From an optimization exercise on the open Yosys and OpenROAD flow, aimed at small area, a short achievable clock period and few clock cycles; shortcuts taken in it are not production practice. Where RTL was checked, it was by simulation tests only, not by an equivalence proof against the original. Not every run is shown, and edits may drop behaviour that the tests do not exercise. The RTL of runs 5 and 6 was laid out without a check of its function.

File: run.sh
#!/bin/bash
# synth_recipe.tcl (not shown) runs the flow's synth.tcl, then flattens the netlist and writes it again
# the make line also repeats each setting of config.mk as NAME=value (left out here)
make -C /OpenROAD-flow-scripts/flow DESIGN_CONFIG=/design/flow/config.mk WORK_HOME=/design/flow/orfs CLKGATE_MAP_FILE= SYNTH_SCRIPT=/design/flow/synth_recipe.tcl finish
File: config.mk
export PLATFORM = sky130hd
export DESIGN_NAME = JAM
export DESIGN_NICKNAME = JAM
export VERILOG_FILES = /design/flow/design.v
export SDC_FILE = /design/flow/constraint.sdc
export NUM_CORES = 4
export LEC_CHECK = 0
export CAP_MARGIN = 20
export CORE_MARGIN = 2
export CORE_UTILIZATION = 40
export SLEW_MARGIN = 20
File: constraint.sdc
create_clock -name core_clock -period 6.0 [get_ports {CLK}]
set_input_delay 1.2000 -clock core_clock [delete_from_list [all_inputs] [get_ports {CLK}]]
set_output_delay 1.2000 -clock core_clock [all_outputs]
set_load 0.01 [all_outputs]
File: design.v
module JAM (
input CLK,
input RST,
output reg [2:0] W,
output reg [2:0] J,
input [6:0] Cost,
output reg [3:0] MatchCount,
output reg [9:0] MinCost,
output reg Valid );
localparam IDLE  = 4'd0;
localparam RECV  = 4'd1;
localparam CALC  = 4'd2;
localparam TEMP   = 4'd3;
localparam SORT1 = 4'd5;
localparam SORT2 = 4'd6;
localparam SORT3 = 4'd7;
localparam SORT4 = 4'd8;
localparam OUT = 4'd9;
reg [3:0] ps, ns; 
reg [2:0] permu [0:7];  
reg [9:0] cost_acc;
wire flag;
reg [2:0] index_p;
reg [2:0] min_max;
reg [2:0] index_mm;
reg flag_fst_swap;
wire flag_done;
wire [9:0] cost_acc_temp;
reg [6:0] cost_arr [0:7][0:7];
reg [2:0] index_add;
always@(posedge CLK or posedge RST) begin
    if(RST) begin
        ps <= IDLE;
    end
    else begin
        ps <= ns;
    end
end
always@(*) begin
    case(ps)
    IDLE: ns = RECV;
    RECV: ns = ({W,J} == 6'd63) ? CALC : IDLE;
    CALC: ns = (index_add == 3'd6) ? TEMP : CALC;
    TEMP: ns = (flag_done) ? OUT : SORT1;
    SORT1: ns = (flag) ? SORT2 : SORT1;
    SORT2: ns = (index_mm == index_p) ? SORT3 : SORT2;
    SORT3: ns = SORT4;
    SORT4: ns = CALC;
    OUT: ns = OUT;
    default: ns = IDLE;
    endcase 
end
assign flag_done = (permu[0] == 3'd7 && permu[1] == 3'd6 && permu[2] == 3'd5 && permu[3] == 3'd4 && permu[4] == 3'd3 && permu[5] == 3'd2 && permu[6] == 3'd1) ? 1'd1 : 1'd0;
integer i;
always@(posedge CLK or posedge RST) begin
    if(RST) begin
        for (i = 0;i < 8;i = i + 1) begin
           permu[i] <= i; 
        end
    end
    else if(ps == SORT3)
    begin
        permu[index_p] <= permu[min_max];
        permu[min_max] <= permu[index_p];
    end
    else if(ps == SORT4)
    begin
        case (index_p)
            3'd0:
            begin
                permu[1] <= permu[7];
                permu[7] <= permu[1];
                permu[2] <= permu[6];
                permu[6] <= permu[2];
                permu[3] <= permu[5];
                permu[5] <= permu[3];
            end
            3'd1:
            begin
                permu[2] <= permu[7];
                permu[7] <= permu[2];
                permu[3] <= permu[6];
                permu[6] <= permu[3];
                permu[4] <= permu[5];
                permu[5] <= permu[4];
            end
            3'd2: 
            begin
                permu[3] <= permu[7];
                permu[7] <= permu[3];
                permu[6] <= permu[4];
                permu[4] <= permu[6];
            end
            3'd3: 
            begin
                permu[4] <= permu[7];
                permu[7] <= permu[4];
                permu[5] <= permu[6];
                permu[6] <= permu[5];
            end
            3'd4:
            begin 
                permu[5] <= permu[7];
                permu[7] <= permu[5];
            end
            3'd5:
            begin
                permu[6] <= permu[7];
                permu[7] <= permu[6];
            end 
        endcase
    end
end
always@(posedge CLK or posedge RST) begin
    if(RST) begin
        min_max <= 3'd7;
    end
    else if(ps == SORT2)
    begin
        if(flag_fst_swap)
        begin
            if(permu[index_mm] > permu[index_p] && permu[index_mm] <= permu[min_max])
            begin
                min_max <= index_mm;
            end
        end
        else
        begin
            if(permu[index_mm] > permu[index_p])
            begin
                min_max <= index_mm;
            end
        end
    end
    else if(ps == TEMP)
    begin
        min_max <= 3'd7;
    end
end
always@(posedge CLK or posedge RST) begin
    if(RST)
    begin
        flag_fst_swap <= 1'd0;
    end
    else if(ps == SORT2)
    begin
        if(permu[index_mm] > permu[index_p])
        begin
            flag_fst_swap <= 1'd1;
        end
    end
    else if(ps == TEMP)
    begin
        flag_fst_swap <= 1'd0;
    end
end
assign flag = (permu[index_p] > permu[index_p-1]) ? 1'd1 : 1'd0;
always@(posedge CLK or posedge RST) begin
    if(RST)
    begin
        index_p <= 3'd7;
    end
    else if(ps == SORT1)
    begin
        index_p <= index_p - 1'd1;
    end
    else if(ps == TEMP)
    begin
        index_p <= 3'd7;
    end
end
always@(posedge CLK or posedge RST) begin
    if(RST)
    begin
        index_mm <= 3'd7;
    end
    else if(ps == SORT2)
    begin
        index_mm <= index_mm - 1'd1;
    end
    else if(ps == TEMP)
    begin
        index_mm <= 3'd7;
    end
end
always@(posedge CLK or posedge RST) begin
    if(RST)
    begin
        {W,J} <= 6'd0;
    end
    else if(ps == RECV) 
    begin
        {W,J} <= {W,J} + 1'd1;
    end
    else if(ps == SORT1) 
    begin
        {W,J} <= 6'd0;
    end
end
integer m, n;
always@(posedge CLK or posedge RST) begin
    if(RST)
    begin
        for (m = 0;m < 8;m = m + 1) begin
            for (n = 0;n < 8;n = n + 1) begin
                cost_arr[m][n] <= 7'd0; 
            end
        end
    end
    else if(ps == RECV) 
    begin
        cost_arr[W][J] <= Cost;
    end
end
always@(posedge CLK or posedge RST) begin
    if(RST)
    begin
        index_add <= 2'd0;
    end
    else if(ps == CALC)
    begin
        index_add <= index_add + 2'd2;
    end
    else if(ps == TEMP)
    begin
        index_add <= 2'd0;
    end
end
always@(posedge CLK or posedge RST) begin
    if(RST) begin
        cost_acc <= 10'd0;
    end
    else if(ps == CALC)
    begin
        cost_acc <= cost_acc + cost_acc_temp;
    end
    else if(ps == TEMP)
    begin
        cost_acc <= 10'd0;
    end
end
assign cost_acc_temp = cost_arr[index_add][permu[index_add]] + cost_arr[index_add+1][permu[index_add+1]];
always@(posedge CLK or posedge RST) begin
    if(RST) begin
        MinCost <= {10{1'd1}};
    end
    else if(ps == TEMP)
    begin
        MinCost <= (MinCost > cost_acc) ? cost_acc : MinCost;
    end
end
always@(posedge CLK or posedge RST) begin
    if(RST) begin
        MatchCount <= 5'd1;
    end
    else if(ps == TEMP)
    begin
        if(MinCost > cost_acc)
        begin
            MatchCount <= 5'd1;
        end
        else if(MinCost == cost_acc)
        begin
            MatchCount <= MatchCount + 5'd1;
        end
    end
end
always@(posedge CLK or posedge RST) begin
    if(RST) begin
        Valid <= 1'd0;
    end
    else if(ps == OUT)
    begin
        Valid <= 1'd1;
    end
end
endmodule
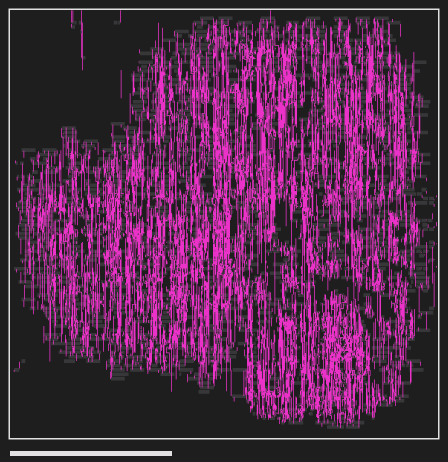
Figure 1: run 1, metal 2.
The bar under the picture is 100 um long.
nets with wire on the layer: 2187
wire length on this layer: 40.7 mm
main direction: vertical
share of all routed wire: 44%

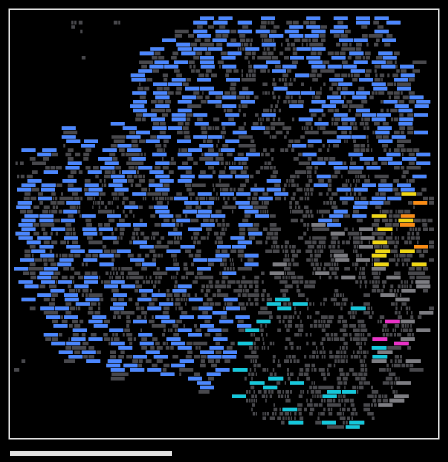
Figure 2: run 1, register map, names as in the netlist.
The bar under the picture is 100 um long. Other sequential cells in the stronger gray, the rest of the logic in the fainter gray.
| color | name in the netlist | flops |
|---|---|---|
| cyan | permu | 24 |
| magenta | index_p | 3 |
| yellow | MinCost | 10 |
| orange | MatchCount | 4 |
| blue | cost_arr | 448 |

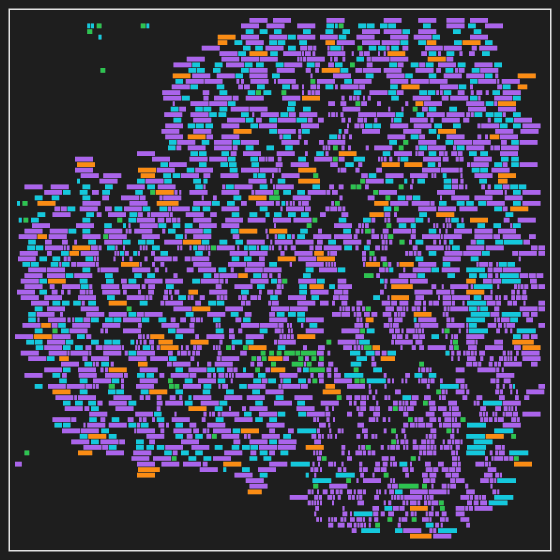
Figure 3: run 1, cells by drive strength.
| color | size | cells | share |
|---|---|---|---|
| orange | drive 6 and up | 97 | 3.9% |
| purple | drive 1 or less | 1719 | 69% |
| green | drive 3 to 4 | 106 | 4.3% |
| cyan | drive 2 | 564 | 23% |
Finished Cell Area: 30800 sq um
bufs w/o clock: 139

==> results.cfg, run 1 <==
[run_status]
outcome = no timing/DRC/antenna violations

[cells_and_area]
bufAreaShareNonClock_pct = 4.09
finalNonFillerCells = 3359
nets = 2511
register_area_sq_um = 13000
nNonClkInverters = 52
finish.utilization_pct = 45.8
final_common_cell = dfrtp_1
multiInputGateArea_sq_um = 13200
area_growth_pct = 13.1

[synthesis]
yosys.cell_count.top_type = dfrtp_1
synth_edf_count = 0
synth_top_family_by_area = multiplexers
synth-seq-cells = 519
synthAdderAreaFrac_pct = 2.81
synth-main-ff-cell = dfrtp_1
yosys_warnings = 3
syn-cell-area_sq_um = 27200
syn_avg_cell_area_sq_um = 11.1
synthMuxAreaShare_pct = 20.7
synth_top_area_share_pct = 44.8

[floorplanning]
fp.dieArea_sq_um = 70200
die_y_um = 265
io_pins = 30

[route]
route.top_layer_used = met5
dr_wl_met2_um = 40700
ant_nets = 0
routed-via-count = 21335
m1WireLength_um = 40700
via_per_inst = 6.35

[timing]
skew_ns = 0.0411
hold_viol_final = 0
setup_violations = 0
holdWs_ns = 0.466
rsz0062_at_grt = false

[clock_network]
cts_made_buffers = 58
cts_root_buffer = clkbuf_16
htreeDepth = 2
post_cts_buffers = 0

[critical_path]
cp_max_fo = 21
path_common_cell = a21oi_1
worstPathArrival_ns = 6.26
critical-path-top-delay-family = compound AO/OA/AOI/OAI gates
worstPathCellList = inv_1 -> ha_2 -> buf_6 -> a221o_1 -> o21ai_4 -> buf_12 -> a21oi_1 -> o21ai_0 -> nand3_1 -> a221oi_1 -> nand4_1 -> ha_1 -> fa_1 -> a21oi_1 -> nor2_1 -> nor2_1 -> o21bai_1 -> a21oi_1 -> xnor2_1 -> ha_1 -> or3_1 -> o221ai_1 -> o32ai_1 -> mux2_2
startpoint_type = flop

[min_path]
hp-class = flop to flop

[global_route]
gr-usage-met1_pct = 37.8
top_usage_layer = met2
grt_pass1_vias = 21223
use_met3_pct = 5.25

[placement]
dp_slack_ns = 0.238
dp_cells = 3253
io_buffers = 29
gp_congestion = 0.973
Testbench counts for the RTL of run 1, summed over its fixed seeds: cycles 11,069,592.
[run 1: final timing paths]
kind                       cells past startpoint  slack (ns)                startpoint                          to
max                                           24        0.28  index_add[1]$_DFFE_PP0P_     cost_acc[9]$_DFFE_PP0P_
min                                            1        0.47         Valid$_DFFE_PP0P_           Valid$_DFFE_PP0P_
max reg2reg                                   24        0.28  index_add[1]$_DFFE_PP0P_     cost_acc[9]$_DFFE_PP0P_
min reg2reg                                    1        0.47         Valid$_DFFE_PP0P_           Valid$_DFFE_PP0P_
max in group asynchronous                      4        3.50                       RST     permu[1][2]$_DFFE_PP0P_
min in group asynchronous                      2        1.09                       RST  cost_arr[3][0]$_DFFE_PP0P_
[run 1: flip-flops by register name, summed over array words and instances, names as in the netlist]
signal / count
MatchCount: 4
Valid: 1
W: 3
flag_fst_swap: 1
MinCost: 10
index_mm: 3
ps: 4
min_max: 3
index_p: 3
permu: 24
J: 3
cost_arr: 448
index_add: 2
cost_acc: 10
Figure 4. Path with the least slack (run 1).
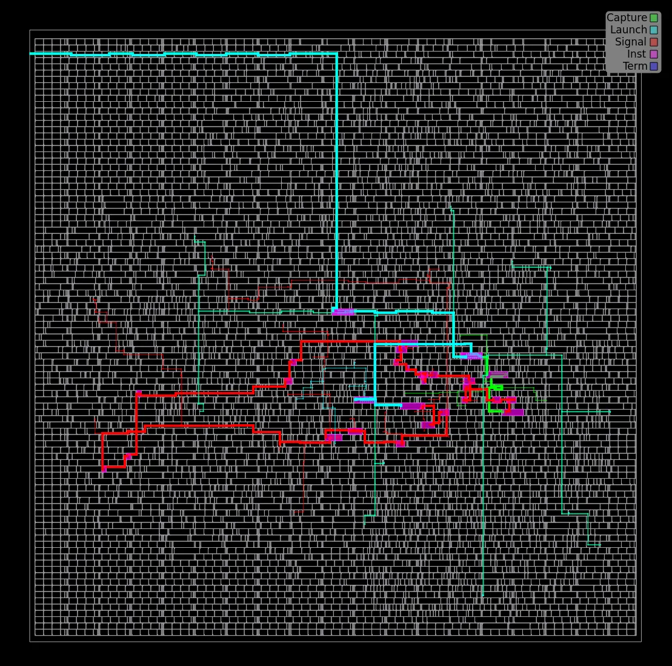

==> inputs of run 2 (changes only) <==
==> design.v (replaced) <==
module JAM (
input CLK,
input RST,
output reg [2:0] W,
output reg [2:0] J,
input [6:0] Cost,
output reg [3:0] MatchCount,
output reg [9:0] MinCost,
output reg Valid );
localparam P1 = 2'd0, P2 = 2'd1, SRCH = 2'd2, START = 2'd3;
reg [1:0]  ph;
reg [2:0]  kd, jd;       
reg        sk;           
reg [7:0]  Ud;           
reg [10:0] Bd;           
reg [6:0]  cd;           
reg [9:0]  T;
reg        found;
reg [2:0]  js [0:6];     
reg [10:0] X  [0:6];     
reg [6:0]  r  [0:7];
reg [6:0]  c  [0:7];
wire [10:0] thr  = Bd + {4'd0, cd};
wire        hi   = |thr[10:7];
wire        le   = hi | (Cost <= thr[6:0]);
wire        lt   = hi | (Cost <  thr[6:0]);
wire        srch = (ph == SRCH) & ~Valid;
wire        ev   = srch & ~sk;
wire        leaf = (kd == 3'd7);
wire        desc = ev & le & ~leaf;
wire        hit  = ev & le & leaf;
wire        impr = hit & lt;
function [2:0] pe;        
    input [7:0] m;
    begin
        casez (m)
        8'b???????1: pe = 3'd0;
        8'b??????10: pe = 3'd1;
        8'b?????100: pe = 3'd2;
        8'b????1000: pe = 3'd3;
        8'b???10000: pe = 3'd4;
        8'b??100000: pe = 3'd5;
        8'b?1000000: pe = 3'd6;
        default:     pe = 3'd7;
        endcase
    end
endfunction
wire [7:0] ohj  = 8'd1 << jd;
wire [7:0] Uc   = Ud | ohj;
wire [2:0] fc   = pe(~Uc);
wire [7:0] sibm = ~Ud & (8'hFE << jd);
wire       hsib = |sibm;
wire [2:0] jsib = pe(sibm);
wire [2:0] kl   = kd - 3'd1;
wire [2:0] jl   = js[kl];
wire [7:0] Ul   = Ud & ~(8'd1 << jl);
wire [7:0] popm = ~Ul & (8'hFE << jl);
wire       hpop = |popm;
wire [2:0] jpop = pe(popm);
wire       k0   = (kd == 3'd0);
wire       lastd = (kd == 3'd7) & (jd == 3'd7);
reg [2:0] Wn, Jn;
always @(*) begin
    if (ph == P2 && lastd) begin
        Wn = 3'd7; Jn = 3'd7;
    end else if (ph == P1 || ph == P2) begin
        {Wn, Jn} = {kd, jd} + 6'd1;
    end else if (ph == START) begin
        Wn = 3'd0; Jn = 3'd0;
    end else if (hsib) begin
        Wn = kd; Jn = jsib;
    end else if (!k0) begin
        Wn = kl; Jn = hpop ? jpop : jl;
    end else begin
        Wn = 3'd7; Jn = 3'd7;
    end
end
always @(*) begin
    if (desc) begin
        W = kd + 3'd1; J = fc;
    end else begin
        W = Wn; J = Jn;
    end
end
wire [6:0] rmin = (Cost < cd) ? Cost : cd;
wire [6:0] val  = Cost - Bd[6:0];
wire [6:0] cmin = (val < cd) ? val : cd;
wire [9:0] s    = T - thr[9:0] + {3'd0, Cost};
wire [6:0] rnext = r[kd + 3'd1];
always @(posedge CLK or posedge RST) begin
    if (RST) begin
        ph <= P1;
        kd <= 3'd7;
        jd <= 3'd7;
        sk <= 1'b1;
        Valid <= 1'b0;
    end else if (!Valid) begin
        if (impr) begin
            sk <= 1'b1;
        end else begin
            kd <= W;
            jd <= J;
            sk <= 1'b0;
            case (ph)
            P1:    if (!sk && lastd) ph <= P2;
            P2:    if (lastd) begin ph <= START; sk <= 1'b1; end
            START: ph <= SRCH;
            default: begin
                if (!desc && !hsib) begin
                    if (!k0) sk <= !hpop;
                    else if (found) Valid <= 1'b1;
                    else begin ph <= START; sk <= 1'b1; end
                end
            end
            endcase
        end
    end
end
integer i;
always @(posedge CLK) begin
    if (!Valid) begin
        case (ph)
        P1: begin
            T <= 10'd15;
            found <= 1'b0;
            if (!sk) begin
                cd <= (jd == 3'd0) ? Cost : rmin;
                if (jd == 3'd7) begin
                    r[kd] <= rmin;
                    MinCost <= ((kd == 3'd0) ? 10'd0 : MinCost) + {3'd0, rmin};
                end
            end
            if (lastd) Bd <= {4'd0, rnext};
        end
        P2: begin
            cd <= c[J];
            c[jd] <= (kd == 3'd0) ? val : cmin;
            if (kd == 3'd7) MinCost <= MinCost + {3'd0, cmin};
            if (jd == 3'd7) Bd <= {4'd0, rnext};
        end
        START: begin
            cd <= c[J];
            Ud <= 8'd0;
            Bd <= {1'b0, T} + {4'd0, rnext};
        end
        default: begin
            cd <= c[J];
            if (hit) begin
                found <= 1'b1;
                MatchCount <= (lt | ~found) ? 4'd1 : MatchCount + 4'd1;
                if (lt) T <= s;
            end
            if (!impr) begin
                if (desc) begin
                    Ud <= Uc;
                    Bd <= thr - {4'd0, Cost} + {4'd0, rnext};
                    js[kd] <= jd;
                    X[kd] <= Bd - {1'b0, T};
                end else if (!hsib) begin
                    if (!k0) begin
                        Ud <= Ul;
                        Bd <= {1'b0, T} + X[kl];
                    end else begin
                        if (found) MinCost <= MinCost + T;
                        else T <= {T[8:0], 1'b1};
                    end
                end
            end
        end
        endcase
    end
end
endmodule
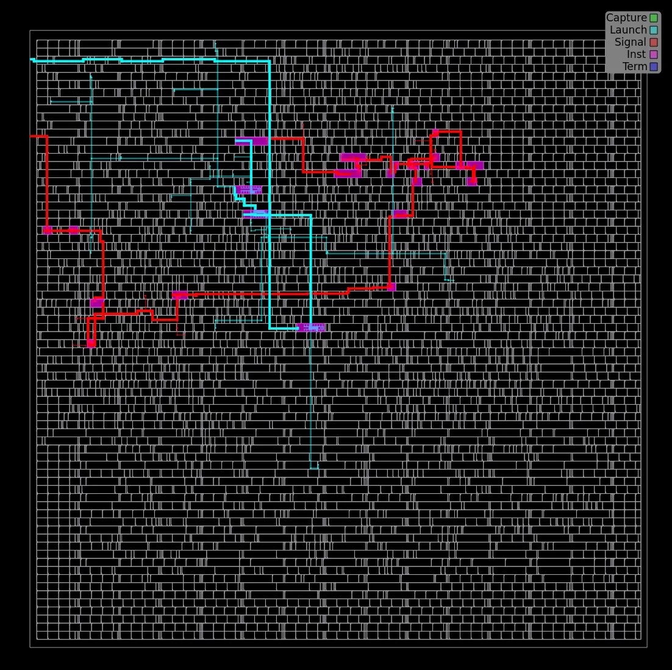
Figure 5: run 2, path with the least slack.
Setup WS post-layout: 0.192 ns
Final Instance Count excl. Fillers: 2063
final core utilization: 46.4%
fin crit period: 5.81 ns

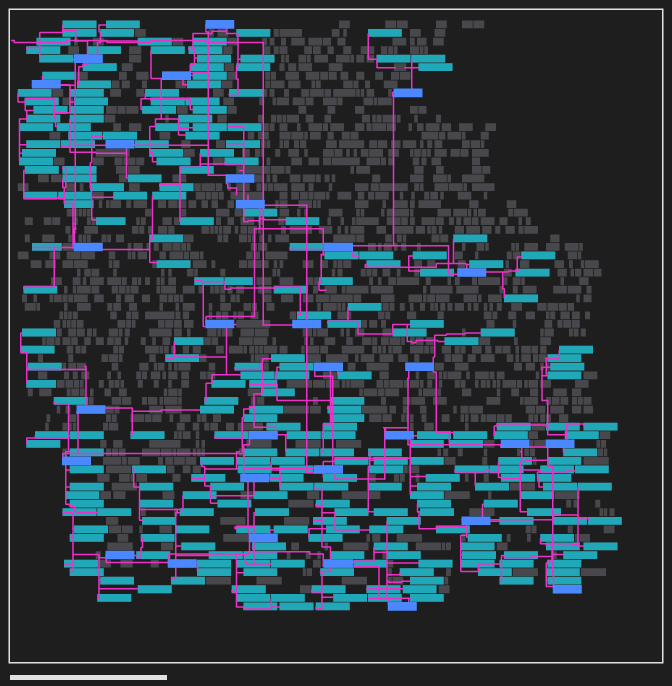
Figure 6: run 2, clock network drawn from the DEF.
The bar under the picture is 50 um long.
[cyan] flip-flops | count: 271
[magenta] clock wires | length: 3510 um
[blue] cells driving clock nets | count: 30
flops lie: widely spread
routed clock nets: 31

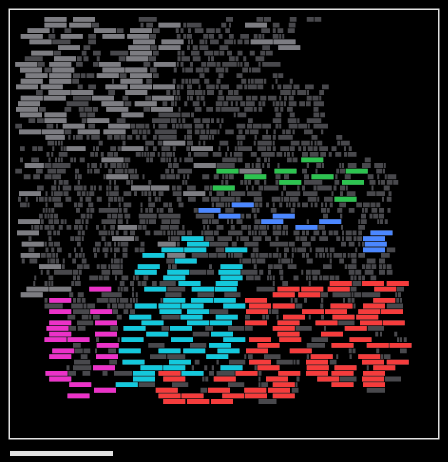
Figure 7: run 2, register map, names as in the netlist.
The bar under the picture is 50 um long. Other sequential cells in the stronger gray, the rest of the logic in the fainter gray.
| color | name in the netlist | flops |
|---|---|---|
| red | X | 77 |
| magenta | js | 21 |
| cyan | r | 56 |
| green | T | 10 |
| blue | Bd | 11 |
not colored: 96

==> results.cfg, run 2 <==
[route]
drc = 0
drt_wl_total_um = 42500
ant_nets = 0
via_per_inst = 5.57
dr.pass1.iters = 5
route.top_layer_used = met4
dr.first_iter.drc_count = 974
dr_wl_met2_um = 20000
m1WireLength_um = 19200
routed-via-count = 11484

[global_route]
grt_pass1_vias = 11541
gr-usage-met1_pct = 27.4
top_usage_layer = met2
use_met3_pct = 2.68
track_usage_pct = 19.7

[clock_network]
cts_tree = built
cts_made_buffers = 30
post_cts_buffers = 4
htreeDepth = 1
cts_root_buffer = clkbuf_16

[synthesis]
synthAdderAreaFrac_pct = 11.9
synthMuxAreaShare_pct = 9.10
synth_top_area_share_pct = 47.4
syn_avg_cell_area_sq_um = 11.6
synthArstFlopShare_pct = 3.69
synth-seq-cells = 271
syn-cell-area_sq_um = 16500
synth_top_family_by_area = compound AO/OA/AOI/OAI gates
yosys_warnings = 1
synth_compound_area_share_pct = 12.6
synthCells = 1425
synth_fp_nets = 1579
synth_edf_count = 261
synthTopCellsByArea = edfxtp_1 (47%), ha_1 (9.5%), mux4_2 (3.8%)
synth-main-ff-cell = edfxtp_1
yosysSeqAreaShare_pct = 49.0
yosys.cell_count.top_type = edfxtp_1

[critical_path]
cp-startpoint = cd[0]$_DFFE_PP_
worstPathCellList = ha_4 -> inv_1 -> fa_2 -> nor2b_1 -> o21ai_1 -> nand2_1 -> a21oi_1 -> o21bai_1 -> xor2_1 -> ha_2 -> buf_4 -> nand2_1 -> nor4_1 -> a211o_1 -> nor4_2 -> buf_4 -> nand2b_4 -> nor2_2 -> a211oi_2 -> buf_4 -> buf_4
critPathKind = flop to output port
critical-path-top-delay-family = compound AO/OA/AOI/OAI gates
r2r_start = kd[0]$_DFFE_PP1P_
worstPathArrival_ns = 4.61
path_common_cell = buf_4
cp_max_fo = 6
startpoint_type = flop

[cells_and_area]
nets = 1662
layout_common_cells = edfxtp_1 (261), ha_1 (122), nor2_1 (120), a21oi_1 (109), inv_1 (100)
final_common_cell = edfxtp_1
largest_register_ff_count = 77
area_growth_pct = 14.8
top_regs = X x77, c x56, r x56
regMostFlops = X

[placement]
io_buffers = 29
gp_congestion = 0.901

[floorplanning]
io_pins = 30
die_y_um = 207
fp.dieArea_sq_um = 42900

[min_path]
hp-class = flop to flop
min-delay-start = sk$_DFFE_PP1N_

[timing]
tns_ns = 0
skew_ns = 0.0251
setup_violations = 0
rsz0062_at_grt = true
hold_viol_final = 0

[run_status]
outcome = no timing/DRC/antenna violations
Testbench counts for the RTL of run 2, summed over its fixed seeds: cycles 14,928.
run 2: metrics by stage:
stage | cell area (sq um) | worst slack (ns) | instances | hold slack (ns) | util (%)
after CTS | 18900 | 0.00121 | 2056 | 0.511 | 46.3
after detailed placement | 17800 | -0.201 | 1997 | 0.500 | 43.6
after global routing | 19000 | -0.0526 | 2063 | 0.540 | 46.4
after global placement | 17800 | -0.102 | 1997 | 0.501 | 43.6
final | 19000 | 0.192 | 2063 | 0.511 | 46.4
after floorplan | 16500 | 0.0447 | 1425 | 0.477 | -
run 2: layout make-up:
type | instances | area, sq um
repair buffers | 111 | 911
clock buffers | 35 | 769
flip-flops and latches | 271 | 8100
clock inverters | 20 | 215
inverters | 101 | 379
well taps | 532 | 666
fillers | 3709 | 21900
multi-input cells | 993 | 7920
run 2: path summary, 6_finish.rpt:
check	slack (ns)	depth (start not counted)	end
max	0.19	21	J[2]
min	0.51	2	sk$_DFFE_PP1N_
max reg2reg	0.67	16	Bd[10]$_DFFE_PP_
min reg2reg	0.51	2	sk$_DFFE_PP1N_
max in group asynchronous	4.66	2	sk$_DFFE_PP1N_
min in group asynchronous	0.96	2	ph[0]$_DFFE_PP0P_
Figure 8. Metal 2 (run 2).
The bar under the picture is 50 um long.
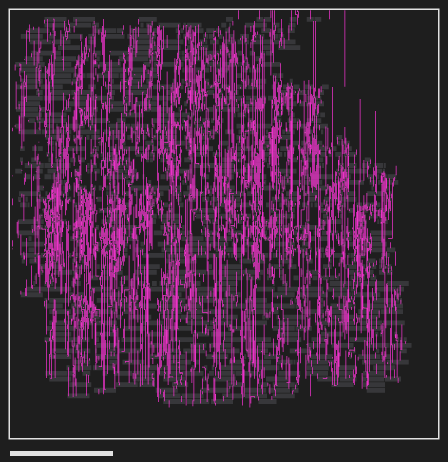

==> run 3: a larger rewrite; changed files in full <==
==> design.v <==
module JAM (
input CLK,
input RST,
output reg [2:0] W,
output reg [2:0] J,
input [6:0] Cost,
output reg [3:0] MatchCount,
output reg [9:0] MinCost,
output reg Valid );
localparam PRE = 2'd0, TAIL = 2'd1, SRCH = 2'd2, START = 2'd3;
reg [1:0]  ph;
reg [2:0]  kd, jd;       
reg        sk;           
reg [7:0]  Ud;           
reg [10:0] Bd;           
reg [6:0]  cd;           
reg [9:0]  T;            
reg        found;
reg [2:0]  js [0:6];     
reg [10:0] X  [0:6];     
reg [6:0]  r  [0:7];
reg [6:0]  c  [0:7];     
wire [10:0] thr  = Bd + {4'd0, cd};
wire [7:0]  dlt  = {1'b0, thr[6:0]} - {1'b0, Cost};
wire        hi   = |thr[10:7];
wire        le   = hi | ~dlt[7];
wire        lt   = hi | (~dlt[7] & |dlt[6:0]);
wire        srch = (ph == SRCH) & ~Valid;
wire        ev   = srch & ~sk;
wire        leaf = (kd == 3'd7);
wire        desc = ev & le & ~leaf;
wire        hit  = ev & le & leaf;
wire        impr = hit & lt;
function [2:0] pe;        
    input [7:0] m;
    begin
        casez (m)
        8'b???????1: pe = 3'd0;
        8'b??????10: pe = 3'd1;
        8'b?????100: pe = 3'd2;
        8'b????1000: pe = 3'd3;
        8'b???10000: pe = 3'd4;
        8'b??100000: pe = 3'd5;
        8'b?1000000: pe = 3'd6;
        default:     pe = 3'd7;
        endcase
    end
endfunction
wire [7:0] ohj  = 8'd1 << jd;
wire [7:0] Uc   = Ud | ohj;
wire [2:0] fc   = pe(~Uc);
wire [7:0] sibm = ~Ud & (8'hFE << jd);
wire       hsib = |sibm;
wire [2:0] jsib = pe(sibm);
wire [2:0] ka   = kd - 3'd1;
wire [2:0] ja   = js[ka];
wire [7:0] Ua   = Ud & ~(8'd1 << ja);
wire [7:0] pma  = ~Ua & (8'hFE << ja);
wire       hpa  = (kd != 3'd0) & |pma;
wire [2:0] kb   = kd - 3'd2;
wire [2:0] jb   = js[kb];
wire [7:0] Ub   = Ua & ~(8'd1 << jb);
wire [7:0] pmb  = ~Ub & (8'hFE << jb);
wire       hpb  = (kd[2:1] != 2'd0) & |pmb;
wire       endp = (kd == 3'd0) | ((kd == 3'd1) & ~hpa);    
wire       lastd = (kd == 3'd7) & (jd == 3'd7);
reg [2:0] Wn, Jn;
always @(*) begin
    if (ph == PRE) begin
        {Wn, Jn} = {kd, jd} + 6'd1;
    end else if (ph == TAIL) begin
        Wn = 3'd7; Jn = jd + 3'd1;
    end else if (ph == START) begin
        Wn = 3'd0; Jn = 3'd0;
    end else if (hsib) begin
        Wn = kd; Jn = pe(sibm);
    end else if (hpa) begin
        Wn = ka; Jn = pe(pma);
    end else if (hpb) begin
        Wn = kb; Jn = pe(pmb);
    end else if (!endp) begin
        Wn = kb; Jn = jb;
    end else begin
        Wn = 3'd7; Jn = 3'd7;
    end
end
always @(*) begin
    if (desc) begin
        W = kd + 3'd1; J = fc;
    end else begin
        W = Wn; J = Jn;
    end
end
wire [6:0]  rmin  = (Cost < cd) ? Cost : cd;
wire [6:0]  rowv  = (jd == 3'd0) ? Cost : rmin;           
wire [6:0]  val   = X[0][6:0] - Bd[6:0];                  
wire [6:0]  cmin  = (kd == 3'd1 && ph == PRE) ? val : ((val < c[0]) ? val : c[0]);
wire [9:0]  s     = (T - thr[9:0]) + {3'd0, Cost};
wire [6:0]  rnext = r[kd + 3'd1];
wire [10:0] xsel  = hpa ? X[ka] : X[kb];
wire [10:0] badd  = {1'b0, T} + ((ph == SRCH) ? xsel : {4'd0, rnext});
wire        colp  = (ph == TAIL) | (kd != 3'd0);         
wire        rowe  = (ph == PRE) & ~sk & (jd == 3'd7);     
wire [9:0]  madd  = (ph == SRCH) ? T : (rowe ? {3'd0, rowv} : {3'd0, cmin});
always @(posedge CLK or posedge RST) begin
    if (RST) begin
        ph <= PRE;
        kd <= 3'd7;
        jd <= 3'd7;
        sk <= 1'b1;
        Valid <= 1'b0;
    end else if (!Valid) begin
        if (impr) begin
            sk <= 1'b1;
        end else begin
            kd <= W;
            jd <= J;
            sk <= 1'b0;
            case (ph)
            PRE:   if (!sk && lastd) ph <= TAIL;
            TAIL:  if (jd == 3'd7) begin ph <= START; sk <= 1'b1; end
            START: ph <= SRCH;
            default: begin
                if (!desc && !hsib && !hpa && !hpb) begin
                    if (!endp) sk <= 1'b1;
                    else if (found) Valid <= 1'b1;
                    else begin ph <= START; sk <= 1'b1; end
                end
            end
            endcase
        end
    end
end
integer i;
always @(posedge CLK) begin
    if (!Valid) begin
        case (ph)
        PRE, TAIL: begin
            found <= 1'b0;
            if (!sk || ph == TAIL) begin
                if (ph == TAIL && jd == 3'd7) T <= 10'd15;
                else T[6:0] <= Cost;
                for (i = 0; i < 6; i = i + 1) X[i][6:0] <= X[i+1][6:0];
                X[6][6:0] <= T[6:0];
                cd <= rowv;
                for (i = 0; i < 7; i = i + 1) c[i] <= c[i+1];
                c[7] <= colp ? cmin : c[0];
                if (rowe) begin
                    r[kd] <= rowv;
                    Bd <= {4'd0, rowv};
                end
                if (rowe || (ph == TAIL))
                    MinCost <= ((kd == 3'd0 && ph == PRE) ? 10'd0 : MinCost) + madd;
            end
        end
        START: begin
            cd <= c[J];
            Ud <= 8'd0;
            Bd <= badd;
        end
        default: begin
            cd <= c[J];
            if (hit) begin
                found <= 1'b1;
                MatchCount <= (lt | ~found) ? 4'd1 : MatchCount + 4'd1;
                if (lt) T <= s;
            end
            if (!impr) begin
                if (desc) begin
                    Ud <= Uc;
                    Bd <= thr + {4'd0, rnext} - {4'd0, Cost};
                    js[kd] <= jd;
                    X[kd] <= Bd - {1'b0, T};
                end else if (!hsib) begin
                    Ud <= hpa ? Ua : Ub;
                    Bd <= badd;
                    if (endp) begin
                        if (found) MinCost <= MinCost + madd;
                        else T <= {T[8:0], 1'b1};
                    end
                end
            end
        end
        endcase
    end
end
endmodule
==> config.mk <==
export PLATFORM = sky130hd
export DESIGN_NAME = JAM
export DESIGN_NICKNAME = JAM
export VERILOG_FILES = /design/flow/design.v
export SDC_FILE = /design/flow/constraint.sdc
export NUM_CORES = 4
export LEC_CHECK = 0
export CAP_MARGIN = 20
export CORE_MARGIN = 2
export CORE_UTILIZATION = 40
export SETUP_SLACK_MARGIN = 2.0
export SLEW_MARGIN = 20
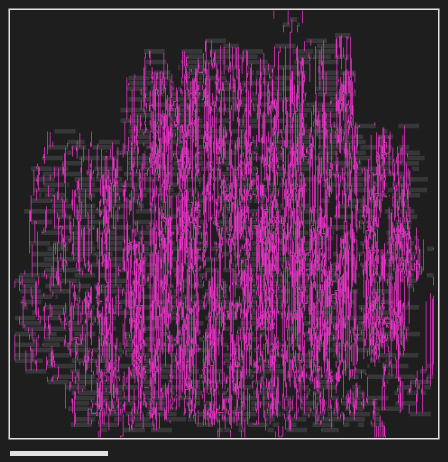
Figure 9: run 3, metal 2.
The bar under the picture is 50 um long.
main direction: vertical
wire length on this layer: 27.5 mm
share of all routed wire: 48%
nets with wire on the layer: 1699
longest straight run: 84.8 um

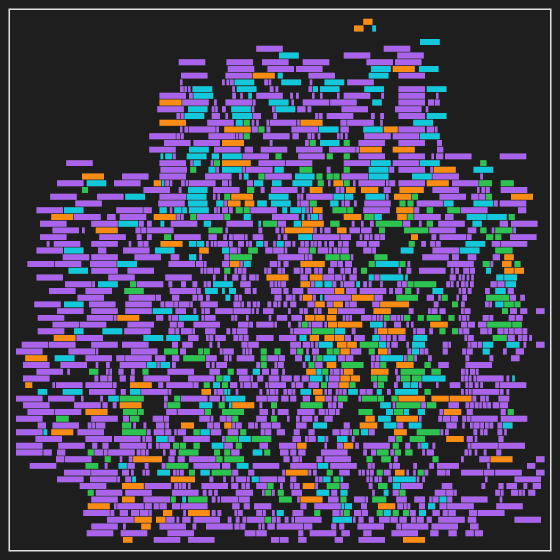
Figure 10: run 3, cells by drive strength.
| color | size | cells | share |
|---|---|---|---|
| orange | drive 6 and up | 123 | 6.7% |
| green | drive 3 to 4 | 204 | 11% |
| cyan | drive 2 | 215 | 12% |
| purple | drive 1 or less | 1305 | 71% |

==> results.cfg, run 3 <==
[floorplanning]
tap_cells = 600

[placement]
dp_slack_ns = 0.109
io_buffers = 29

[timing]
setup_ws_ns = 0.0980
rsz0062_at_grt = true
setup_violations = 0
holdWs_ns = 0.438
skew_ns = 0.0307
hold_viol_final = 0

[cells_and_area]
layout_common_cells = edfxtp_1 (272), inv_1 (122), nor2_1 (122), buf_4 (121), a21oi_1 (109)
regMostFlops = X
multi_input_area_share_pct = 43.2
register_area_sq_um = 8430
multiInputGateArea_sq_um = 10000
fill_cells = 3993
num-multi-input-gates = 1137

[route]
routed-via-count = 14262
drc = 0
dr_wl_met2_um = 27500
m1WireLength_um = 24400

[critical_path]
startpoint_type = flop
cp_max_fo = 3
cp_num_cells = 24
r2r_end = Bd[10]$_DFFE_PP_
cp-endpoint = W[0]
r2r_start = Bd[0]$_DFFE_PP_

[synthesis]
synthTopCellsByArea = edfxtp_1 (44%), mux4_2 (8.0%), ha_1 (7.0%)
synthCells = 1640
synth-main-ff-cell = edfxtp_1
synth_fp_nets = 1772
yosys_warnings = 2
synth_top_area_share_pct = 44.5
synth-seq-cells = 282

[min_path]
hp-class = flop to flop

[clock_network]
cts_root_buffer = clkbuf_16
post_cts_buffers = 67

[global_route]
use_met3_pct = 3.95
grt_pass1_vias = 13923
gr-usage-met1_pct = 32.5

[run_status]
outcome = no timing/DRC/antenna violations
Testbench counts for the RTL of run 3, summed over its fixed seeds: cycles 12,906.
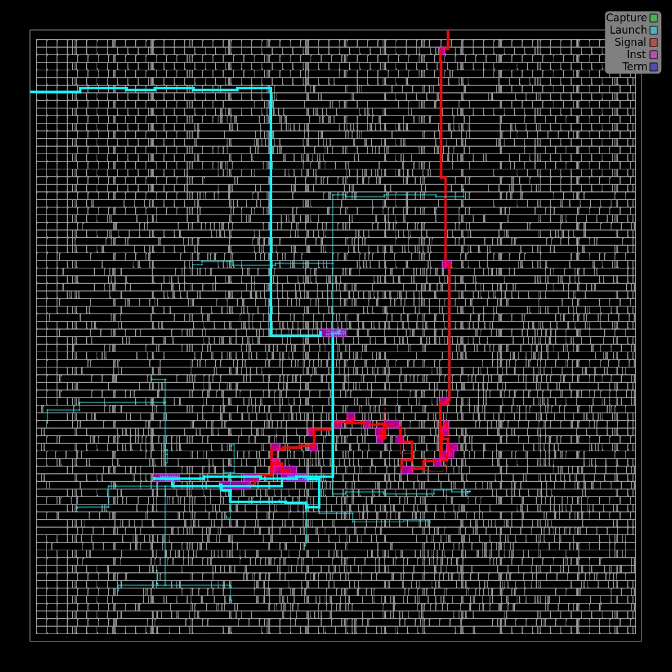
Figure 11: run 3, path with the least slack.
final core utilization: 51.1%
Post-Route Setup TNS: 0 ns

[run 3: changes by cell type after synthesis, sizes merged, moves of 21 or more]
cell,before,now
mux4,28,65
a21oi,110,149
nand2,74,117
buf,12,33
ha,125,103
inv,101,139
[run 3: how the worst min path moves through the flow]
stage	start	endpoint	cells past startpoint
2_1_floorplan	c[1][6]$_DFFE_PP_	c[0][6]$_DFFE_PP_	0
3_3_place_gp	c[2][2]$_DFFE_PP_	c[1][2]$_DFFE_PP_	0
3_5_place_dp	c[6][0]$_DFFE_PP_	c[5][0]$_DFFE_PP_	0
4_1_cts	c[6][6]$_DFFE_PP_	c[5][6]$_DFFE_PP_	0
5_1_grt	c[6][0]$_DFFE_PP_	c[5][0]$_DFFE_PP_	0
6_report	c[6][6]$_DFFE_PP_	c[5][6]$_DFFE_PP_	0
[run 3: cell families (layout without fill, tap and decap cells)]
logic type / count (synthesis) / after routing / synth area share (%)
compound gates: 413 / 413 / 14.8
simple gates: 403 / 403 / 10.2
flops: 282 / 282 / 45.9
buf+inv: 221 / 428 / 4.81
mux: 143 / 143 / 12.5
fa+ha+maj: 123 / 123 / 9.20
xor+xnor: 55 / 55 / 2.66
Figure 12. Clock network drawn from the DEF (run 3).
The bar under the picture is 50 um long.
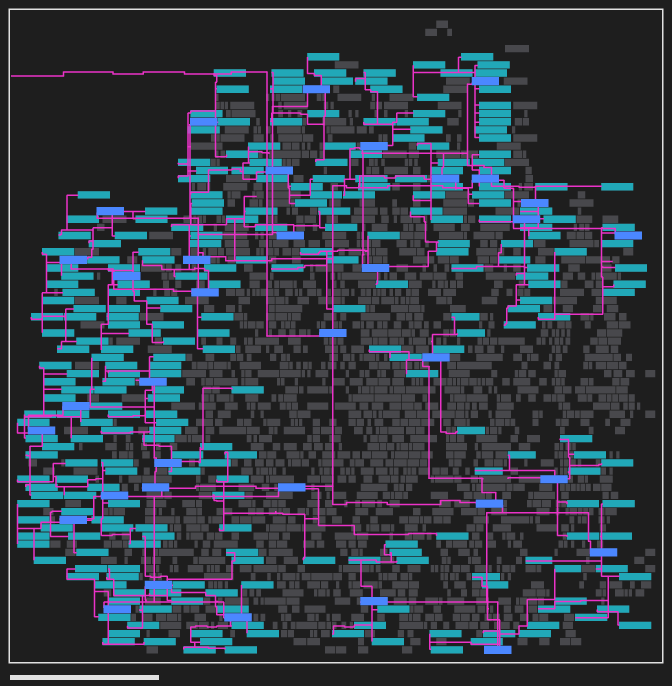

==> inputs of run 4 (changes only) <==
--- a/config.mk
+++ b/config.mk
@@ -8,5 +8,5 @@
 export CAP_MARGIN = 20
 export CORE_MARGIN = 2
 export CORE_UTILIZATION = 40
-export SETUP_SLACK_MARGIN = 2.0
+export SETUP_SLACK_MARGIN = 1.0
 export SLEW_MARGIN = 20
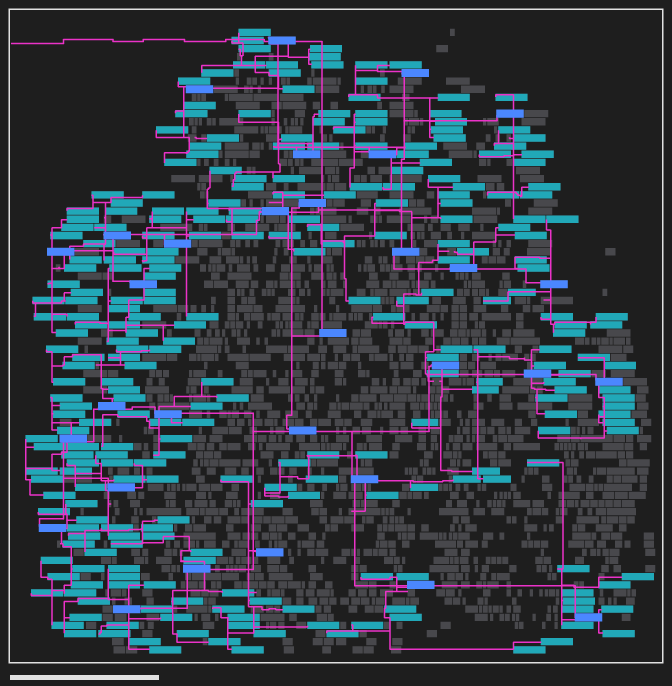
Figure 13: run 4, clock network drawn from the DEF.
The bar under the picture is 50 um long.
[blue] cells driving clock nets | count: 31
[cyan] flip-flops | count: 282
[magenta] clock wires | length: 4060 um
flops lie: widely spread

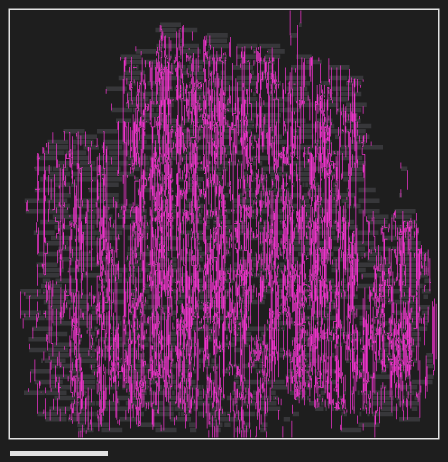
Figure 14: run 4, metal 2.
The bar under the picture is 50 um long.
longest straight run: 92.6 um
main direction: vertical
share of all routed wire: 48%
wire length on this layer: 26.7 mm
nets with wire on the layer: 1656
grt met2 use: 38.3%
via count: 13971
Routed WL: 55600 um

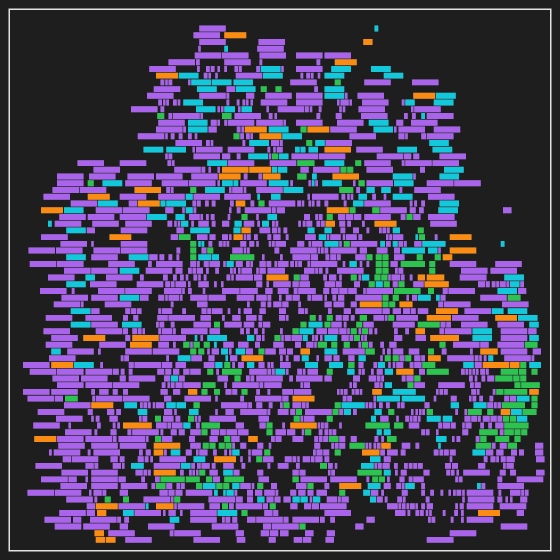
Figure 15: run 4, cells by drive strength.
| color | size | cells | share |
|---|---|---|---|
| orange | drive 6 and up | 74 | 4.1% |
| green | drive 3 to 4 | 188 | 10% |
| purple | drive 1 or less | 1341 | 74% |
| cyan | drive 2 | 207 | 11% |
synthesis-to-finish area growth: 21.8%
Finished Cell Area: 22400 sq um
Setup WS post-layout: 0.0634 ns
bufs w/o clock: 194

==> results.cfg, run 4 <==
[global_route]
overflow = 0
use_met3_pct = 3.01
grt_pass1_wl_um = 83200
top_usage_layer = met2
grt_pass1_vias = 13707
gr-usage-met1_pct = 30.9
grt_start_max_net_pins = 70

[cells_and_area]
finalNonFillerCells = 2413
multi_input_area_share_pct = 43.5
fill_cells = 4053
regMostFlops = X
multiInputGateArea_sq_um = 9730
nets = 1919
num-multi-input-gates = 1138
final_common_cell = edfxtp_1
layout_common_cells = edfxtp_1 (272), buf_4 (136), inv_1 (127), nor2_1 (125), a21oi_1 (121)
num-clock-buffers = 33
finish.utilization_pct = 49.3
register_area_sq_um = 8430
nFlopsAndLatches = 282
nNonClkInverters = 140

[route]
ant_nets = 0
dr.pass1.iters = 5
drc = 0
wl_per_cell_um = 23.0

[synthesis]
yosysTopAreaCell = edfxtp_1
yosys_warnings = 2
synthTopCellsByArea = edfxtp_1 (44%), mux4_2 (8.0%), ha_1 (7.0%)
synth-main-ff-cell = edfxtp_1
synthSimpleGateAreaFrac_pct = 10.2
synthMuxAreaShare_pct = 12.5
synthAdderAreaFrac_pct = 9.20
ys_types = 90
synth_top_area_share_pct = 44.5
synth_edf_count = 272
syn_avg_cell_area_sq_um = 11.2
synth-seq-cells = 282
synthCells = 1640
synth_fp_nets = 1772
syn-cell-area_sq_um = 18400
synth_compound_area_share_pct = 14.8
yosysSeqAreaShare_pct = 45.9
synth_top_family_by_area = compound AO/OA/AOI/OAI gates
synth-xor-area-share_pct = 2.66

[clock_network]
clockBufferDepth = 3
htreeDepth = 1
cts_hold_buffers = 0
cts_made_buffers = 31
cts_root_buffer = clkbuf_16

[critical_path]
cp-endpoint = J[2]
slowest_delay_ns = 0.46
r2r_start = cd[0]$_DFFE_PP_
r2r_end = kd[0]$_DFFE_PP1P_
worstPathArrival_ns = 4.74
cp_slowest_cell = or4_4
cp_max_fo = 4
r2r_cells = 38
critical-path-top-delay-family = simple AND/OR/NAND/NOR gates
path_common_cell = inv_2
startpoint_type = flop
worstPathCellList = ha_2 -> inv_2 -> fa_2 -> inv_2 -> a21oi_2 -> o21bai_2 -> a21oi_2 -> o21bai_1 -> a21o_1 -> nand2_2 -> xnor2_2 -> inv_1 -> ha_2 -> nand3b_1 -> or4_4 -> o211a_4 -> nand4_1 -> o21ai_2 -> or4_4 -> o32ai_4 -> inv_2 -> buf_6
r2r_setup_slack_ns = 0.34
cp_num_cells = 22

[timing]
hold_viol_final = 0
slew_viol_final = 0
fin_crit_sh_pct = 98.9
skew_ns = 0.0273
setup_violations = 0
rsz0062_at_grt = true
tightestPinTransition_ns = 0.858

[min_path]
holdPathEnd = c[0][5]$_DFFE_PP_
min-delay-start = c[1][5]$_DFFE_PP_
hp-class = flop to flop
whs_path_depth = 0

[run_status]
outcome = no timing/DRC/antenna violations

[floorplanning]
fp.dieArea_sq_um = 47700
tap_cells = 600
coreArea_sq_um = 45400
rows = 78

[placement]
io_buffers = 29
dp_cells = 2256
dp_hpwl_um = 39600

[run]
drv_cap = 0
-- run 4: cell types whose count changed in the layout (fill, tap and decap cells not counted), sizes merged, moves of 2 or more --
cell | previous run | this run
clkinv | 16 | 11
bufbuf | 4 | 2
buf | 196 | 168
diode | 0 | 3
bufinv | 2 | 9
inv | 142 | 139
clkbuf | 40 | 34
-- run 4: repair_timing --
item                                   CTS  global route
endpoints found under the hold margin    0             0
gates cloned                             2             2
buffers inserted                        50            44
setup endpoints to repair               39           111
resized for setup                       95            89
pin swaps                               28            72
-- run 4: routing by layer --
layer | vias to the layer above | part of all wire (%) | wire (um)
met4 | 0 | 3.7 | 2040
met5 | - | 0 | 0
met1 | 6943 | 42 | 23300
li1 | 6406 | - | -
met3 | 109 | 6.4 | 3560
met2 | 513 | 48 | 26700
-- run 4: through the flow --
step                      hold WS [ns]  worst slack [ns]  setup TNS [ns]
after floorplan                  0.417            0.0357               0
after global placement           0.421             0.176               0
after detailed placement         0.424             0.126               0
after CTS                        0.440           -0.0423         -0.0789
after global routing             0.457           -0.0953          -0.184
final                            0.442            0.0634               0
Figure 16. Register map, names as in the netlist (run 4).
The bar under the picture is 50 um long. Other sequential cells in the stronger gray, the rest of the logic in the fainter gray.
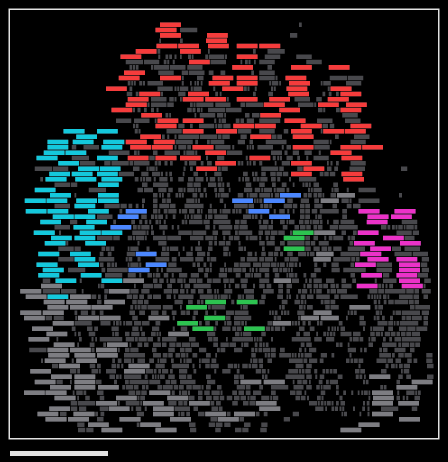

==> run 5: a larger rewrite; changed files in full <==
==> design.v <==
module JAM (
input CLK,
input RST,
output reg [2:0] W,
output reg [2:0] J,
input [6:0] Cost,
output reg [3:0] MatchCount,
output reg [9:0] MinCost,
output reg Valid );
localparam PRE = 2'd0, SRCH = 2'd2;
reg [1:0]  ph;
reg        qc;           
reg [2:0]  kd, jd;
reg        sk;           
reg [7:0]  Ud;           
reg [10:0] Xd;           
reg [10:0] thr;          
reg [2:0]  Ws, Js;
reg [7:0]  Us;
reg [10:0] Xs;
reg        ss;           
reg        se;           
reg [9:0]  T;            
reg        found;
reg [2:0]  js [0:6];     
reg [10:0] X  [0:6];     
reg [6:0]  r  [0:7];
reg [6:0]  c  [0:7];     
function [2:0] pe;        
    input [7:0] m;
    begin
        casez (m)
        8'b???????1: pe = 3'd0;
        8'b??????10: pe = 3'd1;
        8'b?????100: pe = 3'd2;
        8'b????1000: pe = 3'd3;
        8'b???10000: pe = 3'd4;
        8'b??100000: pe = 3'd5;
        8'b?1000000: pe = 3'd6;
        default:     pe = 3'd7;
        endcase
    end
endfunction
wire        hi   = |thr[10:7];
wire [7:0]  dlt  = {1'b0, thr[6:0]} - {1'b0, Cost};
wire        le   = hi | ~dlt[7];
wire        lt   = hi | (~dlt[7] & |dlt[6:0]);
wire        ev   = (ph == SRCH) & ~Valid & ~sk;
wire        leaf = (kd == 3'd7);
wire        desc = ev & ~leaf & le;
wire        hit  = ev & leaf & le;
wire        impr = hit & lt;
wire [7:0]  Uc   = Ud | (8'd1 << jd);
wire [2:0]  fc   = pe(~Uc);
wire [2:0]  sf   = pe(~(Uc | (8'd1 << fc)));
wire [2:0]  kc   = kd + 3'd1;
always @(*) begin
    if (desc) begin
        W = kc; J = fc;
    end else begin
        W = Ws; J = Js;
    end
end
wire [6:0]  rn   = r[kc];
wire [10:0] thrc = thr + {4'd0, rn} + {4'd0, c[fc]} - {4'd0, Cost};
wire [10:0] Xc   = thr + {4'd0, rn} - {1'b0, T} - {4'd0, Cost};
wire [7:0]  sibm = ~Us & (8'hFE << Js);
wire        hs   = |sibm;
wire [2:0]  ka   = Ws - 3'd1;
wire [2:0]  ja   = js[ka];
wire [7:0]  Ua   = Us & ~(8'd1 << ja);
wire [7:0]  pma  = ~Ua & (8'hFE << ja);
wire        ha   = (Ws != 3'd0) & |pma;
wire [2:0]  kb   = Ws - 3'd2;
wire [2:0]  jb   = js[kb];
wire [7:0]  Ub   = Ua & ~(8'd1 << jb);
wire [7:0]  pmb  = ~Ub & (8'hFE << jb);
wire        hb   = (Ws[2:1] != 2'd0) & |pmb;
reg [2:0]  nW, nJ;
reg [7:0]  nU;
reg [10:0] nX;
reg        nss, nse;
always @(*) begin
    nss = 1'b0; nse = 1'b0;
    nW = Ws; nJ = pe(sibm); nU = Us; nX = Xs;
    if (!hs) begin
        if (ha) begin
            nW = ka; nJ = pe(pma); nU = Ua; nX = X[ka];
        end else begin
            nW = kb; nJ = hb ? pe(pmb) : jb; nU = Ub; nX = X[kb];
            if (!hb) begin
                if (Ws[2:1] == 2'd0 || Ws == 3'd2) nse = 1'b1;
                else nss = 1'b1;
            end
        end
    end
end
wire [10:0] thrs = {1'b0, T} + Xs + {4'd0, c[Js]};
wire [9:0]  s    = (T - thr[9:0]) + {3'd0, Cost};
wire [6:0]  q     = {qc, Ws, Js};
wire [6:0]  rowv  = (Js == 3'd2) ? T[6:0] : ((T[6:0] < thr[6:0]) ? T[6:0] : thr[6:0]);
wire        rowe  = (Js == 3'd1) & (q >= 7'd9) & ~qc | (q == 7'd65);           
wire [6:0]  val   = Xs[6:0] - r[7];                        
wire        row0  = (q >= 7'd10) & (q <= 7'd17);
wire [6:0]  cmin  = row0 ? val : ((val < c[0]) ? val : c[0]);
wire        colp  = (q >= 7'd10);
wire        fin   = (q >= 7'd66);                           
wire [9:0]  madd  = (ph == SRCH) ? T : (rowe ? {3'd0, rowv} : {3'd0, cmin});
wire        pend  = ~desc & ~impr & se;                   
always @(posedge CLK or posedge RST) begin
    if (RST) begin
        ph <= PRE;
        qc <= 1'b0;
        sk <= 1'b1;
        Ws <= 3'd0;
        Js <= 3'd0;
        Valid <= 1'b0;
    end else if (!Valid) begin
        case (ph)
        PRE: begin
            sk <= 1'b0;
            {qc, Ws, Js} <= {qc, Ws, Js} + 7'd1;
            if (q == 7'd73) begin
                ph <= SRCH;
                sk <= 1'b1;
                Ws <= 3'd0;
                Js <= 3'd0;
            end
        end
        default: begin
            if (desc) begin
                sk <= 1'b0;
                if (kd != 3'd6) begin
                    Ws <= kc; Js <= sf;
                end
            end else if (impr) begin
                sk <= 1'b1;
            end else if (se) begin
                if (found | hit) Valid <= 1'b1;
                else begin
                    sk <= 1'b1;
                    Ws <= 3'd0;
                    Js <= 3'd0;
                end
            end else begin
                sk <= ss;
                Ws <= nW; Js <= nJ;
            end
        end
        endcase
    end
end
integer i;
always @(posedge CLK) begin
    if (!Valid) begin
        case (ph)
        PRE: begin
            found <= 1'b0;
            if (!sk) begin
                T[6:0] <= Cost;
                for (i = 0; i < 6; i = i + 1) X[i][6:0] <= X[i+1][6:0];
                X[6][6:0] <= T[6:0];
                Xs[6:0] <= X[0][6:0];
                thr[6:0] <= rowv;
                for (i = 0; i < 7; i = i + 1) c[i] <= c[i+1];
                c[7] <= colp ? cmin : c[0];
                if (rowe) begin
                    for (i = 0; i < 7; i = i + 1) r[i] <= r[i+1];
                    r[7] <= rowv;
                end
                if (rowe || fin)
                    MinCost <= ((q == 7'd9) ? 10'd0 : MinCost) + madd;
            end
            if (q == 7'd73) begin
                T <= 10'd15;
                Us <= 8'd0;
                Xs <= {4'd0, r[0]};
                ss <= 1'b0;
                se <= 1'b0;
            end
        end
        default: begin
            if (hit) begin
                found <= 1'b1;
                MatchCount <= (lt | ~found) ? 4'd1 : MatchCount + 4'd1;
                if (lt) T <= s;
            end
            if (desc) begin
                kd <= kc; jd <= fc;
                Ud <= Uc; Xd <= Xc; thr <= thrc;
                js[kd] <= jd;
                X[kd] <= Xd;
                if (kd != 3'd6) begin
                    Us <= Uc; Xs <= Xc; ss <= 1'b0; se <= 1'b0;
                end
            end else if (impr) begin
            end else if (se) begin
                if (!(found | hit)) begin
                    T <= {T[8:0], 1'b1};
                    Us <= 8'd0;
                    Xs <= {4'd0, r[0]};
                    ss <= 1'b0;
                    se <= 1'b0;
                end else begin
                    MinCost <= MinCost + madd;
                end
            end else begin
                kd <= Ws; jd <= Js;
                Ud <= Us; Xd <= Xs; thr <= thrs;
                Us <= nU; Xs <= nX; ss <= nss; se <= nse;
            end
        end
        endcase
    end
end
endmodule
==> config.mk <==
export PLATFORM = sky130hd
export DESIGN_NAME = JAM
export DESIGN_NICKNAME = JAM
export VERILOG_FILES = /design/flow/design.v
export SDC_FILE = /design/flow/constraint.sdc
export NUM_CORES = 4
export LEC_CHECK = 0
export CAP_MARGIN = 20
export CORE_MARGIN = 2
export CORE_UTILIZATION = 40
export SETUP_SLACK_MARGIN = 2.0
export SLEW_MARGIN = 20
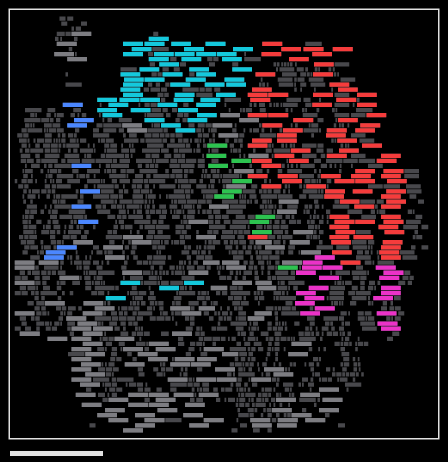
Figure 17: run 5, register map, names as in the netlist.
The bar under the picture is 50 um long. Other sequential cells in the stronger gray, the rest of the logic in the fainter gray.
| color | name in the netlist | flops |
|---|---|---|
| magenta | js | 21 |
| green | Xs | 11 |
| blue | T | 10 |
| red | X | 88 |
| cyan | r | 56 |
not colored: 127

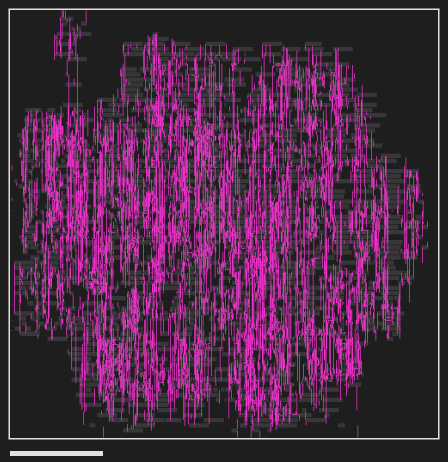
Figure 18: run 5, metal 2.
The bar under the picture is 50 um long.
wire length on this layer: 28.5 mm
nets with wire on the layer: 1821
main direction: vertical
longest straight run: 106 um
Routed WL: 63200 um
via count: 15829
grt met2 use: 36.7%

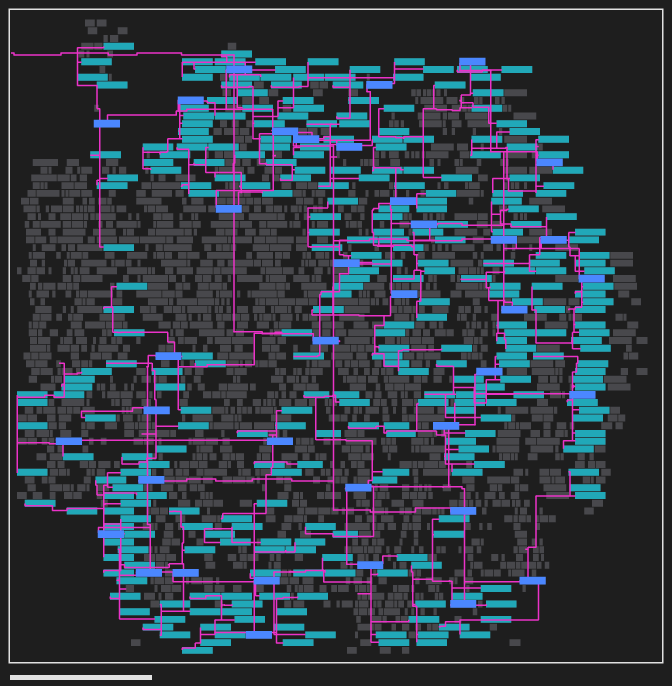
Figure 19: run 5, clock network drawn from the DEF.
The bar under the picture is 50 um long.
[cyan] flip-flops | count: 313
[magenta] clock wires | length: 4600 um
[blue] cells driving clock nets | count: 37
routed clock nets: 38
flops lie: widely spread

==> results.cfg, run 5 <==
[critical_path]
r2r_end = Xs[10]$_SDFFCE_PN0P_
startpoint_type = flop
cp-endpoint = Xs[10]$_SDFFCE_PN0P_
r2r_setup_slack_ns = 0.88
required_ns = 6.41
r2r_cells = 24
worstPathArrival_ns = 5.53
cp_max_fo = 8
r2r_start = kd[0]$_DFFE_PP_

[route]
ant_nets = 0
dr_wl_met3_um = 4720
route.top_layer_used = met4
dr.pass1.iters = 7
wl_per_cell_um = 24.1
drc = 0
m1WireLength_um = 27200
dr_wl_met2_um = 28500

[cells_and_area]
nonClockBufferCount = 208
nFlopsAndLatches = 313
regMostFlops = X
finalNonFillerCells = 2622
nets = 2079
num-multi-input-gates = 1218
stdcell_area_sq_um = 24900
num-clock-buffers = 41
drive_gt1_share_pct = 27.7
nNonClkInverters = 147
seq_share_pct = 37.6
layout_common_cells = edfxtp_1 (303), buf_4 (123), inv_1 (122), nand2_1 (118), a21oi_1 (99)
fill_cells = 4469
largest_register_ff_count = 88
area_growth_pct = 23.0
final_common_cell = edfxtp_1
multiInputGateArea_sq_um = 11100
multi_input_area_share_pct = 44.6
register_area_sq_um = 9360
insertedDiodeCount = 0

[synthesis]
synth_top_area_share_pct = 44.9
syn-cell-area_sq_um = 20200
synthMuxAreaShare_pct = 11.0
yosysTopAreaCell = edfxtp_1
synth_fp_nets = 1918
synth-seq-cells = 313
synth-main-ff-cell = edfxtp_1
synth_edf_count = 303
synthTopCellsByArea = edfxtp_1 (45%), ha_1 (6.9%), mux4_2 (6.1%)
synth-xor-area-share_pct = 2.89
synthArstFlopShare_pct = 3.19
synthAdderAreaFrac_pct = 10.2
synth_top_family_by_area = compound AO/OA/AOI/OAI gates
synthSimpleGateAreaFrac_pct = 8.73
yosysSeqAreaShare_pct = 46.2
ys_types = 88
synthCells = 1764
synth_compound_area_share_pct = 16.3
yosys_warnings = 3
syn_avg_cell_area_sq_um = 11.5

[global_route]
grt_pass1_vias = 15859
top_usage_layer = met2
overflow = 0
antenna_found_initial = 0
use_met3_pct = 4.10
gr-usage-met1_pct = 33.3
grt_pass1_wl_um = 96400
grt_start_max_net_pins = 57

[clock_network]
cts_made_buffers = 37
htreeDepth = 2
cts_tree = built
clockBufferDepth = 3
cts_root_buffer = clkbuf_16

[run_status]
outcome = no timing/DRC/antenna violations

[placement]
dp_cells = 2434
io_buffers = 29
dp_hpwl_um = 44500

[min_path]
whs_path_depth = 0
hp-class = flop to flop
min-delay-start = r[5][2]$_DFFE_PP_
holdPathEnd = r[4][2]$_DFFE_PP_

[floorplanning]
tap_cells = 672
rows = 82
die_w_um = 229
fp.dieArea_sq_um = 52400
die_y_um = 229
coreArea_sq_um = 50100

[timing]
slew_viol_final = 0
rsz0062_at_grt = true
tns_ns = 0
tightestPinTransition_ns = 1.00
fin_crit_sh_pct = 85.4
setup_violations = 0
hold_viol_final = 0
skew_ns = 0.0309

[run]
drv_cap = 0
-- run 5: critical path: stages, from the launching register on --
cell and delay, ns:
edfxtp_1 0.48, buf_6 0.18, buf_6 0.11, ha_4 0.20, a222oi_1 0.31, mux2i_1 0.16, a21o_1 0.21, ha_4 0.17
fa_2 0.35, a21o_1 0.17, a21o_1 0.20, a21oi_2 0.16, inv_1 0.07, a21oi_2 0.19, xnor2_2 0.15, inv_1 0.07
fa_1 0.52, inv_2 0.05, ha_4 0.16, a21oi_4 0.17, o21ai_4 0.08, a31oi_2 0.21, xor3_2 0.33, a2bb2oi_2 0.15
nor2_1 0.12
-- run 5: timing repair --
action | CTS | global route
hold buffers | 0 | 0
setup endpoints to repair | 269 | 104
resized for setup | 205 | 95
pin swaps | 72 | 54
setup buffers | 90 | 34
-- run 5: through the flow --
step,setup slack (ns),hold slack (ns),util [%]
after CTS,1.00,0.448,48.4
after global routing,0.671,0.458,49.7
after floorplan,1.17,0.425,-
after global placement,0.459,0.433,43.5
final,0.878,0.446,49.7
after detailed placement,0.414,0.435,43.5
Figure 20. Path with the least slack (run 5).
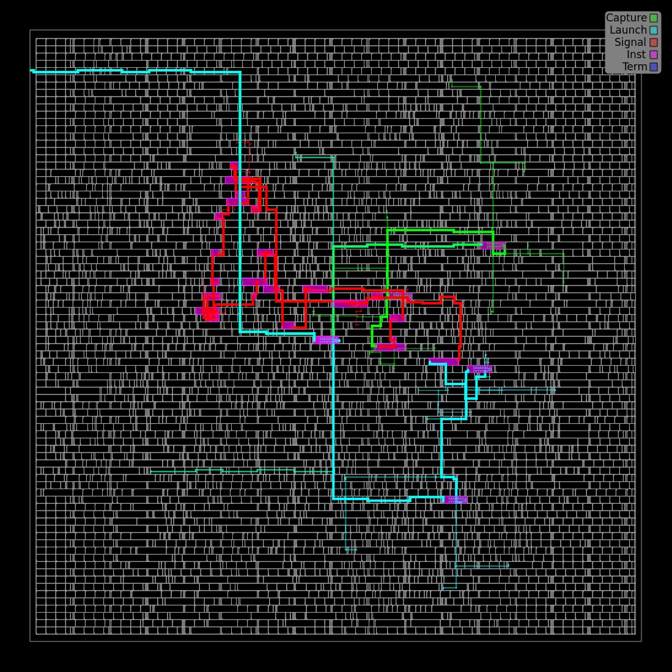

==> inputs of run 6 (changes only) <==
--- a/config.mk
+++ b/config.mk
@@ -8,5 +8,4 @@
 export CAP_MARGIN = 20
 export CORE_MARGIN = 2
 export CORE_UTILIZATION = 40
-export SETUP_SLACK_MARGIN = 2.0
 export SLEW_MARGIN = 20
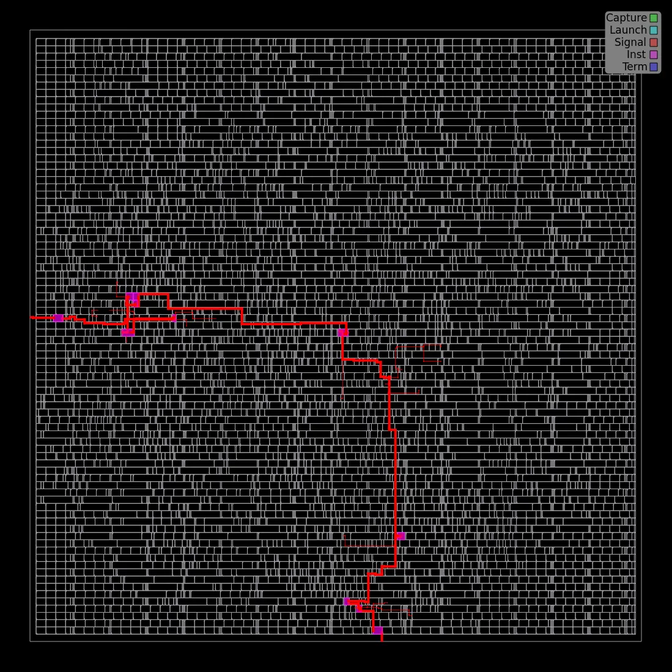
Figure 21: run 6, path with the least slack.
fin crit period: 5.72 ns
Final Instance Count excl. Fillers: 2510

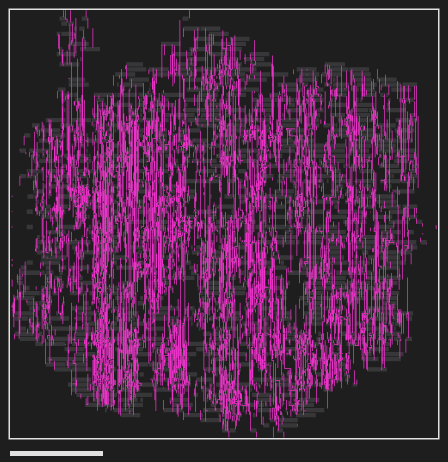
Figure 22: run 6, metal 2.
The bar under the picture is 50 um long.
wire length on this layer: 27.0 mm
main direction: vertical
nets with wire on the layer: 1670
share of all routed wire: 44%
grt met2 use: 35.2%
via count: 15159
Routed WL: 60700 um

==> results.cfg, run 6 <==
[timing]
setup_violations = 0
tns_ns = 0
hold_viol_final = 0
fin_crit_sh_pct = 95.3
skew_ns = 0.0231
slew_viol_final = 0

[synthesis]
synth_compound_area_share_pct = 16.3
synth-seq-cells = 313
yosysTopAreaCell = edfxtp_1
synthAdderAreaFrac_pct = 10.2
synthArstFlopShare_pct = 3.19
synthCells = 1764
yosys_warnings = 3
synth_edf_count = 303
ys_types = 88
syn-cell-area_sq_um = 20200
yosysSeqAreaShare_pct = 46.2

[placement]
dp_slack_ns = 0.401
io_buffers = 29
dp_hpwl_um = 45300

[floorplanning]
rows = 82
fp.dieArea_sq_um = 52400
die_y_um = 229
die_w_um = 229

[critical_path]
slowest_delay_ns = 0.59
cp-endpoint = J[0]
worstPathCellList = clkdlybuf4s50_1 -> inv_1 -> ha_1 -> o21a_1 -> o21ai_0 -> a31oi_1 -> o31a_2 -> buf_4 -> o21ai_0 -> o21ai_0 -> clkdlybuf4s50_1
r2r_start = kd[1]$_DFFE_PP_
critical-path-top-delay-family = buffers and inverters
required_ns = 4.80
cp_max_fo = 13
r2r_setup_slack_ns = 0.35
cp_num_cells = 11
crit_buf_inv = 4
startpoint_type = primary input
cp_slowest_cell = clkdlybuf4s50_1
path_common_cell = o21ai_0

[run_status]
outcome = no timing/DRC/antenna violations

[route]
dr_wl_met3_um = 4650
dr.pass1.iters = 9
m1WireLength_um = 27100
wl_per_cell_um = 24.2
route.top_layer_used = met4

[clock_network]
htreeDepth = 2
postCtsResizedCells = 0
clockBufferDepth = 3
cts_root_buffer = clkbuf_16
cts_tree = built

[global_route]
grt_pass1_vias = 14919
use_met3_pct = 3.73
grt_start_max_net_pins = 57
top_usage_layer = met2
antenna_found_initial = 0

[cells_and_area]
finish.utilization_pct = 45.3
final_common_cell = edfxtp_1
drive_gt1_share_pct = 12.8

[min_path]
holdPathEnd = r[1][1]$_DFFE_PP_

[run]
drv_cap = 0
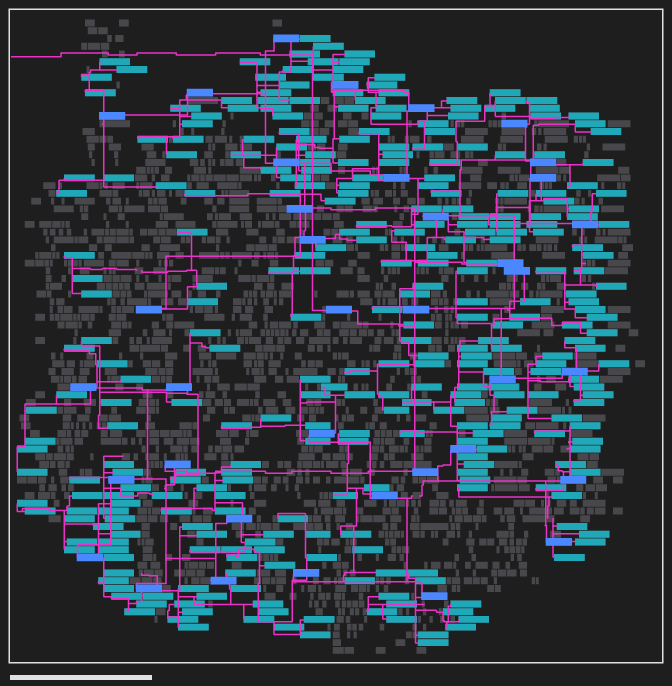
Figure 23: run 6, clock network drawn from the DEF.
The bar under the picture is 50 um long.
[blue] cells driving clock nets | count: 37
[cyan] flip-flops | count: 313
[magenta] clock wires | length: 4620 um
routed clock nets: 38
flops lie: widely spread
Clock Latency Late Sink: 0.56 ns

-- run 6: cell counts after synthesis --
No cell type changed its count.
-- run 6: kinds of logic after synthesis --
group / Yosys count
AO/OA/AOI/OAI: 481
AND/OR/NAND/NOR: 379
flip-flops: 313
buffers and inverters: 233
multiplexers: 150
adder cells (fa/ha/maj): 145
XOR/XNOR: 63
-- run 6: final cells by class --
| cell class | instances | area, sq um |
|---|---|---|
| clock buffer | 43 | 948 |
| clock inverter | 21 | 210 |
| fill | 4631 | 27400 |
| inverter | 147 | 552 |
| multi-input combinational | 1218 | 9990 |
| sequential | 313 | 9350 |
| tap | 672 | 841 |
| timing repair buffer | 96 | 793 |
-- run 6: per-stage QoR --
stage	cell area, sq um	instances
6_report	22700	2510
2_1_floorplan	20200	1764
3_3_place_gp	21500	2446
4_1_cts	22700	2510
3_5_place_dp	21500	2446
5_1_grt	22700	2510
Figure 24. Cells by drive strength (run 6).
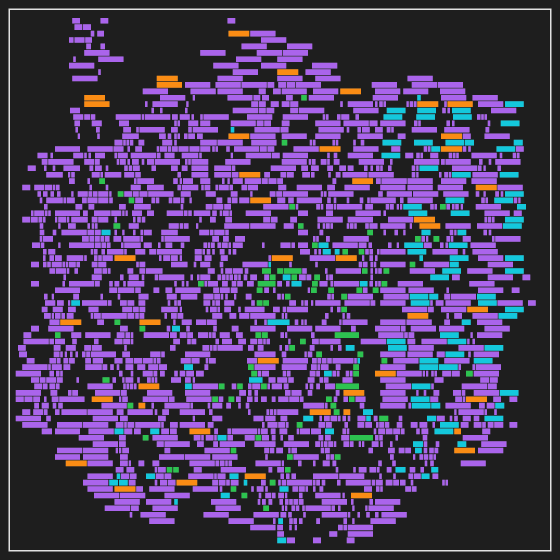

## Run 7: files that changed since run 6, shown whole
==> design.v <==
module JAM (
input CLK,
input RST,
output reg [2:0] W,
output reg [2:0] J,
input [6:0] Cost,
output reg [3:0] MatchCount,
output reg [9:0] MinCost,
output reg Valid );
localparam PRE = 2'd0, SRCH = 2'd2;
reg [1:0]  ph;
reg        qc;           
reg [2:0]  kd, jd;
reg        sk;           
reg [7:0]  Ud;           
reg [10:0] thr;          
reg [7:0]  ec;           
reg [10:0] xt;           
reg [2:0]  Ws, Js;
reg [7:0]  Us;
reg [10:0] Xs;
reg        ss;           
reg        se;           
reg [9:0]  T;            
reg        found;
reg [2:0]  js [0:6];     
reg [10:0] X  [1:6];     
reg [6:0]  r  [0:7];
reg [6:0]  c  [0:7];     
function [2:0] pe;        
    input [7:0] m;
    begin
        casez (m)
        8'b???????1: pe = 3'd0;
        8'b??????10: pe = 3'd1;
        8'b?????100: pe = 3'd2;
        8'b????1000: pe = 3'd3;
        8'b???10000: pe = 3'd4;
        8'b??100000: pe = 3'd5;
        8'b?1000000: pe = 3'd6;
        default:     pe = 3'd7;
        endcase
    end
endfunction
wire        hi   = |thr[10:7];
wire [7:0]  dlt  = {1'b0, thr[6:0]} - {1'b0, Cost};
wire        le   = hi | ~dlt[7];
wire        lt   = hi | (~dlt[7] & |dlt[6:0]);
wire        ev   = (ph == SRCH) & ~Valid & ~sk;
wire        leaf = (kd == 3'd7);
wire        desc = ev & ~leaf & le;
wire        hit  = ev & leaf & le;
wire        impr = hit & lt;
wire [7:0]  Uc   = Ud | (8'd1 << jd);
wire [2:0]  fc   = pe(~Uc);
wire [2:0]  sf   = pe(~(Uc | (8'd1 << fc)));
wire [2:0]  kc   = kd + 3'd1;
always @(*) begin
    if (desc) begin
        W = kc; J = fc;
    end else begin
        W = Ws; J = Js;
    end
end
function [10:0] add3c;
    input [10:0] a, b;
    input [6:0]  k;
    reg   [10:0] nk, sm, cy;
    begin
        nk = ~{4'd0, k};
        sm = a ^ b ^ nk;
        cy = (a & b) | (a & nk) | (b & nk);
        add3c = sm + {cy[9:0], 1'b1};
    end
endfunction
wire [10:0] thrc = add3c(thr, {3'd0, ec}, Cost);    
wire [10:0] Xc   = add3c(thr, xt, Cost);            
wire [6:0]  rc2  = r[kd + 3'd2];
wire [7:0]  ecc  = {1'b0, rc2} + {1'b0, c[sf]};
wire [10:0] xtc  = {4'd0, rc2} - {1'b0, T};
wire [7:0]  sibm = ~Us & (8'hFE << Js);
wire        hs   = |sibm;
wire [2:0]  ka   = Ws - 3'd1;
wire [2:0]  ja   = js[ka];
wire [7:0]  Ua   = Us & ~(8'd1 << ja);
wire [7:0]  pma  = ~Ua & (8'hFE << ja);
wire        ha   = (Ws != 3'd0) & |pma;
wire [2:0]  kb   = Ws - 3'd2;
wire [2:0]  kx   = ha ? ka : kb;
wire [10:0] Xk   = (kx == 3'd0) ? {4'd0, r[0]} : X[kx];
wire [2:0]  jb   = js[kb];
wire [7:0]  Ub   = Ua & ~(8'd1 << jb);
wire [7:0]  pmb  = ~Ub & (8'hFE << jb);
wire        hb   = (Ws[2:1] != 2'd0) & |pmb;
reg [2:0]  nW, nJ;
reg [7:0]  nU;
reg [10:0] nX;
reg        nss, nse;
always @(*) begin
    nss = 1'b0; nse = 1'b0;
    nW = Ws; nJ = pe(sibm); nU = Us; nX = Xs;
    if (!hs) begin
        if (ha) begin
            nW = ka; nJ = pe(pma); nU = Ua; nX = Xk;
        end else begin
            nW = kb; nJ = hb ? pe(pmb) : jb; nU = Ub; nX = Xk;
            if (!hb) begin
                if (Ws[2:1] == 2'd0 || Ws == 3'd2) nse = 1'b1;
                else nss = 1'b1;
            end
        end
    end
end
wire [10:0] thrs = {1'b0, T} + Xs + {4'd0, c[Js]};
wire [2:0]  fs   = pe(~(Us | (8'd1 << Js)));
wire [6:0]  rs1  = r[Ws + 3'd1];
wire [7:0]  ecs  = {1'b0, rs1} + {1'b0, c[fs]};
wire [10:0] xts  = {4'd0, rs1} - {1'b0, T};
wire [9:0]  s    = (T - thr[9:0]) + {3'd0, Cost};
wire [6:0]  q     = {qc, Ws, Js};
wire [6:0]  rowv  = (Js == 3'd2) ? T[6:0] : ((T[6:0] < thr[6:0]) ? T[6:0] : thr[6:0]);
wire        rowe  = (Js == 3'd1) & (q >= 7'd9) & ~qc | (q == 7'd65);           
wire [6:0]  val   = Xs[6:0] - r[7];                        
wire        row0  = (q >= 7'd10) & (q <= 7'd17);
wire [6:0]  cmin  = row0 ? val : ((val < c[0]) ? val : c[0]);
wire        colp  = (q >= 7'd10);
wire        rowa  = (Js == 3'd2) & (q >= 7'd10) & (q <= 7'd66);   
wire        fina  = (q >= 7'd67);                           
wire [9:0]  madd  = (ph == SRCH) ? T : (rowa ? {3'd0, r[7]} : {3'd0, c[7]});
wire        pend  = ~desc & ~impr & se;                   
always @(posedge CLK or posedge RST) begin
    if (RST) begin
        ph <= PRE;
        qc <= 1'b0;
        sk <= 1'b1;
        Ws <= 3'd0;
        Js <= 3'd0;
        Valid <= 1'b0;
    end else if (!Valid) begin
        case (ph)
        PRE: begin
            sk <= 1'b0;
            {qc, Ws, Js} <= {qc, Ws, Js} + 7'd1;
            if (q == 7'd74) begin
                ph <= SRCH;
                sk <= 1'b1;
                Ws <= 3'd0;
                Js <= 3'd0;
            end
        end
        default: begin
            if (desc) begin
                sk <= 1'b0;
                if (kd != 3'd6) begin
                    Ws <= kc; Js <= sf;
                end
            end else if (impr) begin
                sk <= 1'b1;
            end else if (se) begin
                if (found | hit) Valid <= 1'b1;
                else begin
                    sk <= 1'b1;
                    Ws <= 3'd0;
                    Js <= 3'd0;
                end
            end else begin
                sk <= ss;
                Ws <= nW; Js <= nJ;
            end
        end
        endcase
    end
end
integer i;
always @(posedge CLK) begin
    if (!Valid) begin
        case (ph)
        PRE: begin
            found <= 1'b0;
            if (!sk && q != 7'd74) begin
                T[6:0] <= Cost;
                for (i = 1; i < 6; i = i + 1) X[i][6:0] <= X[i+1][6:0];
                X[6][6:0] <= T[6:0];
                Us[6:0] <= X[1][6:0];
                Xs[6:0] <= Us[6:0];
                thr[6:0] <= rowv;
                for (i = 0; i < 7; i = i + 1) c[i] <= c[i+1];
                c[7] <= colp ? cmin : c[0];
                if (rowe) begin
                    for (i = 0; i < 7; i = i + 1) r[i] <= r[i+1];
                    r[7] <= rowv;
                end
            end
            if (rowa || fina)
                MinCost <= ((q == 7'd10) ? 10'd0 : MinCost) + madd;
            if (q == 7'd74) begin
                T <= 10'd15;
                Us <= 8'd0;
                Xs <= {4'd0, r[0]};
                ss <= 1'b0;
                se <= 1'b0;
            end
        end
        default: begin
            if (hit) begin
                found <= 1'b1;
                MatchCount <= (lt | ~found) ? 4'd1 : MatchCount + 4'd1;
                if (lt) T <= s;
            end
            if (desc) begin
                kd <= kc; jd <= fc;
                Ud <= Uc; thr <= thrc; ec <= ecc; xt <= xtc;
                js[kd] <= jd;
                if (kd != 3'd6) X[kc] <= Xc;
                if (kd != 3'd6) begin
                    Us <= Uc; Xs <= Xc; ss <= 1'b0; se <= 1'b0;
                end
            end else if (impr) begin
            end else if (se) begin
                if (!(found | hit)) begin
                    T <= {T[8:0], 1'b1};
                    Us <= 8'd0;
                    Xs <= {4'd0, r[0]};
                    ss <= 1'b0;
                    se <= 1'b0;
                end else begin
                    MinCost <= MinCost + madd;
                end
            end else begin
                kd <= Ws; jd <= Js;
                Ud <= Us; thr <= thrs; ec <= ecs; xt <= xts;
                Us <= nU; Xs <= nX; ss <= nss; se <= nse;
            end
        end
        endcase
    end
end
endmodule
==> config.mk <==
export PLATFORM = sky130hd
export DESIGN_NAME = JAM
export DESIGN_NICKNAME = JAM
export VERILOG_FILES = /design/flow/design.v
export SDC_FILE = /design/flow/constraint.sdc
export NUM_CORES = 4
export LEC_CHECK = 0
export CAP_MARGIN = 20
export CORE_MARGIN = 2
export CORE_UTILIZATION = 40
export SETUP_SLACK_MARGIN = 2.0
export SLEW_MARGIN = 20
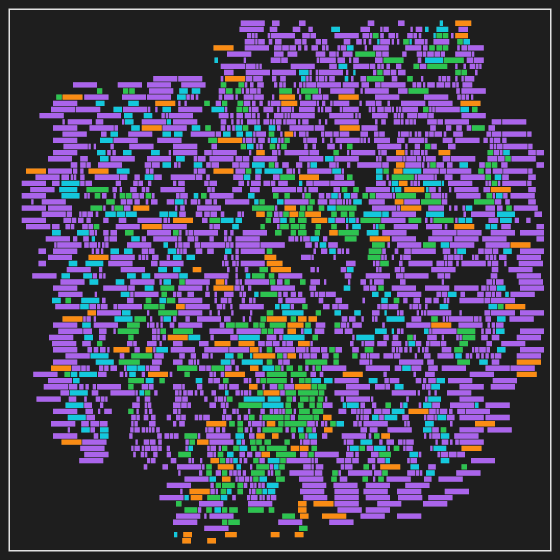
Figure 25: run 7, cells by drive strength.
| color | size | cells | share |
|---|---|---|---|
| green | drive 3 to 4 | 301 | 13% |
| purple | drive 1 or less | 1672 | 71% |
| cyan | drive 2 | 261 | 11% |
| orange | drive 6 and up | 108 | 4.6% |

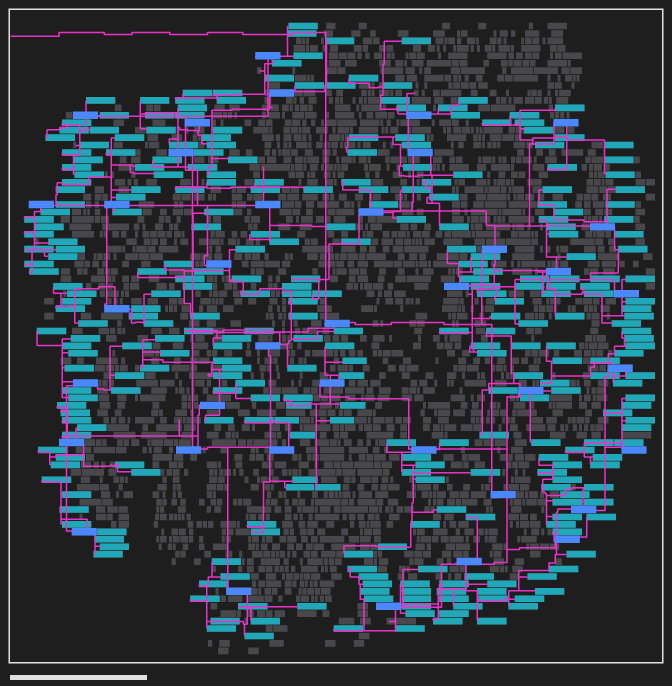
Figure 26: run 7, clock network drawn from the DEF.
The bar under the picture is 50 um long.
[blue] cells driving clock nets | count: 38
[magenta] clock wires | length: 4770 um
[cyan] flip-flops | count: 318
flops lie: widely spread
routed clock nets: 39
Clock Skew: 0.0293 ns

==> results.cfg, run 7 <==
[route]
route.top_layer_used = met4
via_per_inst = 6.19
m1WireLength_um = 32000
routed-via-count = 18799
dr.pass1.iters = 9
dr_wl_met3_um = 5810
drt_wl_total_um = 77500
wl_per_cell_um = 25.5

[critical_path]
cp_max_fo = 4
startpoint_type = primary input
r2r_setup_slack_ns = 1.36
r2r_start = thr[0]$_DFFE_PP_
path_common_cell = o21a_1
crit_buf_inv = 6
cp_num_cells = 14
slowest_delay_ns = 0.60
worstPathCellList = buf_12 -> inv_12 -> ha_4 -> nor2b_1 -> o21a_1 -> o21a_1 -> o31a_1 -> nor4_4 -> buf_4 -> or4_4 -> buf_6 -> buf_8 -> a21oi_4 -> buf_2
critical-path-top-delay-family = simple AND/OR/NAND/NOR gates
required_ns = 4.80
cp-endpoint = W[0]
cp_slowest_cell = or4_4

[synthesis]
synth_edf_count = 308
synthCells = 2093
synth-seq-cells = 318
yosys_warnings = 3
synthAdderAreaFrac_pct = 10.9
synth_compound_area_share_pct = 18.4
syn-cell-area_sq_um = 22000
yosysSeqAreaShare_pct = 43.2
ys_types = 93

[cells_and_area]
layout_common_cells = edfxtp_1 (308), buf_4 (195), inv_1 (164), nand2_1 (157), nor2_1 (113)
stdcell_area_sq_um = 27600
fill_cells = 4770
top_regs = X x85, c x56, r x56
drive_gt1_share_pct = 28.6
finish.utilization_pct = 51.1

[timing]
setup_violations = 0
finalCriticalPeriod_ns = 4.82
fin_crit_sh_pct = 80.3
rsz0062_at_grt = true
slew_viol_final = 0
hold_viol_final = 0

[min_path]
holdPathEnd = r[4][6]$_DFFE_PP_

[clock_network]
cts_root_buffer = clkbuf_16
postCtsResizedCells = 214
htreeDepth = 2
cts_tree = built
worstSkewPairLatency_ns = 0.57
clockBufferDepth = 3

[global_route]
grt_start_max_net_pins = 68
use_met3_pct = 4.14
grt_use_met2_pct = 42.6
top_usage_layer = met2
antenna_found_initial = 0
grt_pass1_vias = 18027

[placement]
dp_cells = 2790
io_buffers = 29
place_area_sq_um = 23700
dp_slack_ns = 0.00416
dp_hpwl_um = 54400

[run_status]
outcome = no timing/DRC/antenna violations

[run]
drv_cap = 0

[floorplanning]
fp.dieArea_sq_um = 56800
die_w_um = 238
rows = 85
die_y_um = 238
Testbench counts for the RTL of run 7, summed over its fixed seeds: cycles 12,897.
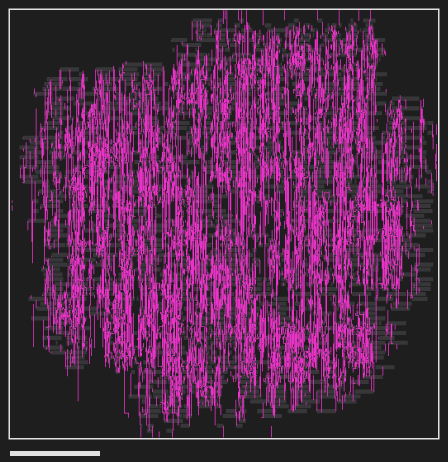
Figure 27: run 7, metal 2.
The bar under the picture is 50 um long.
main direction: vertical
nets with wire on the layer: 2139

==> run 7: cell types whose count changed in the layout (fill, tap and decap cells not counted), sizes merged, moves of 13 or more <==
cell / before / now
mux4: 55 / 12
a221o: 1 / 19
nand3: 23 / 42
clkdlybuf4s50: 29 / 16
nor2: 107 / 132
buf: 67 / 257
ha: 112 / 132
a22oi: 11 / 25
nand2: 131 / 172
mux2i: 62 / 45
mux2: 33 / 96
a21oi: 131 / 158
inv: 150 / 182
xnor2: 41 / 59
==> run 7: final cells by class <==
type / instances / area, sq um / share of cell area [%]
clock inverters: 21 / 191 / 0.693
well taps: 696 / 871 / 3.15
flip-flops and latches: 318 / 9510 / 34.4
multi-input cells: 1495 / 12800 / 46.2
repair buffers: 280 / 2560 / 9.26
inverters: 184 / 733 / 2.65
clock buffers: 44 / 995 / 3.60
diodes: 1 / 2.50 / 0.00906
Figure 28. Register map, names as in the netlist (run 7).
The bar under the picture is 50 um long. Other sequential cells in the stronger gray, the rest of the logic in the fainter gray.
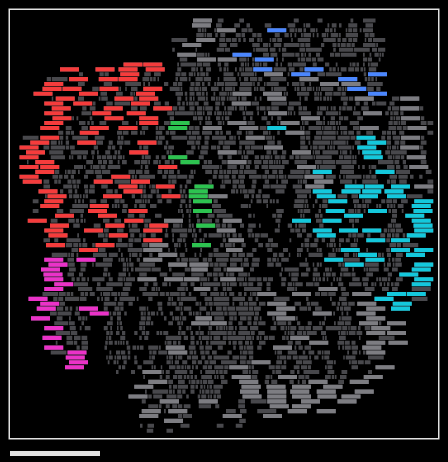

==> run 8: a larger rewrite; changed files in full <==
==> design.v <==
module JAM (
input CLK,
input RST,
output reg [2:0] W,
output reg [2:0] J,
input [6:0] Cost,
output reg [3:0] MatchCount,
output reg [9:0] MinCost,
output reg Valid );
localparam PRE = 2'd0, SRCH = 2'd2;
reg [1:0]  ph;
reg        qc;           
reg [2:0]  kd, jd;
reg        sk;           
reg [7:0]  Ud;           
reg [10:0] thr;          
reg [6:0]  rn;           
reg [6:0]  cf;           
reg        rowa, fina;   
reg [2:0]  Ws, Js;
reg [7:0]  Us;
reg [10:0] Xs;
reg        ss;           
reg        se;           
reg [9:0]  T;            
reg        found;
reg [2:0]  js [0:6];     
reg [10:0] X  [1:6];     
reg [6:0]  r  [0:7];
reg [6:0]  c  [0:7];     
function [10:0] kadd;
    input [10:0] a, b;
    input        ci;
    reg   [10:0] g, p, gg, pp, cy;
    integer i, d;
    begin
        g = a & b;
        p = a ^ b;
        gg = g;
        pp = p;
        gg[0] = g[0] | (p[0] & ci);
        for (d = 1; d < 11; d = d * 2)
            for (i = 10; i >= d; i = i - 1) begin
                gg[i] = gg[i] | (pp[i] & gg[i-d]);
                pp[i] = pp[i] & pp[i-d];
            end
        cy = {gg[9:0], ci};
        kadd = p ^ cy;
    end
endfunction
function gt7;
    input [6:0] a, b;
    reg   [6:0] g, e;
    reg         g10, e10, g32, e32, g54, e54, g30, e30, g64;
    begin
        g = a & ~b;
        e = ~(a ^ b);
        g10 = g[1] | (e[1] & g[0]);  e10 = e[1] & e[0];
        g32 = g[3] | (e[3] & g[2]);  e32 = e[3] & e[2];
        g54 = g[5] | (e[5] & g[4]);  e54 = e[5] & e[4];
        g30 = g32 | (e32 & g10);
        g64 = g[6] | (e[6] & g54);   e30 = e32 & e10;
        gt7 = g64 | (e[6] & e54 & g30);
    end
endfunction
function [2:0] pe;        
    input [7:0] m;
    begin
        casez (m)
        8'b???????1: pe = 3'd0;
        8'b??????10: pe = 3'd1;
        8'b?????100: pe = 3'd2;
        8'b????1000: pe = 3'd3;
        8'b???10000: pe = 3'd4;
        8'b??100000: pe = 3'd5;
        8'b?1000000: pe = 3'd6;
        default:     pe = 3'd7;
        endcase
    end
endfunction
wire        hi   = |thr[10:7];
wire        le   = hi | ~gt7(Cost, thr[6:0]);
wire        lt   = hi | gt7(thr[6:0], Cost);
reg         dp, dl;      
wire        desc = dp & le;
wire        hit  = dl & le;
wire        impr = hit & lt;
wire [7:0]  Uc   = Ud | (8'd1 << jd);
wire [2:0]  fc   = pe(~Uc);
wire [2:0]  sf   = pe(~(Uc | (8'd1 << fc)));
wire [2:0]  kc   = kd + 3'd1;
always @(*) begin
    if (desc) begin
        W = kc; J = fc;
    end else begin
        W = Ws; J = Js;
    end
end
function [10:0] add4c;
    input [10:0] a, b, d;
    input [6:0]  k;
    reg   [10:0] nk, s1, c1, s2, c2;
    begin
        nk = ~{4'd0, k};
        s1 = a ^ b ^ d;
        c1 = {((a & b) | (a & d) | (b & d)), 1'b0};
        s2 = s1 ^ c1 ^ nk;
        c2 = {((s1 & c1) | (s1 & nk) | (c1 & nk)), 1'b1};
        add4c = kadd(s2, {c2[10:1], 1'b0}, 1'b1);
    end
endfunction
wire [10:0] thrc = add4c(thr, {4'd0, rn}, {4'd0, cf}, Cost);    
wire [10:0] Xc   = add4c(thr, {4'd0, rn}, ~{1'b0, T}, Cost) + 11'd1;   
wire [6:0]  rc2  = r[kd + 3'd2];
wire [6:0]  cc2  = c[sf];
wire [7:0]  sibm = ~Us & (8'hFE << Js);
wire        hs   = |sibm;
wire [2:0]  ka   = Ws - 3'd1;
wire [2:0]  ja   = js[ka];
wire [7:0]  Ua   = Us & ~(8'd1 << ja);
wire [7:0]  pma  = ~Ua & (8'hFE << ja);
wire        ha   = (Ws != 3'd0) & |pma;
wire [2:0]  kb   = Ws - 3'd2;
wire [2:0]  kx   = ha ? ka : kb;
wire [10:0] Xk   = (kx == 3'd0) ? {4'd0, r[0]} : X[kx];
wire [2:0]  jb   = js[kb];
wire [7:0]  Ub   = Ua & ~(8'd1 << jb);
wire [7:0]  pmb  = ~Ub & (8'hFE << jb);
wire        hb   = (Ws[2:1] != 2'd0) & |pmb;
reg [2:0]  nW, nJ;
reg [7:0]  nU;
reg [10:0] nX;
reg        nss, nse;
always @(*) begin
    nss = 1'b0; nse = 1'b0;
    nW = Ws; nJ = pe(sibm); nU = Us; nX = Xs;
    if (!hs) begin
        if (ha) begin
            nW = ka; nJ = pe(pma); nU = Ua; nX = Xk;
        end else begin
            nW = kb; nJ = hb ? pe(pmb) : jb; nU = Ub; nX = Xk;
            if (!hb) begin
                if (Ws[2:1] == 2'd0 || Ws == 3'd2) nse = 1'b1;
                else nss = 1'b1;
            end
        end
    end
end
wire [6:0]  cjs  = c[Js];
wire [10:0] ts1  = {1'b0, T} ^ Xs ^ {4'd0, cjs};
wire [10:0] tc1  = ({1'b0, T} & Xs) | ({1'b0, T} & {4'd0, cjs}) | (Xs & {4'd0, cjs});
wire [10:0] thrs = kadd(ts1, {tc1[9:0], 1'b0}, 1'b0);
wire [2:0]  fs   = pe(~(Us | (8'd1 << Js)));
wire [6:0]  rs1  = r[Ws + 3'd1];
wire [6:0]  cs1  = c[fs];
wire [10:0] ss1  = {1'b0, T} ^ ~thr ^ {4'd0, Cost};
wire [10:0] sc1  = ({1'b0, T} & ~thr) | ({1'b0, T} & {4'd0, Cost}) | (~thr & {4'd0, Cost});
wire [10:0] sfull = kadd(ss1, {sc1[9:0], 1'b0}, 1'b1);
wire [9:0]  s    = sfull[9:0];           
wire [6:0]  q     = {qc, Ws, Js};
wire [6:0]  rowv  = (Js == 3'd2) ? T[6:0] : ((T[6:0] < thr[6:0]) ? T[6:0] : thr[6:0]);
wire        rowe  = (Js == 3'd1) & (q >= 7'd9) & ~qc | (q == 7'd65);           
wire [6:0]  val   = Xs[6:0] - r[7];                        
wire        row0  = (q >= 7'd10) & (q <= 7'd17);
wire [6:0]  cmin  = row0 ? val : ((val < c[0]) ? val : c[0]);
wire        colp  = (q >= 7'd10);
wire [9:0]  madd  = (ph == SRCH) ? T : (rowa ? {3'd0, r[7]} : {3'd0, c[7]});
wire        pend  = ~desc & ~impr & se;                   
always @(posedge CLK or posedge RST) begin
    if (RST) begin
        dp <= 1'b0;
        dl <= 1'b0;
        ph <= PRE;
        qc <= 1'b0;
        sk <= 1'b1;
        Ws <= 3'd0;
        Js <= 3'd0;
        Valid <= 1'b0;
    end else if (!Valid) begin
        case (ph)
        PRE: begin
            sk <= 1'b0;
            dp <= 1'b0;
            dl <= 1'b0;
            {qc, Ws, Js} <= {qc, Ws, Js} + 7'd1;
            if (q == 7'd74) begin
                ph <= SRCH;
                sk <= 1'b1;
                Ws <= 3'd0;
                Js <= 3'd0;
            end
        end
        default: begin
            dp <= 1'b0;
            dl <= 1'b0;
            if (desc) begin
                sk <= 1'b0;
                dp <= (kc != 3'd7);
                dl <= (kc == 3'd7);
                if (kd != 3'd6) begin
                    Ws <= kc; Js <= sf;
                end
            end else if (impr) begin
                sk <= 1'b1;
            end else if (se) begin
                if (found | hit) Valid <= 1'b1;
                else begin
                    sk <= 1'b1;
                    Ws <= 3'd0;
                    Js <= 3'd0;
                end
            end else begin
                sk <= ss;
                dp <= ~ss & (Ws != 3'd7);
                dl <= ~ss & (Ws == 3'd7);
                Ws <= nW; Js <= nJ;
            end
        end
        endcase
    end
end
integer i;
always @(posedge CLK) begin
    if (!Valid) begin
        case (ph)
        PRE: begin
            found <= 1'b0;
            if (!sk && q != 7'd74) begin
                T[6:0] <= Cost;
                for (i = 1; i < 6; i = i + 1) X[i][6:0] <= X[i+1][6:0];
                X[6][6:0] <= T[6:0];
                Us[6:0] <= X[1][6:0];
                Xs[6:0] <= Us[6:0];
                thr[6:0] <= rowv;
                for (i = 0; i < 7; i = i + 1) c[i] <= c[i+1];
                c[7] <= colp ? cmin : c[0];
                if (rowe) begin
                    for (i = 0; i < 7; i = i + 1) r[i] <= r[i+1];
                    r[7] <= rowv;
                end
            end
            rowa <= (Js == 3'd1) & (q >= 7'd9) & (q <= 7'd65);
            fina <= (q >= 7'd66);
            if (rowa || fina)
                MinCost <= ((q == 7'd10) ? 10'd0 : MinCost) + madd;
            if (q == 7'd74) begin
                T <= 10'd15;
                Us <= 8'd0;
                Xs <= {4'd0, r[0]};
                ss <= 1'b0;
                se <= 1'b0;
            end
        end
        default: begin
            if (hit) begin
                found <= 1'b1;
                MatchCount <= (lt | ~found) ? 4'd1 : MatchCount + 4'd1;
                if (lt) T <= s;
            end
            if (desc) begin
                kd <= kc; jd <= fc;
                Ud <= Uc; thr <= thrc; rn <= rc2; cf <= cc2;
                js[kd] <= jd;
                if (kd != 3'd6) X[kc] <= Xc;
                if (kd != 3'd6) begin
                    Us <= Uc; Xs <= Xc; ss <= 1'b0; se <= 1'b0;
                end
            end else if (impr) begin
            end else if (se) begin
                if (!(found | hit)) begin
                    T <= {T[8:0], 1'b1};
                    Us <= 8'd0;
                    Xs <= {4'd0, r[0]};
                    ss <= 1'b0;
                    se <= 1'b0;
                end else begin
                    MinCost <= MinCost + madd;
                end
            end else begin
                kd <= Ws; jd <= Js;
                Ud <= Us; thr <= thrs; rn <= rs1; cf <= cs1;
                Us <= nU; Xs <= nX; ss <= nss; se <= nse;
            end
        end
        endcase
    end
end
endmodule
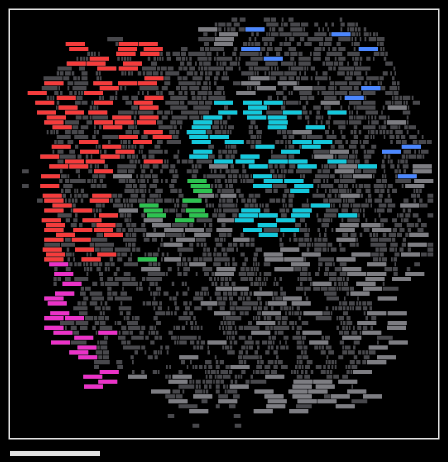
Figure 29: run 8, register map, names as in the netlist.
The bar under the picture is 50 um long. Other sequential cells in the stronger gray, the rest of the logic in the fainter gray.
| color | name in the netlist | flops |
|---|---|---|
| cyan | r | 56 |
| red | X | 85 |
| green | Xs | 11 |
| blue | T | 10 |
| magenta | js | 21 |
not colored: 134

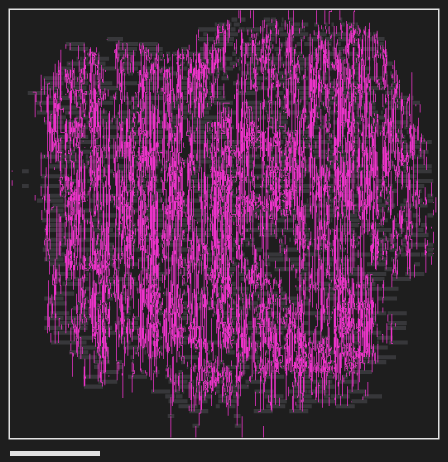
Figure 30: run 8, metal 2.
The bar under the picture is 50 um long.
wire length on this layer: 33.8 mm
main direction: vertical
longest straight run: 103 um
share of all routed wire: 46%
nets with wire on the layer: 2042

==> results.cfg, run 8 <==
[run_status]
outcome = no timing/DRC/antenna violations

[timing]
finalCriticalPeriod_ns = 4.23
fin_crit_sh_pct = 70.4
rsz0062_at_grt = true
skew_ns = 0.0179

[global_route]
top_usage_layer = met2
grt_use_met2_pct = 41.0
use_met3_pct = 4.16
grt_pass1_vias = 17729
antenna_found_initial = 0
grt_start_max_net_pins = 57

[cells_and_area]
multiInputGateArea_sq_um = 12300
layout_common_cells = edfxtp_1 (305), inv_1 (175), nand2_1 (145), buf_4 (144), nor2_1 (129)

[route]
drt_wl_total_um = 73600
route.top_layer_used = met4
m1WireLength_um = 30000

[clock_network]
htreeDepth = 2
cts_root_buffer = clkbuf_16
postCtsResizedCells = 187

[placement]
io_buffers = 29
dp_slack_ns = 0.434
dp_cells = 2779

[synthesis]
ys_types = 91
synthCells = 2101
synth_edf_count = 305

[critical_path]
r2r_start = Js[1]$_DFFE_PP0P_
required_ns = 4.80
startpoint_type = primary input

[run]
drv_cap = 0

[min_path]
holdPathEnd = r[0][3]$_DFFE_PP_

[floorplanning]
die_w_um = 238
Testbench counts for the RTL of run 8, summed over its fixed seeds: cycles 12,897.
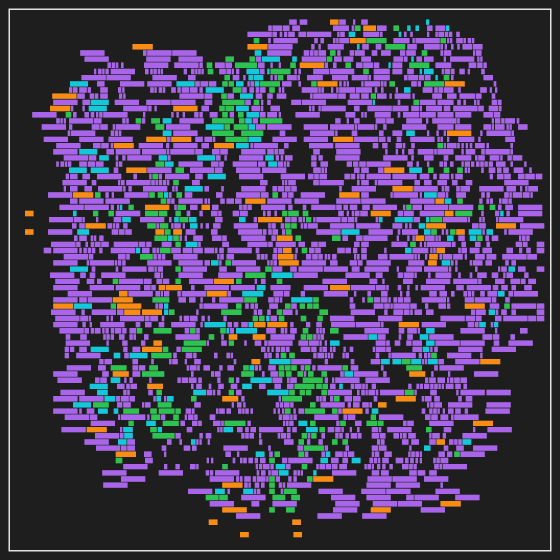
Figure 31: run 8, cells by drive strength.
| color | size | cells | share |
|---|---|---|---|
| green | drive 3 to 4 | 226 | 10% |
| orange | drive 6 and up | 86 | 3.8% |
| cyan | drive 2 | 148 | 6.5% |
| purple | drive 1 or less | 1806 | 80% |
bufs w/o clock: 198
Finished Cell Area: 26500 sq um

## run 8: cell count changes after synthesis, sizes merged, moves of 15 or more
| cell | delta |
|---|---|
| mux2 | -74 |
| mux2i | +68 |
| o21ai | +53 |
| a21oi | -23 |
| a21o | -21 |
| a22oi | +18 |
| and2 | +16 |
| o221ai | -15 |
## run 8: area by class of cell
type	instances	area share (%)
timing repair inverter	1	0.0331
clock inverter	22	1.17
inverter	194	2.93
sequential	317	35.8
multi-input combinational	1485	46.3
tap	696	3.29
clock buffer	49	3.99
timing repair buffer	198	6.48
## run 8: cell families (layout without fill, tap and decap cells)
group	Yosys count	in the layout	share of synthesized area, %
buffers and inverters	301	464	5.43
adders and majority gates	173	173	11.5
and+or+nand+nor	484	485	10.2
muxes	153	153	8.15
AOI/OAI and AO/OA	613	614	19.1
DFF	317	317	43.2
xor gates and xnor gates	60	60	2.40
## run 8: worst max-delay path, stage by stage
cell,delay [ns]
buf_12,0.09
inv_12,0.03
ha_4,0.24
and3b_1,0.15
o21a_1,0.13
o2111ai_1,0.11
a21o_2,0.30
and2_4,0.21
buf_6,0.14
buf_6,0.13
o21ai_4,0.17
buf_6,0.13
Figure 32. Path with the least slack (run 8).
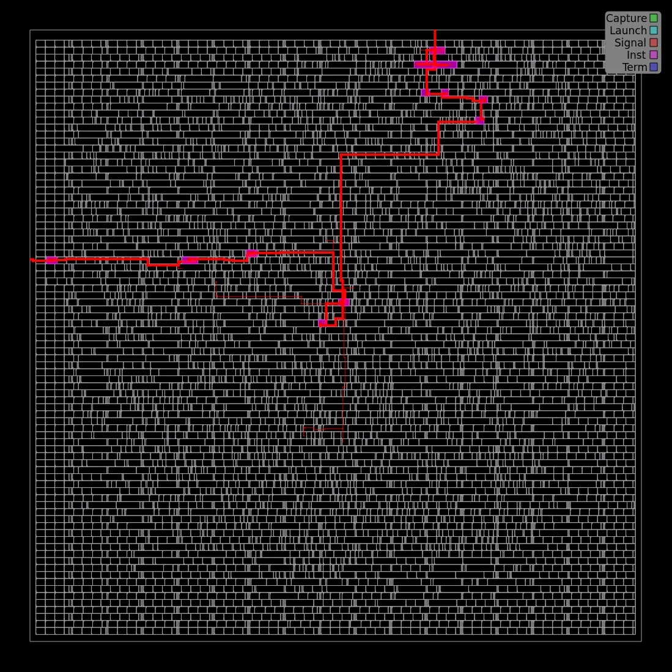

==> inputs of run 9 (changes only) <==
--- a/config.mk
+++ b/config.mk
@@ -5,8 +5,9 @@
 export SDC_FILE = /design/flow/constraint.sdc
 export NUM_CORES = 4
 export LEC_CHECK = 0
+export ABC_AREA = 1
 export CAP_MARGIN = 20
 export CORE_MARGIN = 2
-export CORE_UTILIZATION = 40
+export CORE_UTILIZATION = 60
 export SETUP_SLACK_MARGIN = 2.0
 export SLEW_MARGIN = 20
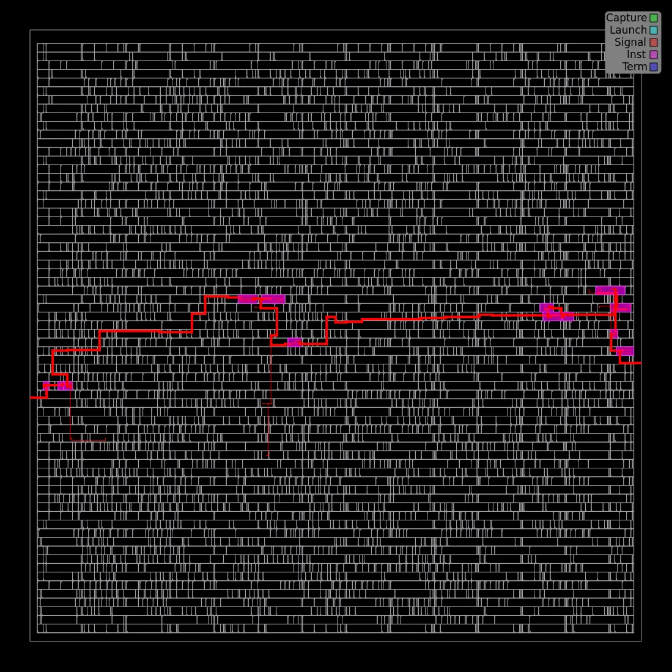
Figure 33: run 9, path with the least slack.
Final Instance Count excl. Fillers: 3045
fin crit period: 4.05 ns

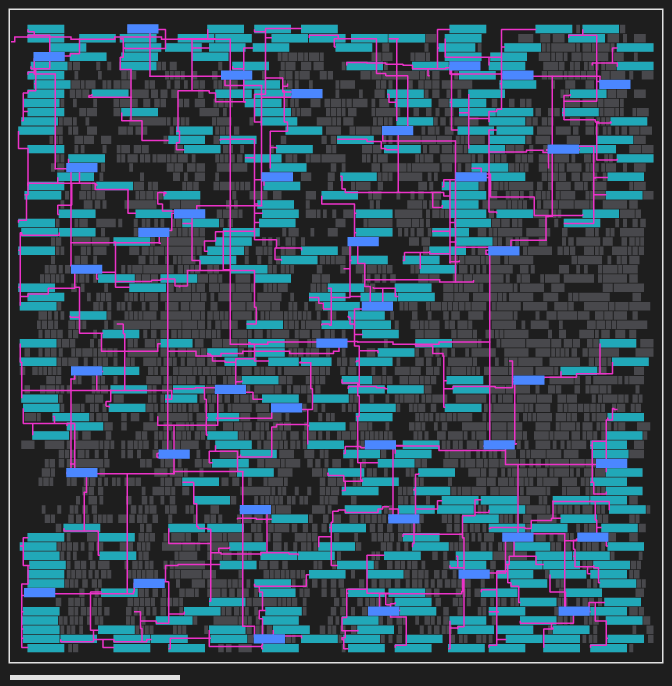
Figure 34: run 9, clock network drawn from the DEF.
The bar under the picture is 50 um long.
[cyan] flip-flops | count: 319
[blue] cells driving clock nets | count: 38
[magenta] clock wires | length: 4600 um
routed clock nets: 39
Clock Skew: 0.0176 ns

==> results.cfg, run 9 <==
[run_status]
outcome = no timing/DRC/antenna violations

[synthesis]
synth-xor-area-share_pct = 2.15
synthMuxAreaShare_pct = 0
synthSimpleGateAreaFrac_pct = 17.4
synthAdderAreaFrac_pct = 11.8
synth_compound_area_share_pct = 14.4
ys_types = 58
synthCells = 2433
synth_top_family_by_area = simple AND/OR/NAND/NOR gates

[cells_and_area]
seq_share_pct = 38.4
num-clock-buffers = 44
multi_input_area_share_pct = 42.3
clkCellAreaFrac_pct = 5.00
nNonClkInverters = 448
bufAreaShareNonClock_pct = 4.98
nFlopsAndLatches = 319
layout_common_cells = nand2_1 (478), inv_1 (414), edfxtp_1 (307), o21ai_0 (194), nand3_1 (152)
top_area_cell_class = multi-input gates
stdcell_area_sq_um = 24800
nonClockBufferCount = 147
num-multi-input-gates = 1610

[global_route]
use_met3_pct = 9.03
grt_use_met2_pct = 59.4
grt_start_max_net_pins = 57
grt_pass1_vias = 18007
top_usage_layer = met2
antenna_found_initial = 1

[critical_path]
r2r_start = thr[3]$_DFFE_PP_
required_ns = 4.80

[floorplanning]
die_w_um = 192
tap_cells = 455

[timing]
rsz0062_at_grt = true
fin_crit_sh_pct = 67.5

[route]
drc = 0
route.top_layer_used = met4
m1WireLength_um = 26900

[clock_network]
htreeDepth = 2
cts_hold_buffers = 0
postCtsResizedCells = 189

[min_path]
holdPathEnd = r[1][6]$_DFFE_PP_

[placement]
io_buffers = 29
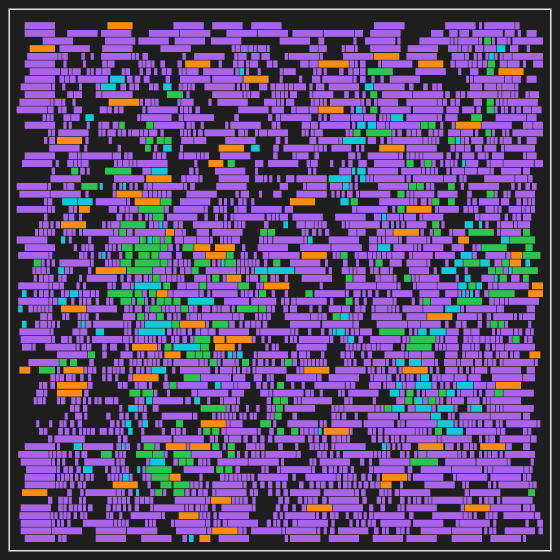
Figure 35: run 9, cells by drive strength.
| color | size | cells | share |
|---|---|---|---|
| purple | drive 1 or less | 2233 | 86% |
| orange | drive 6 and up | 71 | 2.7% |
| green | drive 3 to 4 | 175 | 6.8% |
| cyan | drive 2 | 110 | 4.2% |

run 9: changes by cell type in the layout (fill, tap and decap cells not counted), moves of 22 or more:
| cell | change |
|---|---|
| a21oi_1 | -22 |
| a222oi_1 | -22 |
| a22oi_1 | -34 |
| and2_1 | -29 |
| buf_4 | -37 |
| inv_1 | +239 |
| mux2i_1 | -110 |
| nand2_1 | +333 |
| nand3_1 | +119 |
| nor2b_1 | -22 |
| o21ai_0 | +71 |
| xnor2_1 | -22 |
run 9: worst max-delay path, cell delays in order:
cell      delay (ns)
buf_8           0.10
inv_4           0.05
ha_4            0.19
a31o_4          0.23
nand3_2         0.06
a21boi_2        0.06
o21ai_4         0.23
nand2_4         0.16
buf_12          0.16
clkinv_8        0.06
o211ai_1        0.08
o21ai_1         0.09
buf_2           0.15
run 9: metrics by stage:
stage          hold WS, ns  instances
2_1_floorplan        0.423       2433
3_3_place_gp         0.434       2906
3_5_place_dp         0.433       2906
4_1_cts              0.449       3008
5_1_grt              0.466       3044
6_report             0.450       3045
Figure 36. Metal 2 (run 9).
The bar under the picture is 50 um long.
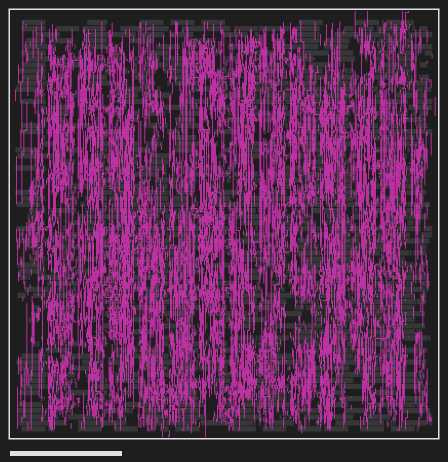

==> inputs of run 10 (changes only) <==
--- a/design.v
+++ b/design.v
@@ -25,7 +25,10 @@
 reg [9:0]  T;            
 reg        found;
 reg [2:0]  js [0:6];     
-reg [10:0] X  [1:6];     
+reg [10:0] X  [0:6];     
+reg [2:0]  ord [0:7];    
+reg [3:0]  sky [0:7];    
+reg [9:0]  sm;           
 reg [6:0]  r  [0:7];
 reg [6:0]  c  [0:7];     
 function [10:0] kadd;
@@ -89,11 +92,14 @@
 wire [2:0]  fc   = pe(~Uc);
 wire [2:0]  sf   = pe(~(Uc | (8'd1 << fc)));
 wire [2:0]  kc   = kd + 3'd1;
+wire [2:0]  oc   = ord[kc];
+wire [2:0]  os   = (ph == PRE) ? Ws : ord[Ws];
+wire [6:0]  r0   = r[ord[0]];
 always @(*) begin
     if (desc) begin
-        W = kc; J = fc;
+        W = oc; J = fc;
     end else begin
-        W = Ws; J = Js;
+        W = os; J = Js;
     end
 end
 function [10:0] add4c;
@@ -111,7 +117,7 @@
 endfunction
 wire [10:0] thrc = add4c(thr, {4'd0, rn}, {4'd0, cf}, Cost);    
 wire [10:0] Xc   = add4c(thr, {4'd0, rn}, ~{1'b0, T}, Cost) + 11'd1;   
-wire [6:0]  rc2  = r[kd + 3'd2];
+wire [6:0]  rc2  = r[ord[kd + 3'd2]];
 wire [6:0]  cc2  = c[sf];
 wire [7:0]  sibm = ~Us & (8'hFE << Js);
 wire        hs   = |sibm;
@@ -122,7 +128,7 @@
 wire        ha   = (Ws != 3'd0) & |pma;
 wire [2:0]  kb   = Ws - 3'd2;
 wire [2:0]  kx   = ha ? ka : kb;
-wire [10:0] Xk   = (kx == 3'd0) ? {4'd0, r[0]} : X[kx];
+wire [10:0] Xk   = X[kx];
 wire [2:0]  jb   = js[kb];
 wire [7:0]  Ub   = Ua & ~(8'd1 << jb);
 wire [7:0]  pmb  = ~Ub & (8'hFE << jb);
@@ -151,7 +157,7 @@
 wire [10:0] tc1  = ({1'b0, T} & Xs) | ({1'b0, T} & {4'd0, cjs}) | (Xs & {4'd0, cjs});
 wire [10:0] thrs = kadd(ts1, {tc1[9:0], 1'b0}, 1'b0);
 wire [2:0]  fs   = pe(~(Us | (8'd1 << Js)));
-wire [6:0]  rs1  = r[Ws + 3'd1];
+wire [6:0]  rs1  = r[ord[Ws + 3'd1]];
 wire [6:0]  cs1  = c[fs];
 wire [10:0] ss1  = {1'b0, T} ^ ~thr ^ {4'd0, Cost};
 wire [10:0] sc1  = ({1'b0, T} & ~thr) | ({1'b0, T} & {4'd0, Cost}) | (~thr & {4'd0, Cost});
@@ -165,7 +171,9 @@
 wire [6:0]  cmin  = row0 ? val : ((val < c[0]) ? val : c[0]);
 wire        colp  = (q >= 7'd10);
 wire [9:0]  madd  = (ph == SRCH) ? T : (rowa ? {3'd0, r[7]} : {3'd0, c[7]});
-wire        pend  = ~desc & ~impr & se;                   
+wire [9:0]  rsum  = sm + {3'd0, T[6:0]};
+wire [9:0]  sprd  = rsum - {rowv, 3'd0};                  
+wire        srt   = (q >= 7'd66) & (q <= 7'd73);         
 always @(posedge CLK or posedge RST) begin
     if (RST) begin
         dp <= 1'b0;
@@ -234,9 +242,23 @@
                 thr[6:0] <= rowv;
                 for (i = 0; i < 7; i = i + 1) c[i] <= c[i+1];
                 c[7] <= colp ? cmin : c[0];
+                sm <= (Js == 3'd2) ? {3'd0, T[6:0]} : rsum;
                 if (rowe) begin
-                    for (i = 0; i < 7; i = i + 1) r[i] <= r[i+1];
+                    for (i = 0; i < 7; i = i + 1) begin
+                        r[i] <= r[i+1];
+                        sky[i] <= sky[i+1];
+                        ord[i] <= ord[i+1];
+                    end
                     r[7] <= rowv;
+                    sky[7] <= sprd[9:6];
+                    ord[7] <= Ws - 3'd1;
+                end
+                if (srt) begin
+                    for (i = 0; i < 7; i = i + 1)
+                        if ((i % 2) == q[0] && sky[i] < sky[i+1]) begin
+                            sky[i] <= sky[i+1]; sky[i+1] <= sky[i];
+                            ord[i] <= ord[i+1]; ord[i+1] <= ord[i];
+                        end
                 end
             end
             rowa <= (Js == 3'd1) & (q >= 7'd9) & (q <= 7'd65);
@@ -246,7 +268,8 @@
             if (q == 7'd74) begin
                 T <= 10'd15;
                 Us <= 8'd0;
-                Xs <= {4'd0, r[0]};
+                X[0] <= {4'd0, r0};
+                Xs <= {4'd0, r0};
                 ss <= 1'b0;
                 se <= 1'b0;
             end
@@ -270,7 +293,7 @@
                 if (!(found | hit)) begin
                     T <= {T[8:0], 1'b1};
                     Us <= 8'd0;
-                    Xs <= {4'd0, r[0]};
+                    Xs <= X[0];
                     ss <= 1'b0;
                     se <= 1'b0;
                 end else begin
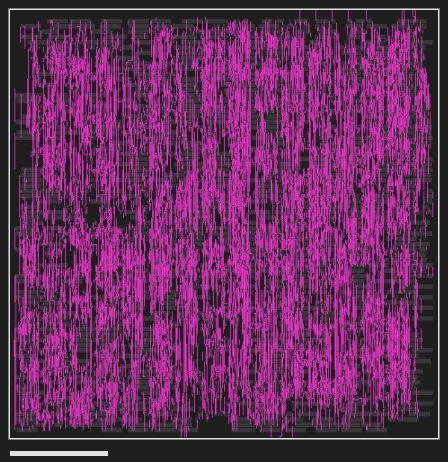
Figure 37: run 10, metal 2.
The bar under the picture is 50 um long.
share of all routed wire: 46%
nets with wire on the layer: 3104
longest straight run: 78.2 um
wire length on this layer: 44.3 mm
grt met2 use: 64.0%
Routed WL: 96700 um

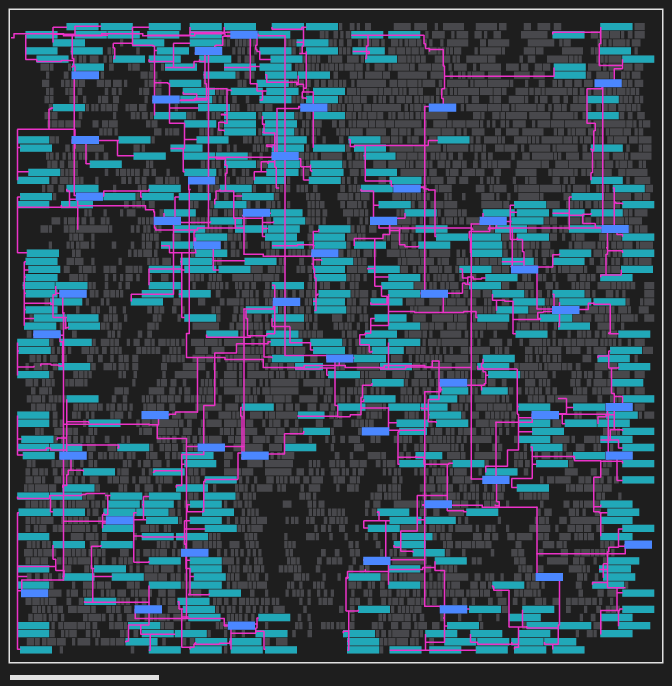
Figure 38: run 10, clock network drawn from the DEF.
The bar under the picture is 50 um long.
[magenta] clock wires | length: 5420 um
[blue] cells driving clock nets | count: 46
[cyan] flip-flops | count: 386
flops lie: widely spread
Clock Skew: 0.0245 ns
Clock Latency Late Sink: 0.60 ns

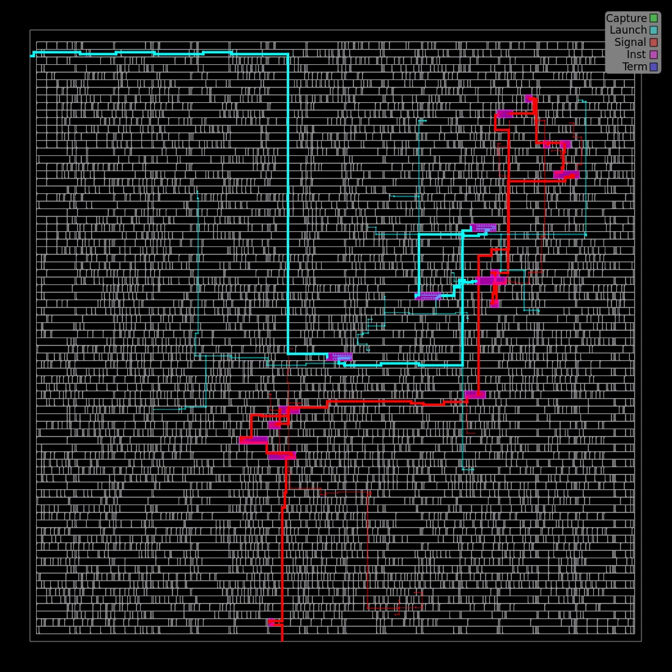
Figure 39: run 10, path with the least slack.
final core utilization: 70.6%
Setup WS post-layout: 1.82 ns
fin crit period: 4.18 ns
Final Instance Count excl. Fillers: 4118

==> results.cfg, run 10 <==
[cells_and_area]
bufAreaShareNonClock_pct = 4.67
top_area_cell_class = multi-input gates
insertedDiodeCount = 1
stdcell_area_sq_um = 32100
regMostFlops = X
layout_common_cells = nand2_1 (650), inv_1 (569), edfxtp_1 (374), o21ai_0 (317), nor2_1 (202)
nNonClkInverters = 610
num-clock-buffers = 52
nets = 3703
register_area_sq_um = 11500
nonClockBufferCount = 172
fill_cells = 3510
num-multi-input-gates = 2264
largest_register_ff_count = 88
clkCellAreaFrac_pct = 4.69
seq_share_pct = 35.9
multi_input_area_share_pct = 45.0
nFlopsAndLatches = 386

[synthesis]
yosysTopAreaCell = edfxtp_1
ys_types = 65
synthCells = 3357
synth_edf_count = 374
synth_fp_nets = 3580
yosys.cell_count.top_type = nand2_1
synthTopCellsByCount = nand2_1 (674), inv_1 (596), edfxtp_1 (374), o21ai_0 (343), nor2_1 (210)
syn_avg_cell_area_sq_um = 8.27
yosys_warnings = 5
syn-cell-area_sq_um = 27800

[critical_path]
crit_buf_inv = 5
required_ns = 4.80
cp_slowest_cell = edfxtp_1
critical-path-top-delay-family = buffers and inverters
slowest_delay_ns = 0.49
cp-endpoint = W[1]
startpoint_type = flop
cp_num_cells = 13
r2r_end = thr[10]$_DFFE_PP_
worstPathCellList = buf_4 -> buf_4 -> ha_4 -> nand3_2 -> nand2_2 -> nand2_2 -> a21o_4 -> nand2_8 -> inv_8 -> buf_12 -> o41ai_4 -> o311ai_4 -> buf_2
r2r_start = Js[0]$_DFFE_PP0P_

[global_route]
use_met3_pct = 6.89
grt_pass1_vias = 25259
overflow = 0
antenna_found_initial = 6
grt_start_max_net_pins = 96
top_usage_layer = met2

[floorplanning]
io_pins = 30
die_w_um = 219
rows = 78
fp.dieArea_sq_um = 48000
tap_cells = 600
coreArea_sq_um = 45500
die_y_um = 219
initial_utilization_pct = 61.1

[timing]
rsz0062_at_grt = true
holdWs_ns = 0.451
tns_ns = 0
fin_crit_sh_pct = 69.6
slew_viol_final = 0

[route]
drc = 0
route.top_layer_used = met5
m1WireLength_um = 35900
wl_per_cell_um = 23.5
dr.pass1.iters = 6
dr_wl_met2_um = 44300
routed-via-count = 26292

[min_path]
hp-class = flop to flop
holdPathEnd = c[6][6]$_DFFE_PP_
whs_path_depth = 0

[run]
drv_cap = 0

[placement]
gp_congestion = 1.04
io_buffers = 29
dp_cells = 3934

[clock_network]
cts_hold_buffers = 0
postCtsResizedCells = 216
post_cts_buffers = 62
clockBufferDepth = 3
htreeDepth = 2
clk_pin_slew_ns = 0.06

[run_status]
outcome = no timing/DRC/antenna violations
Testbench counts for the RTL of run 10, summed over its fixed seeds: cycles 6,463.
## run 10: cell types whose count changed after synthesis, sizes merged, moves of 15 or more
cell | previous run | this run
nand2 | 499 | 686
inv | 443 | 603
o21ai | 235 | 356
edfxtp | 307 | 374
nor2 | 152 | 218
o22ai | 29 | 93
nand3 | 157 | 216
o221ai | 7 | 52
ha | 127 | 167
a21oi | 112 | 141
clkbuf | 31 | 55
buf | 27 | 43
a211oi | 7 | 22
## run 10: cells by family after synthesis
kind of cell	Yosys count	share of synthesized area [%]
adder cells (fa/ha/maj)	214	10.9
buffers and inverters	708	10.2
AND/OR/NAND/NOR	1182	18.1
AO/OA/AOI/OAI	807	17.4
flip-flops	386	41.5
XOR/XNOR	60	1.89
## run 10: worst register-to-register path: cells and delay by family (launching register included)
kind                     cells  cell delay [ns]
AO/OA/AOI/OAI                6             1.11
adder cells (fa/ha/maj)      3             0.99
AND/OR/NAND/NOR              7             0.72
buffers and inverters        5             0.59
flip-flops                   1             0.40

[what the ideal ports hide]
Ports are ideal in the flow. The routed layouts listed here were re-timed in OpenROAD. Step 1, drivers: a clkbuf_16 drives CLK and a buf_2 each remaining input, both assumed. Step 2 adds t to the input delays and takes it off the output delays; t is the mean of the earliest and latest rising clock arrival at the registers after step 1. Input paths then give back, and output paths get back, about the clock's delay inside the block. Three values: no drivers, after step 1, after step 2; two values: the first two.
run | t (ns) | setup slack, ns | hold slack, ns
run 1 | 0.694 | 0.279 / 0.279 / 0.279 | 0.466 / 0.466 / 0.466
run 2 | 0.629 | 0.192 / 0.137 / -0.247 | 0.511 / 0.511 / 0.511
run 3 | 0.615 | 0.098 / 0.043 / 0.266 | 0.438 / 0.438 / 0.438
run 4 | 0.633 | 0.063 / 0.007 / 0.345 | 0.442 / 0.442 / 0.442
run 5 | 0.601 | 0.878 / 0.878 / 0.878 | 0.446 / 0.446 / 0.446
run 6 | 0.603 | 0.283 / 0.258 / 0.258 | 0.444 / 0.444 / 0.444
run 7 | 0.616 | 1.183 / 1.120 / 0.631 | 0.472 / 0.472 / 0.472
run 8 | 0.609 | 1.773 / 1.702 / 1.451 | 0.479 / 0.479 / 0.479
run 9 | 0.599 | 1.951 / 1.910 / 1.556 | 0.450 / 0.450 / 0.450
run 10 | 0.651 | 1.823 / 1.763 / 1.497 | 0.451 / 0.451 / 0.451
Met with ideal ports but missed after step 2: setup timing in run 2. For run 7, which loses most, drivers alone change the setup slack by -0.063 ns; drivers and shift together by -0.552 ns.
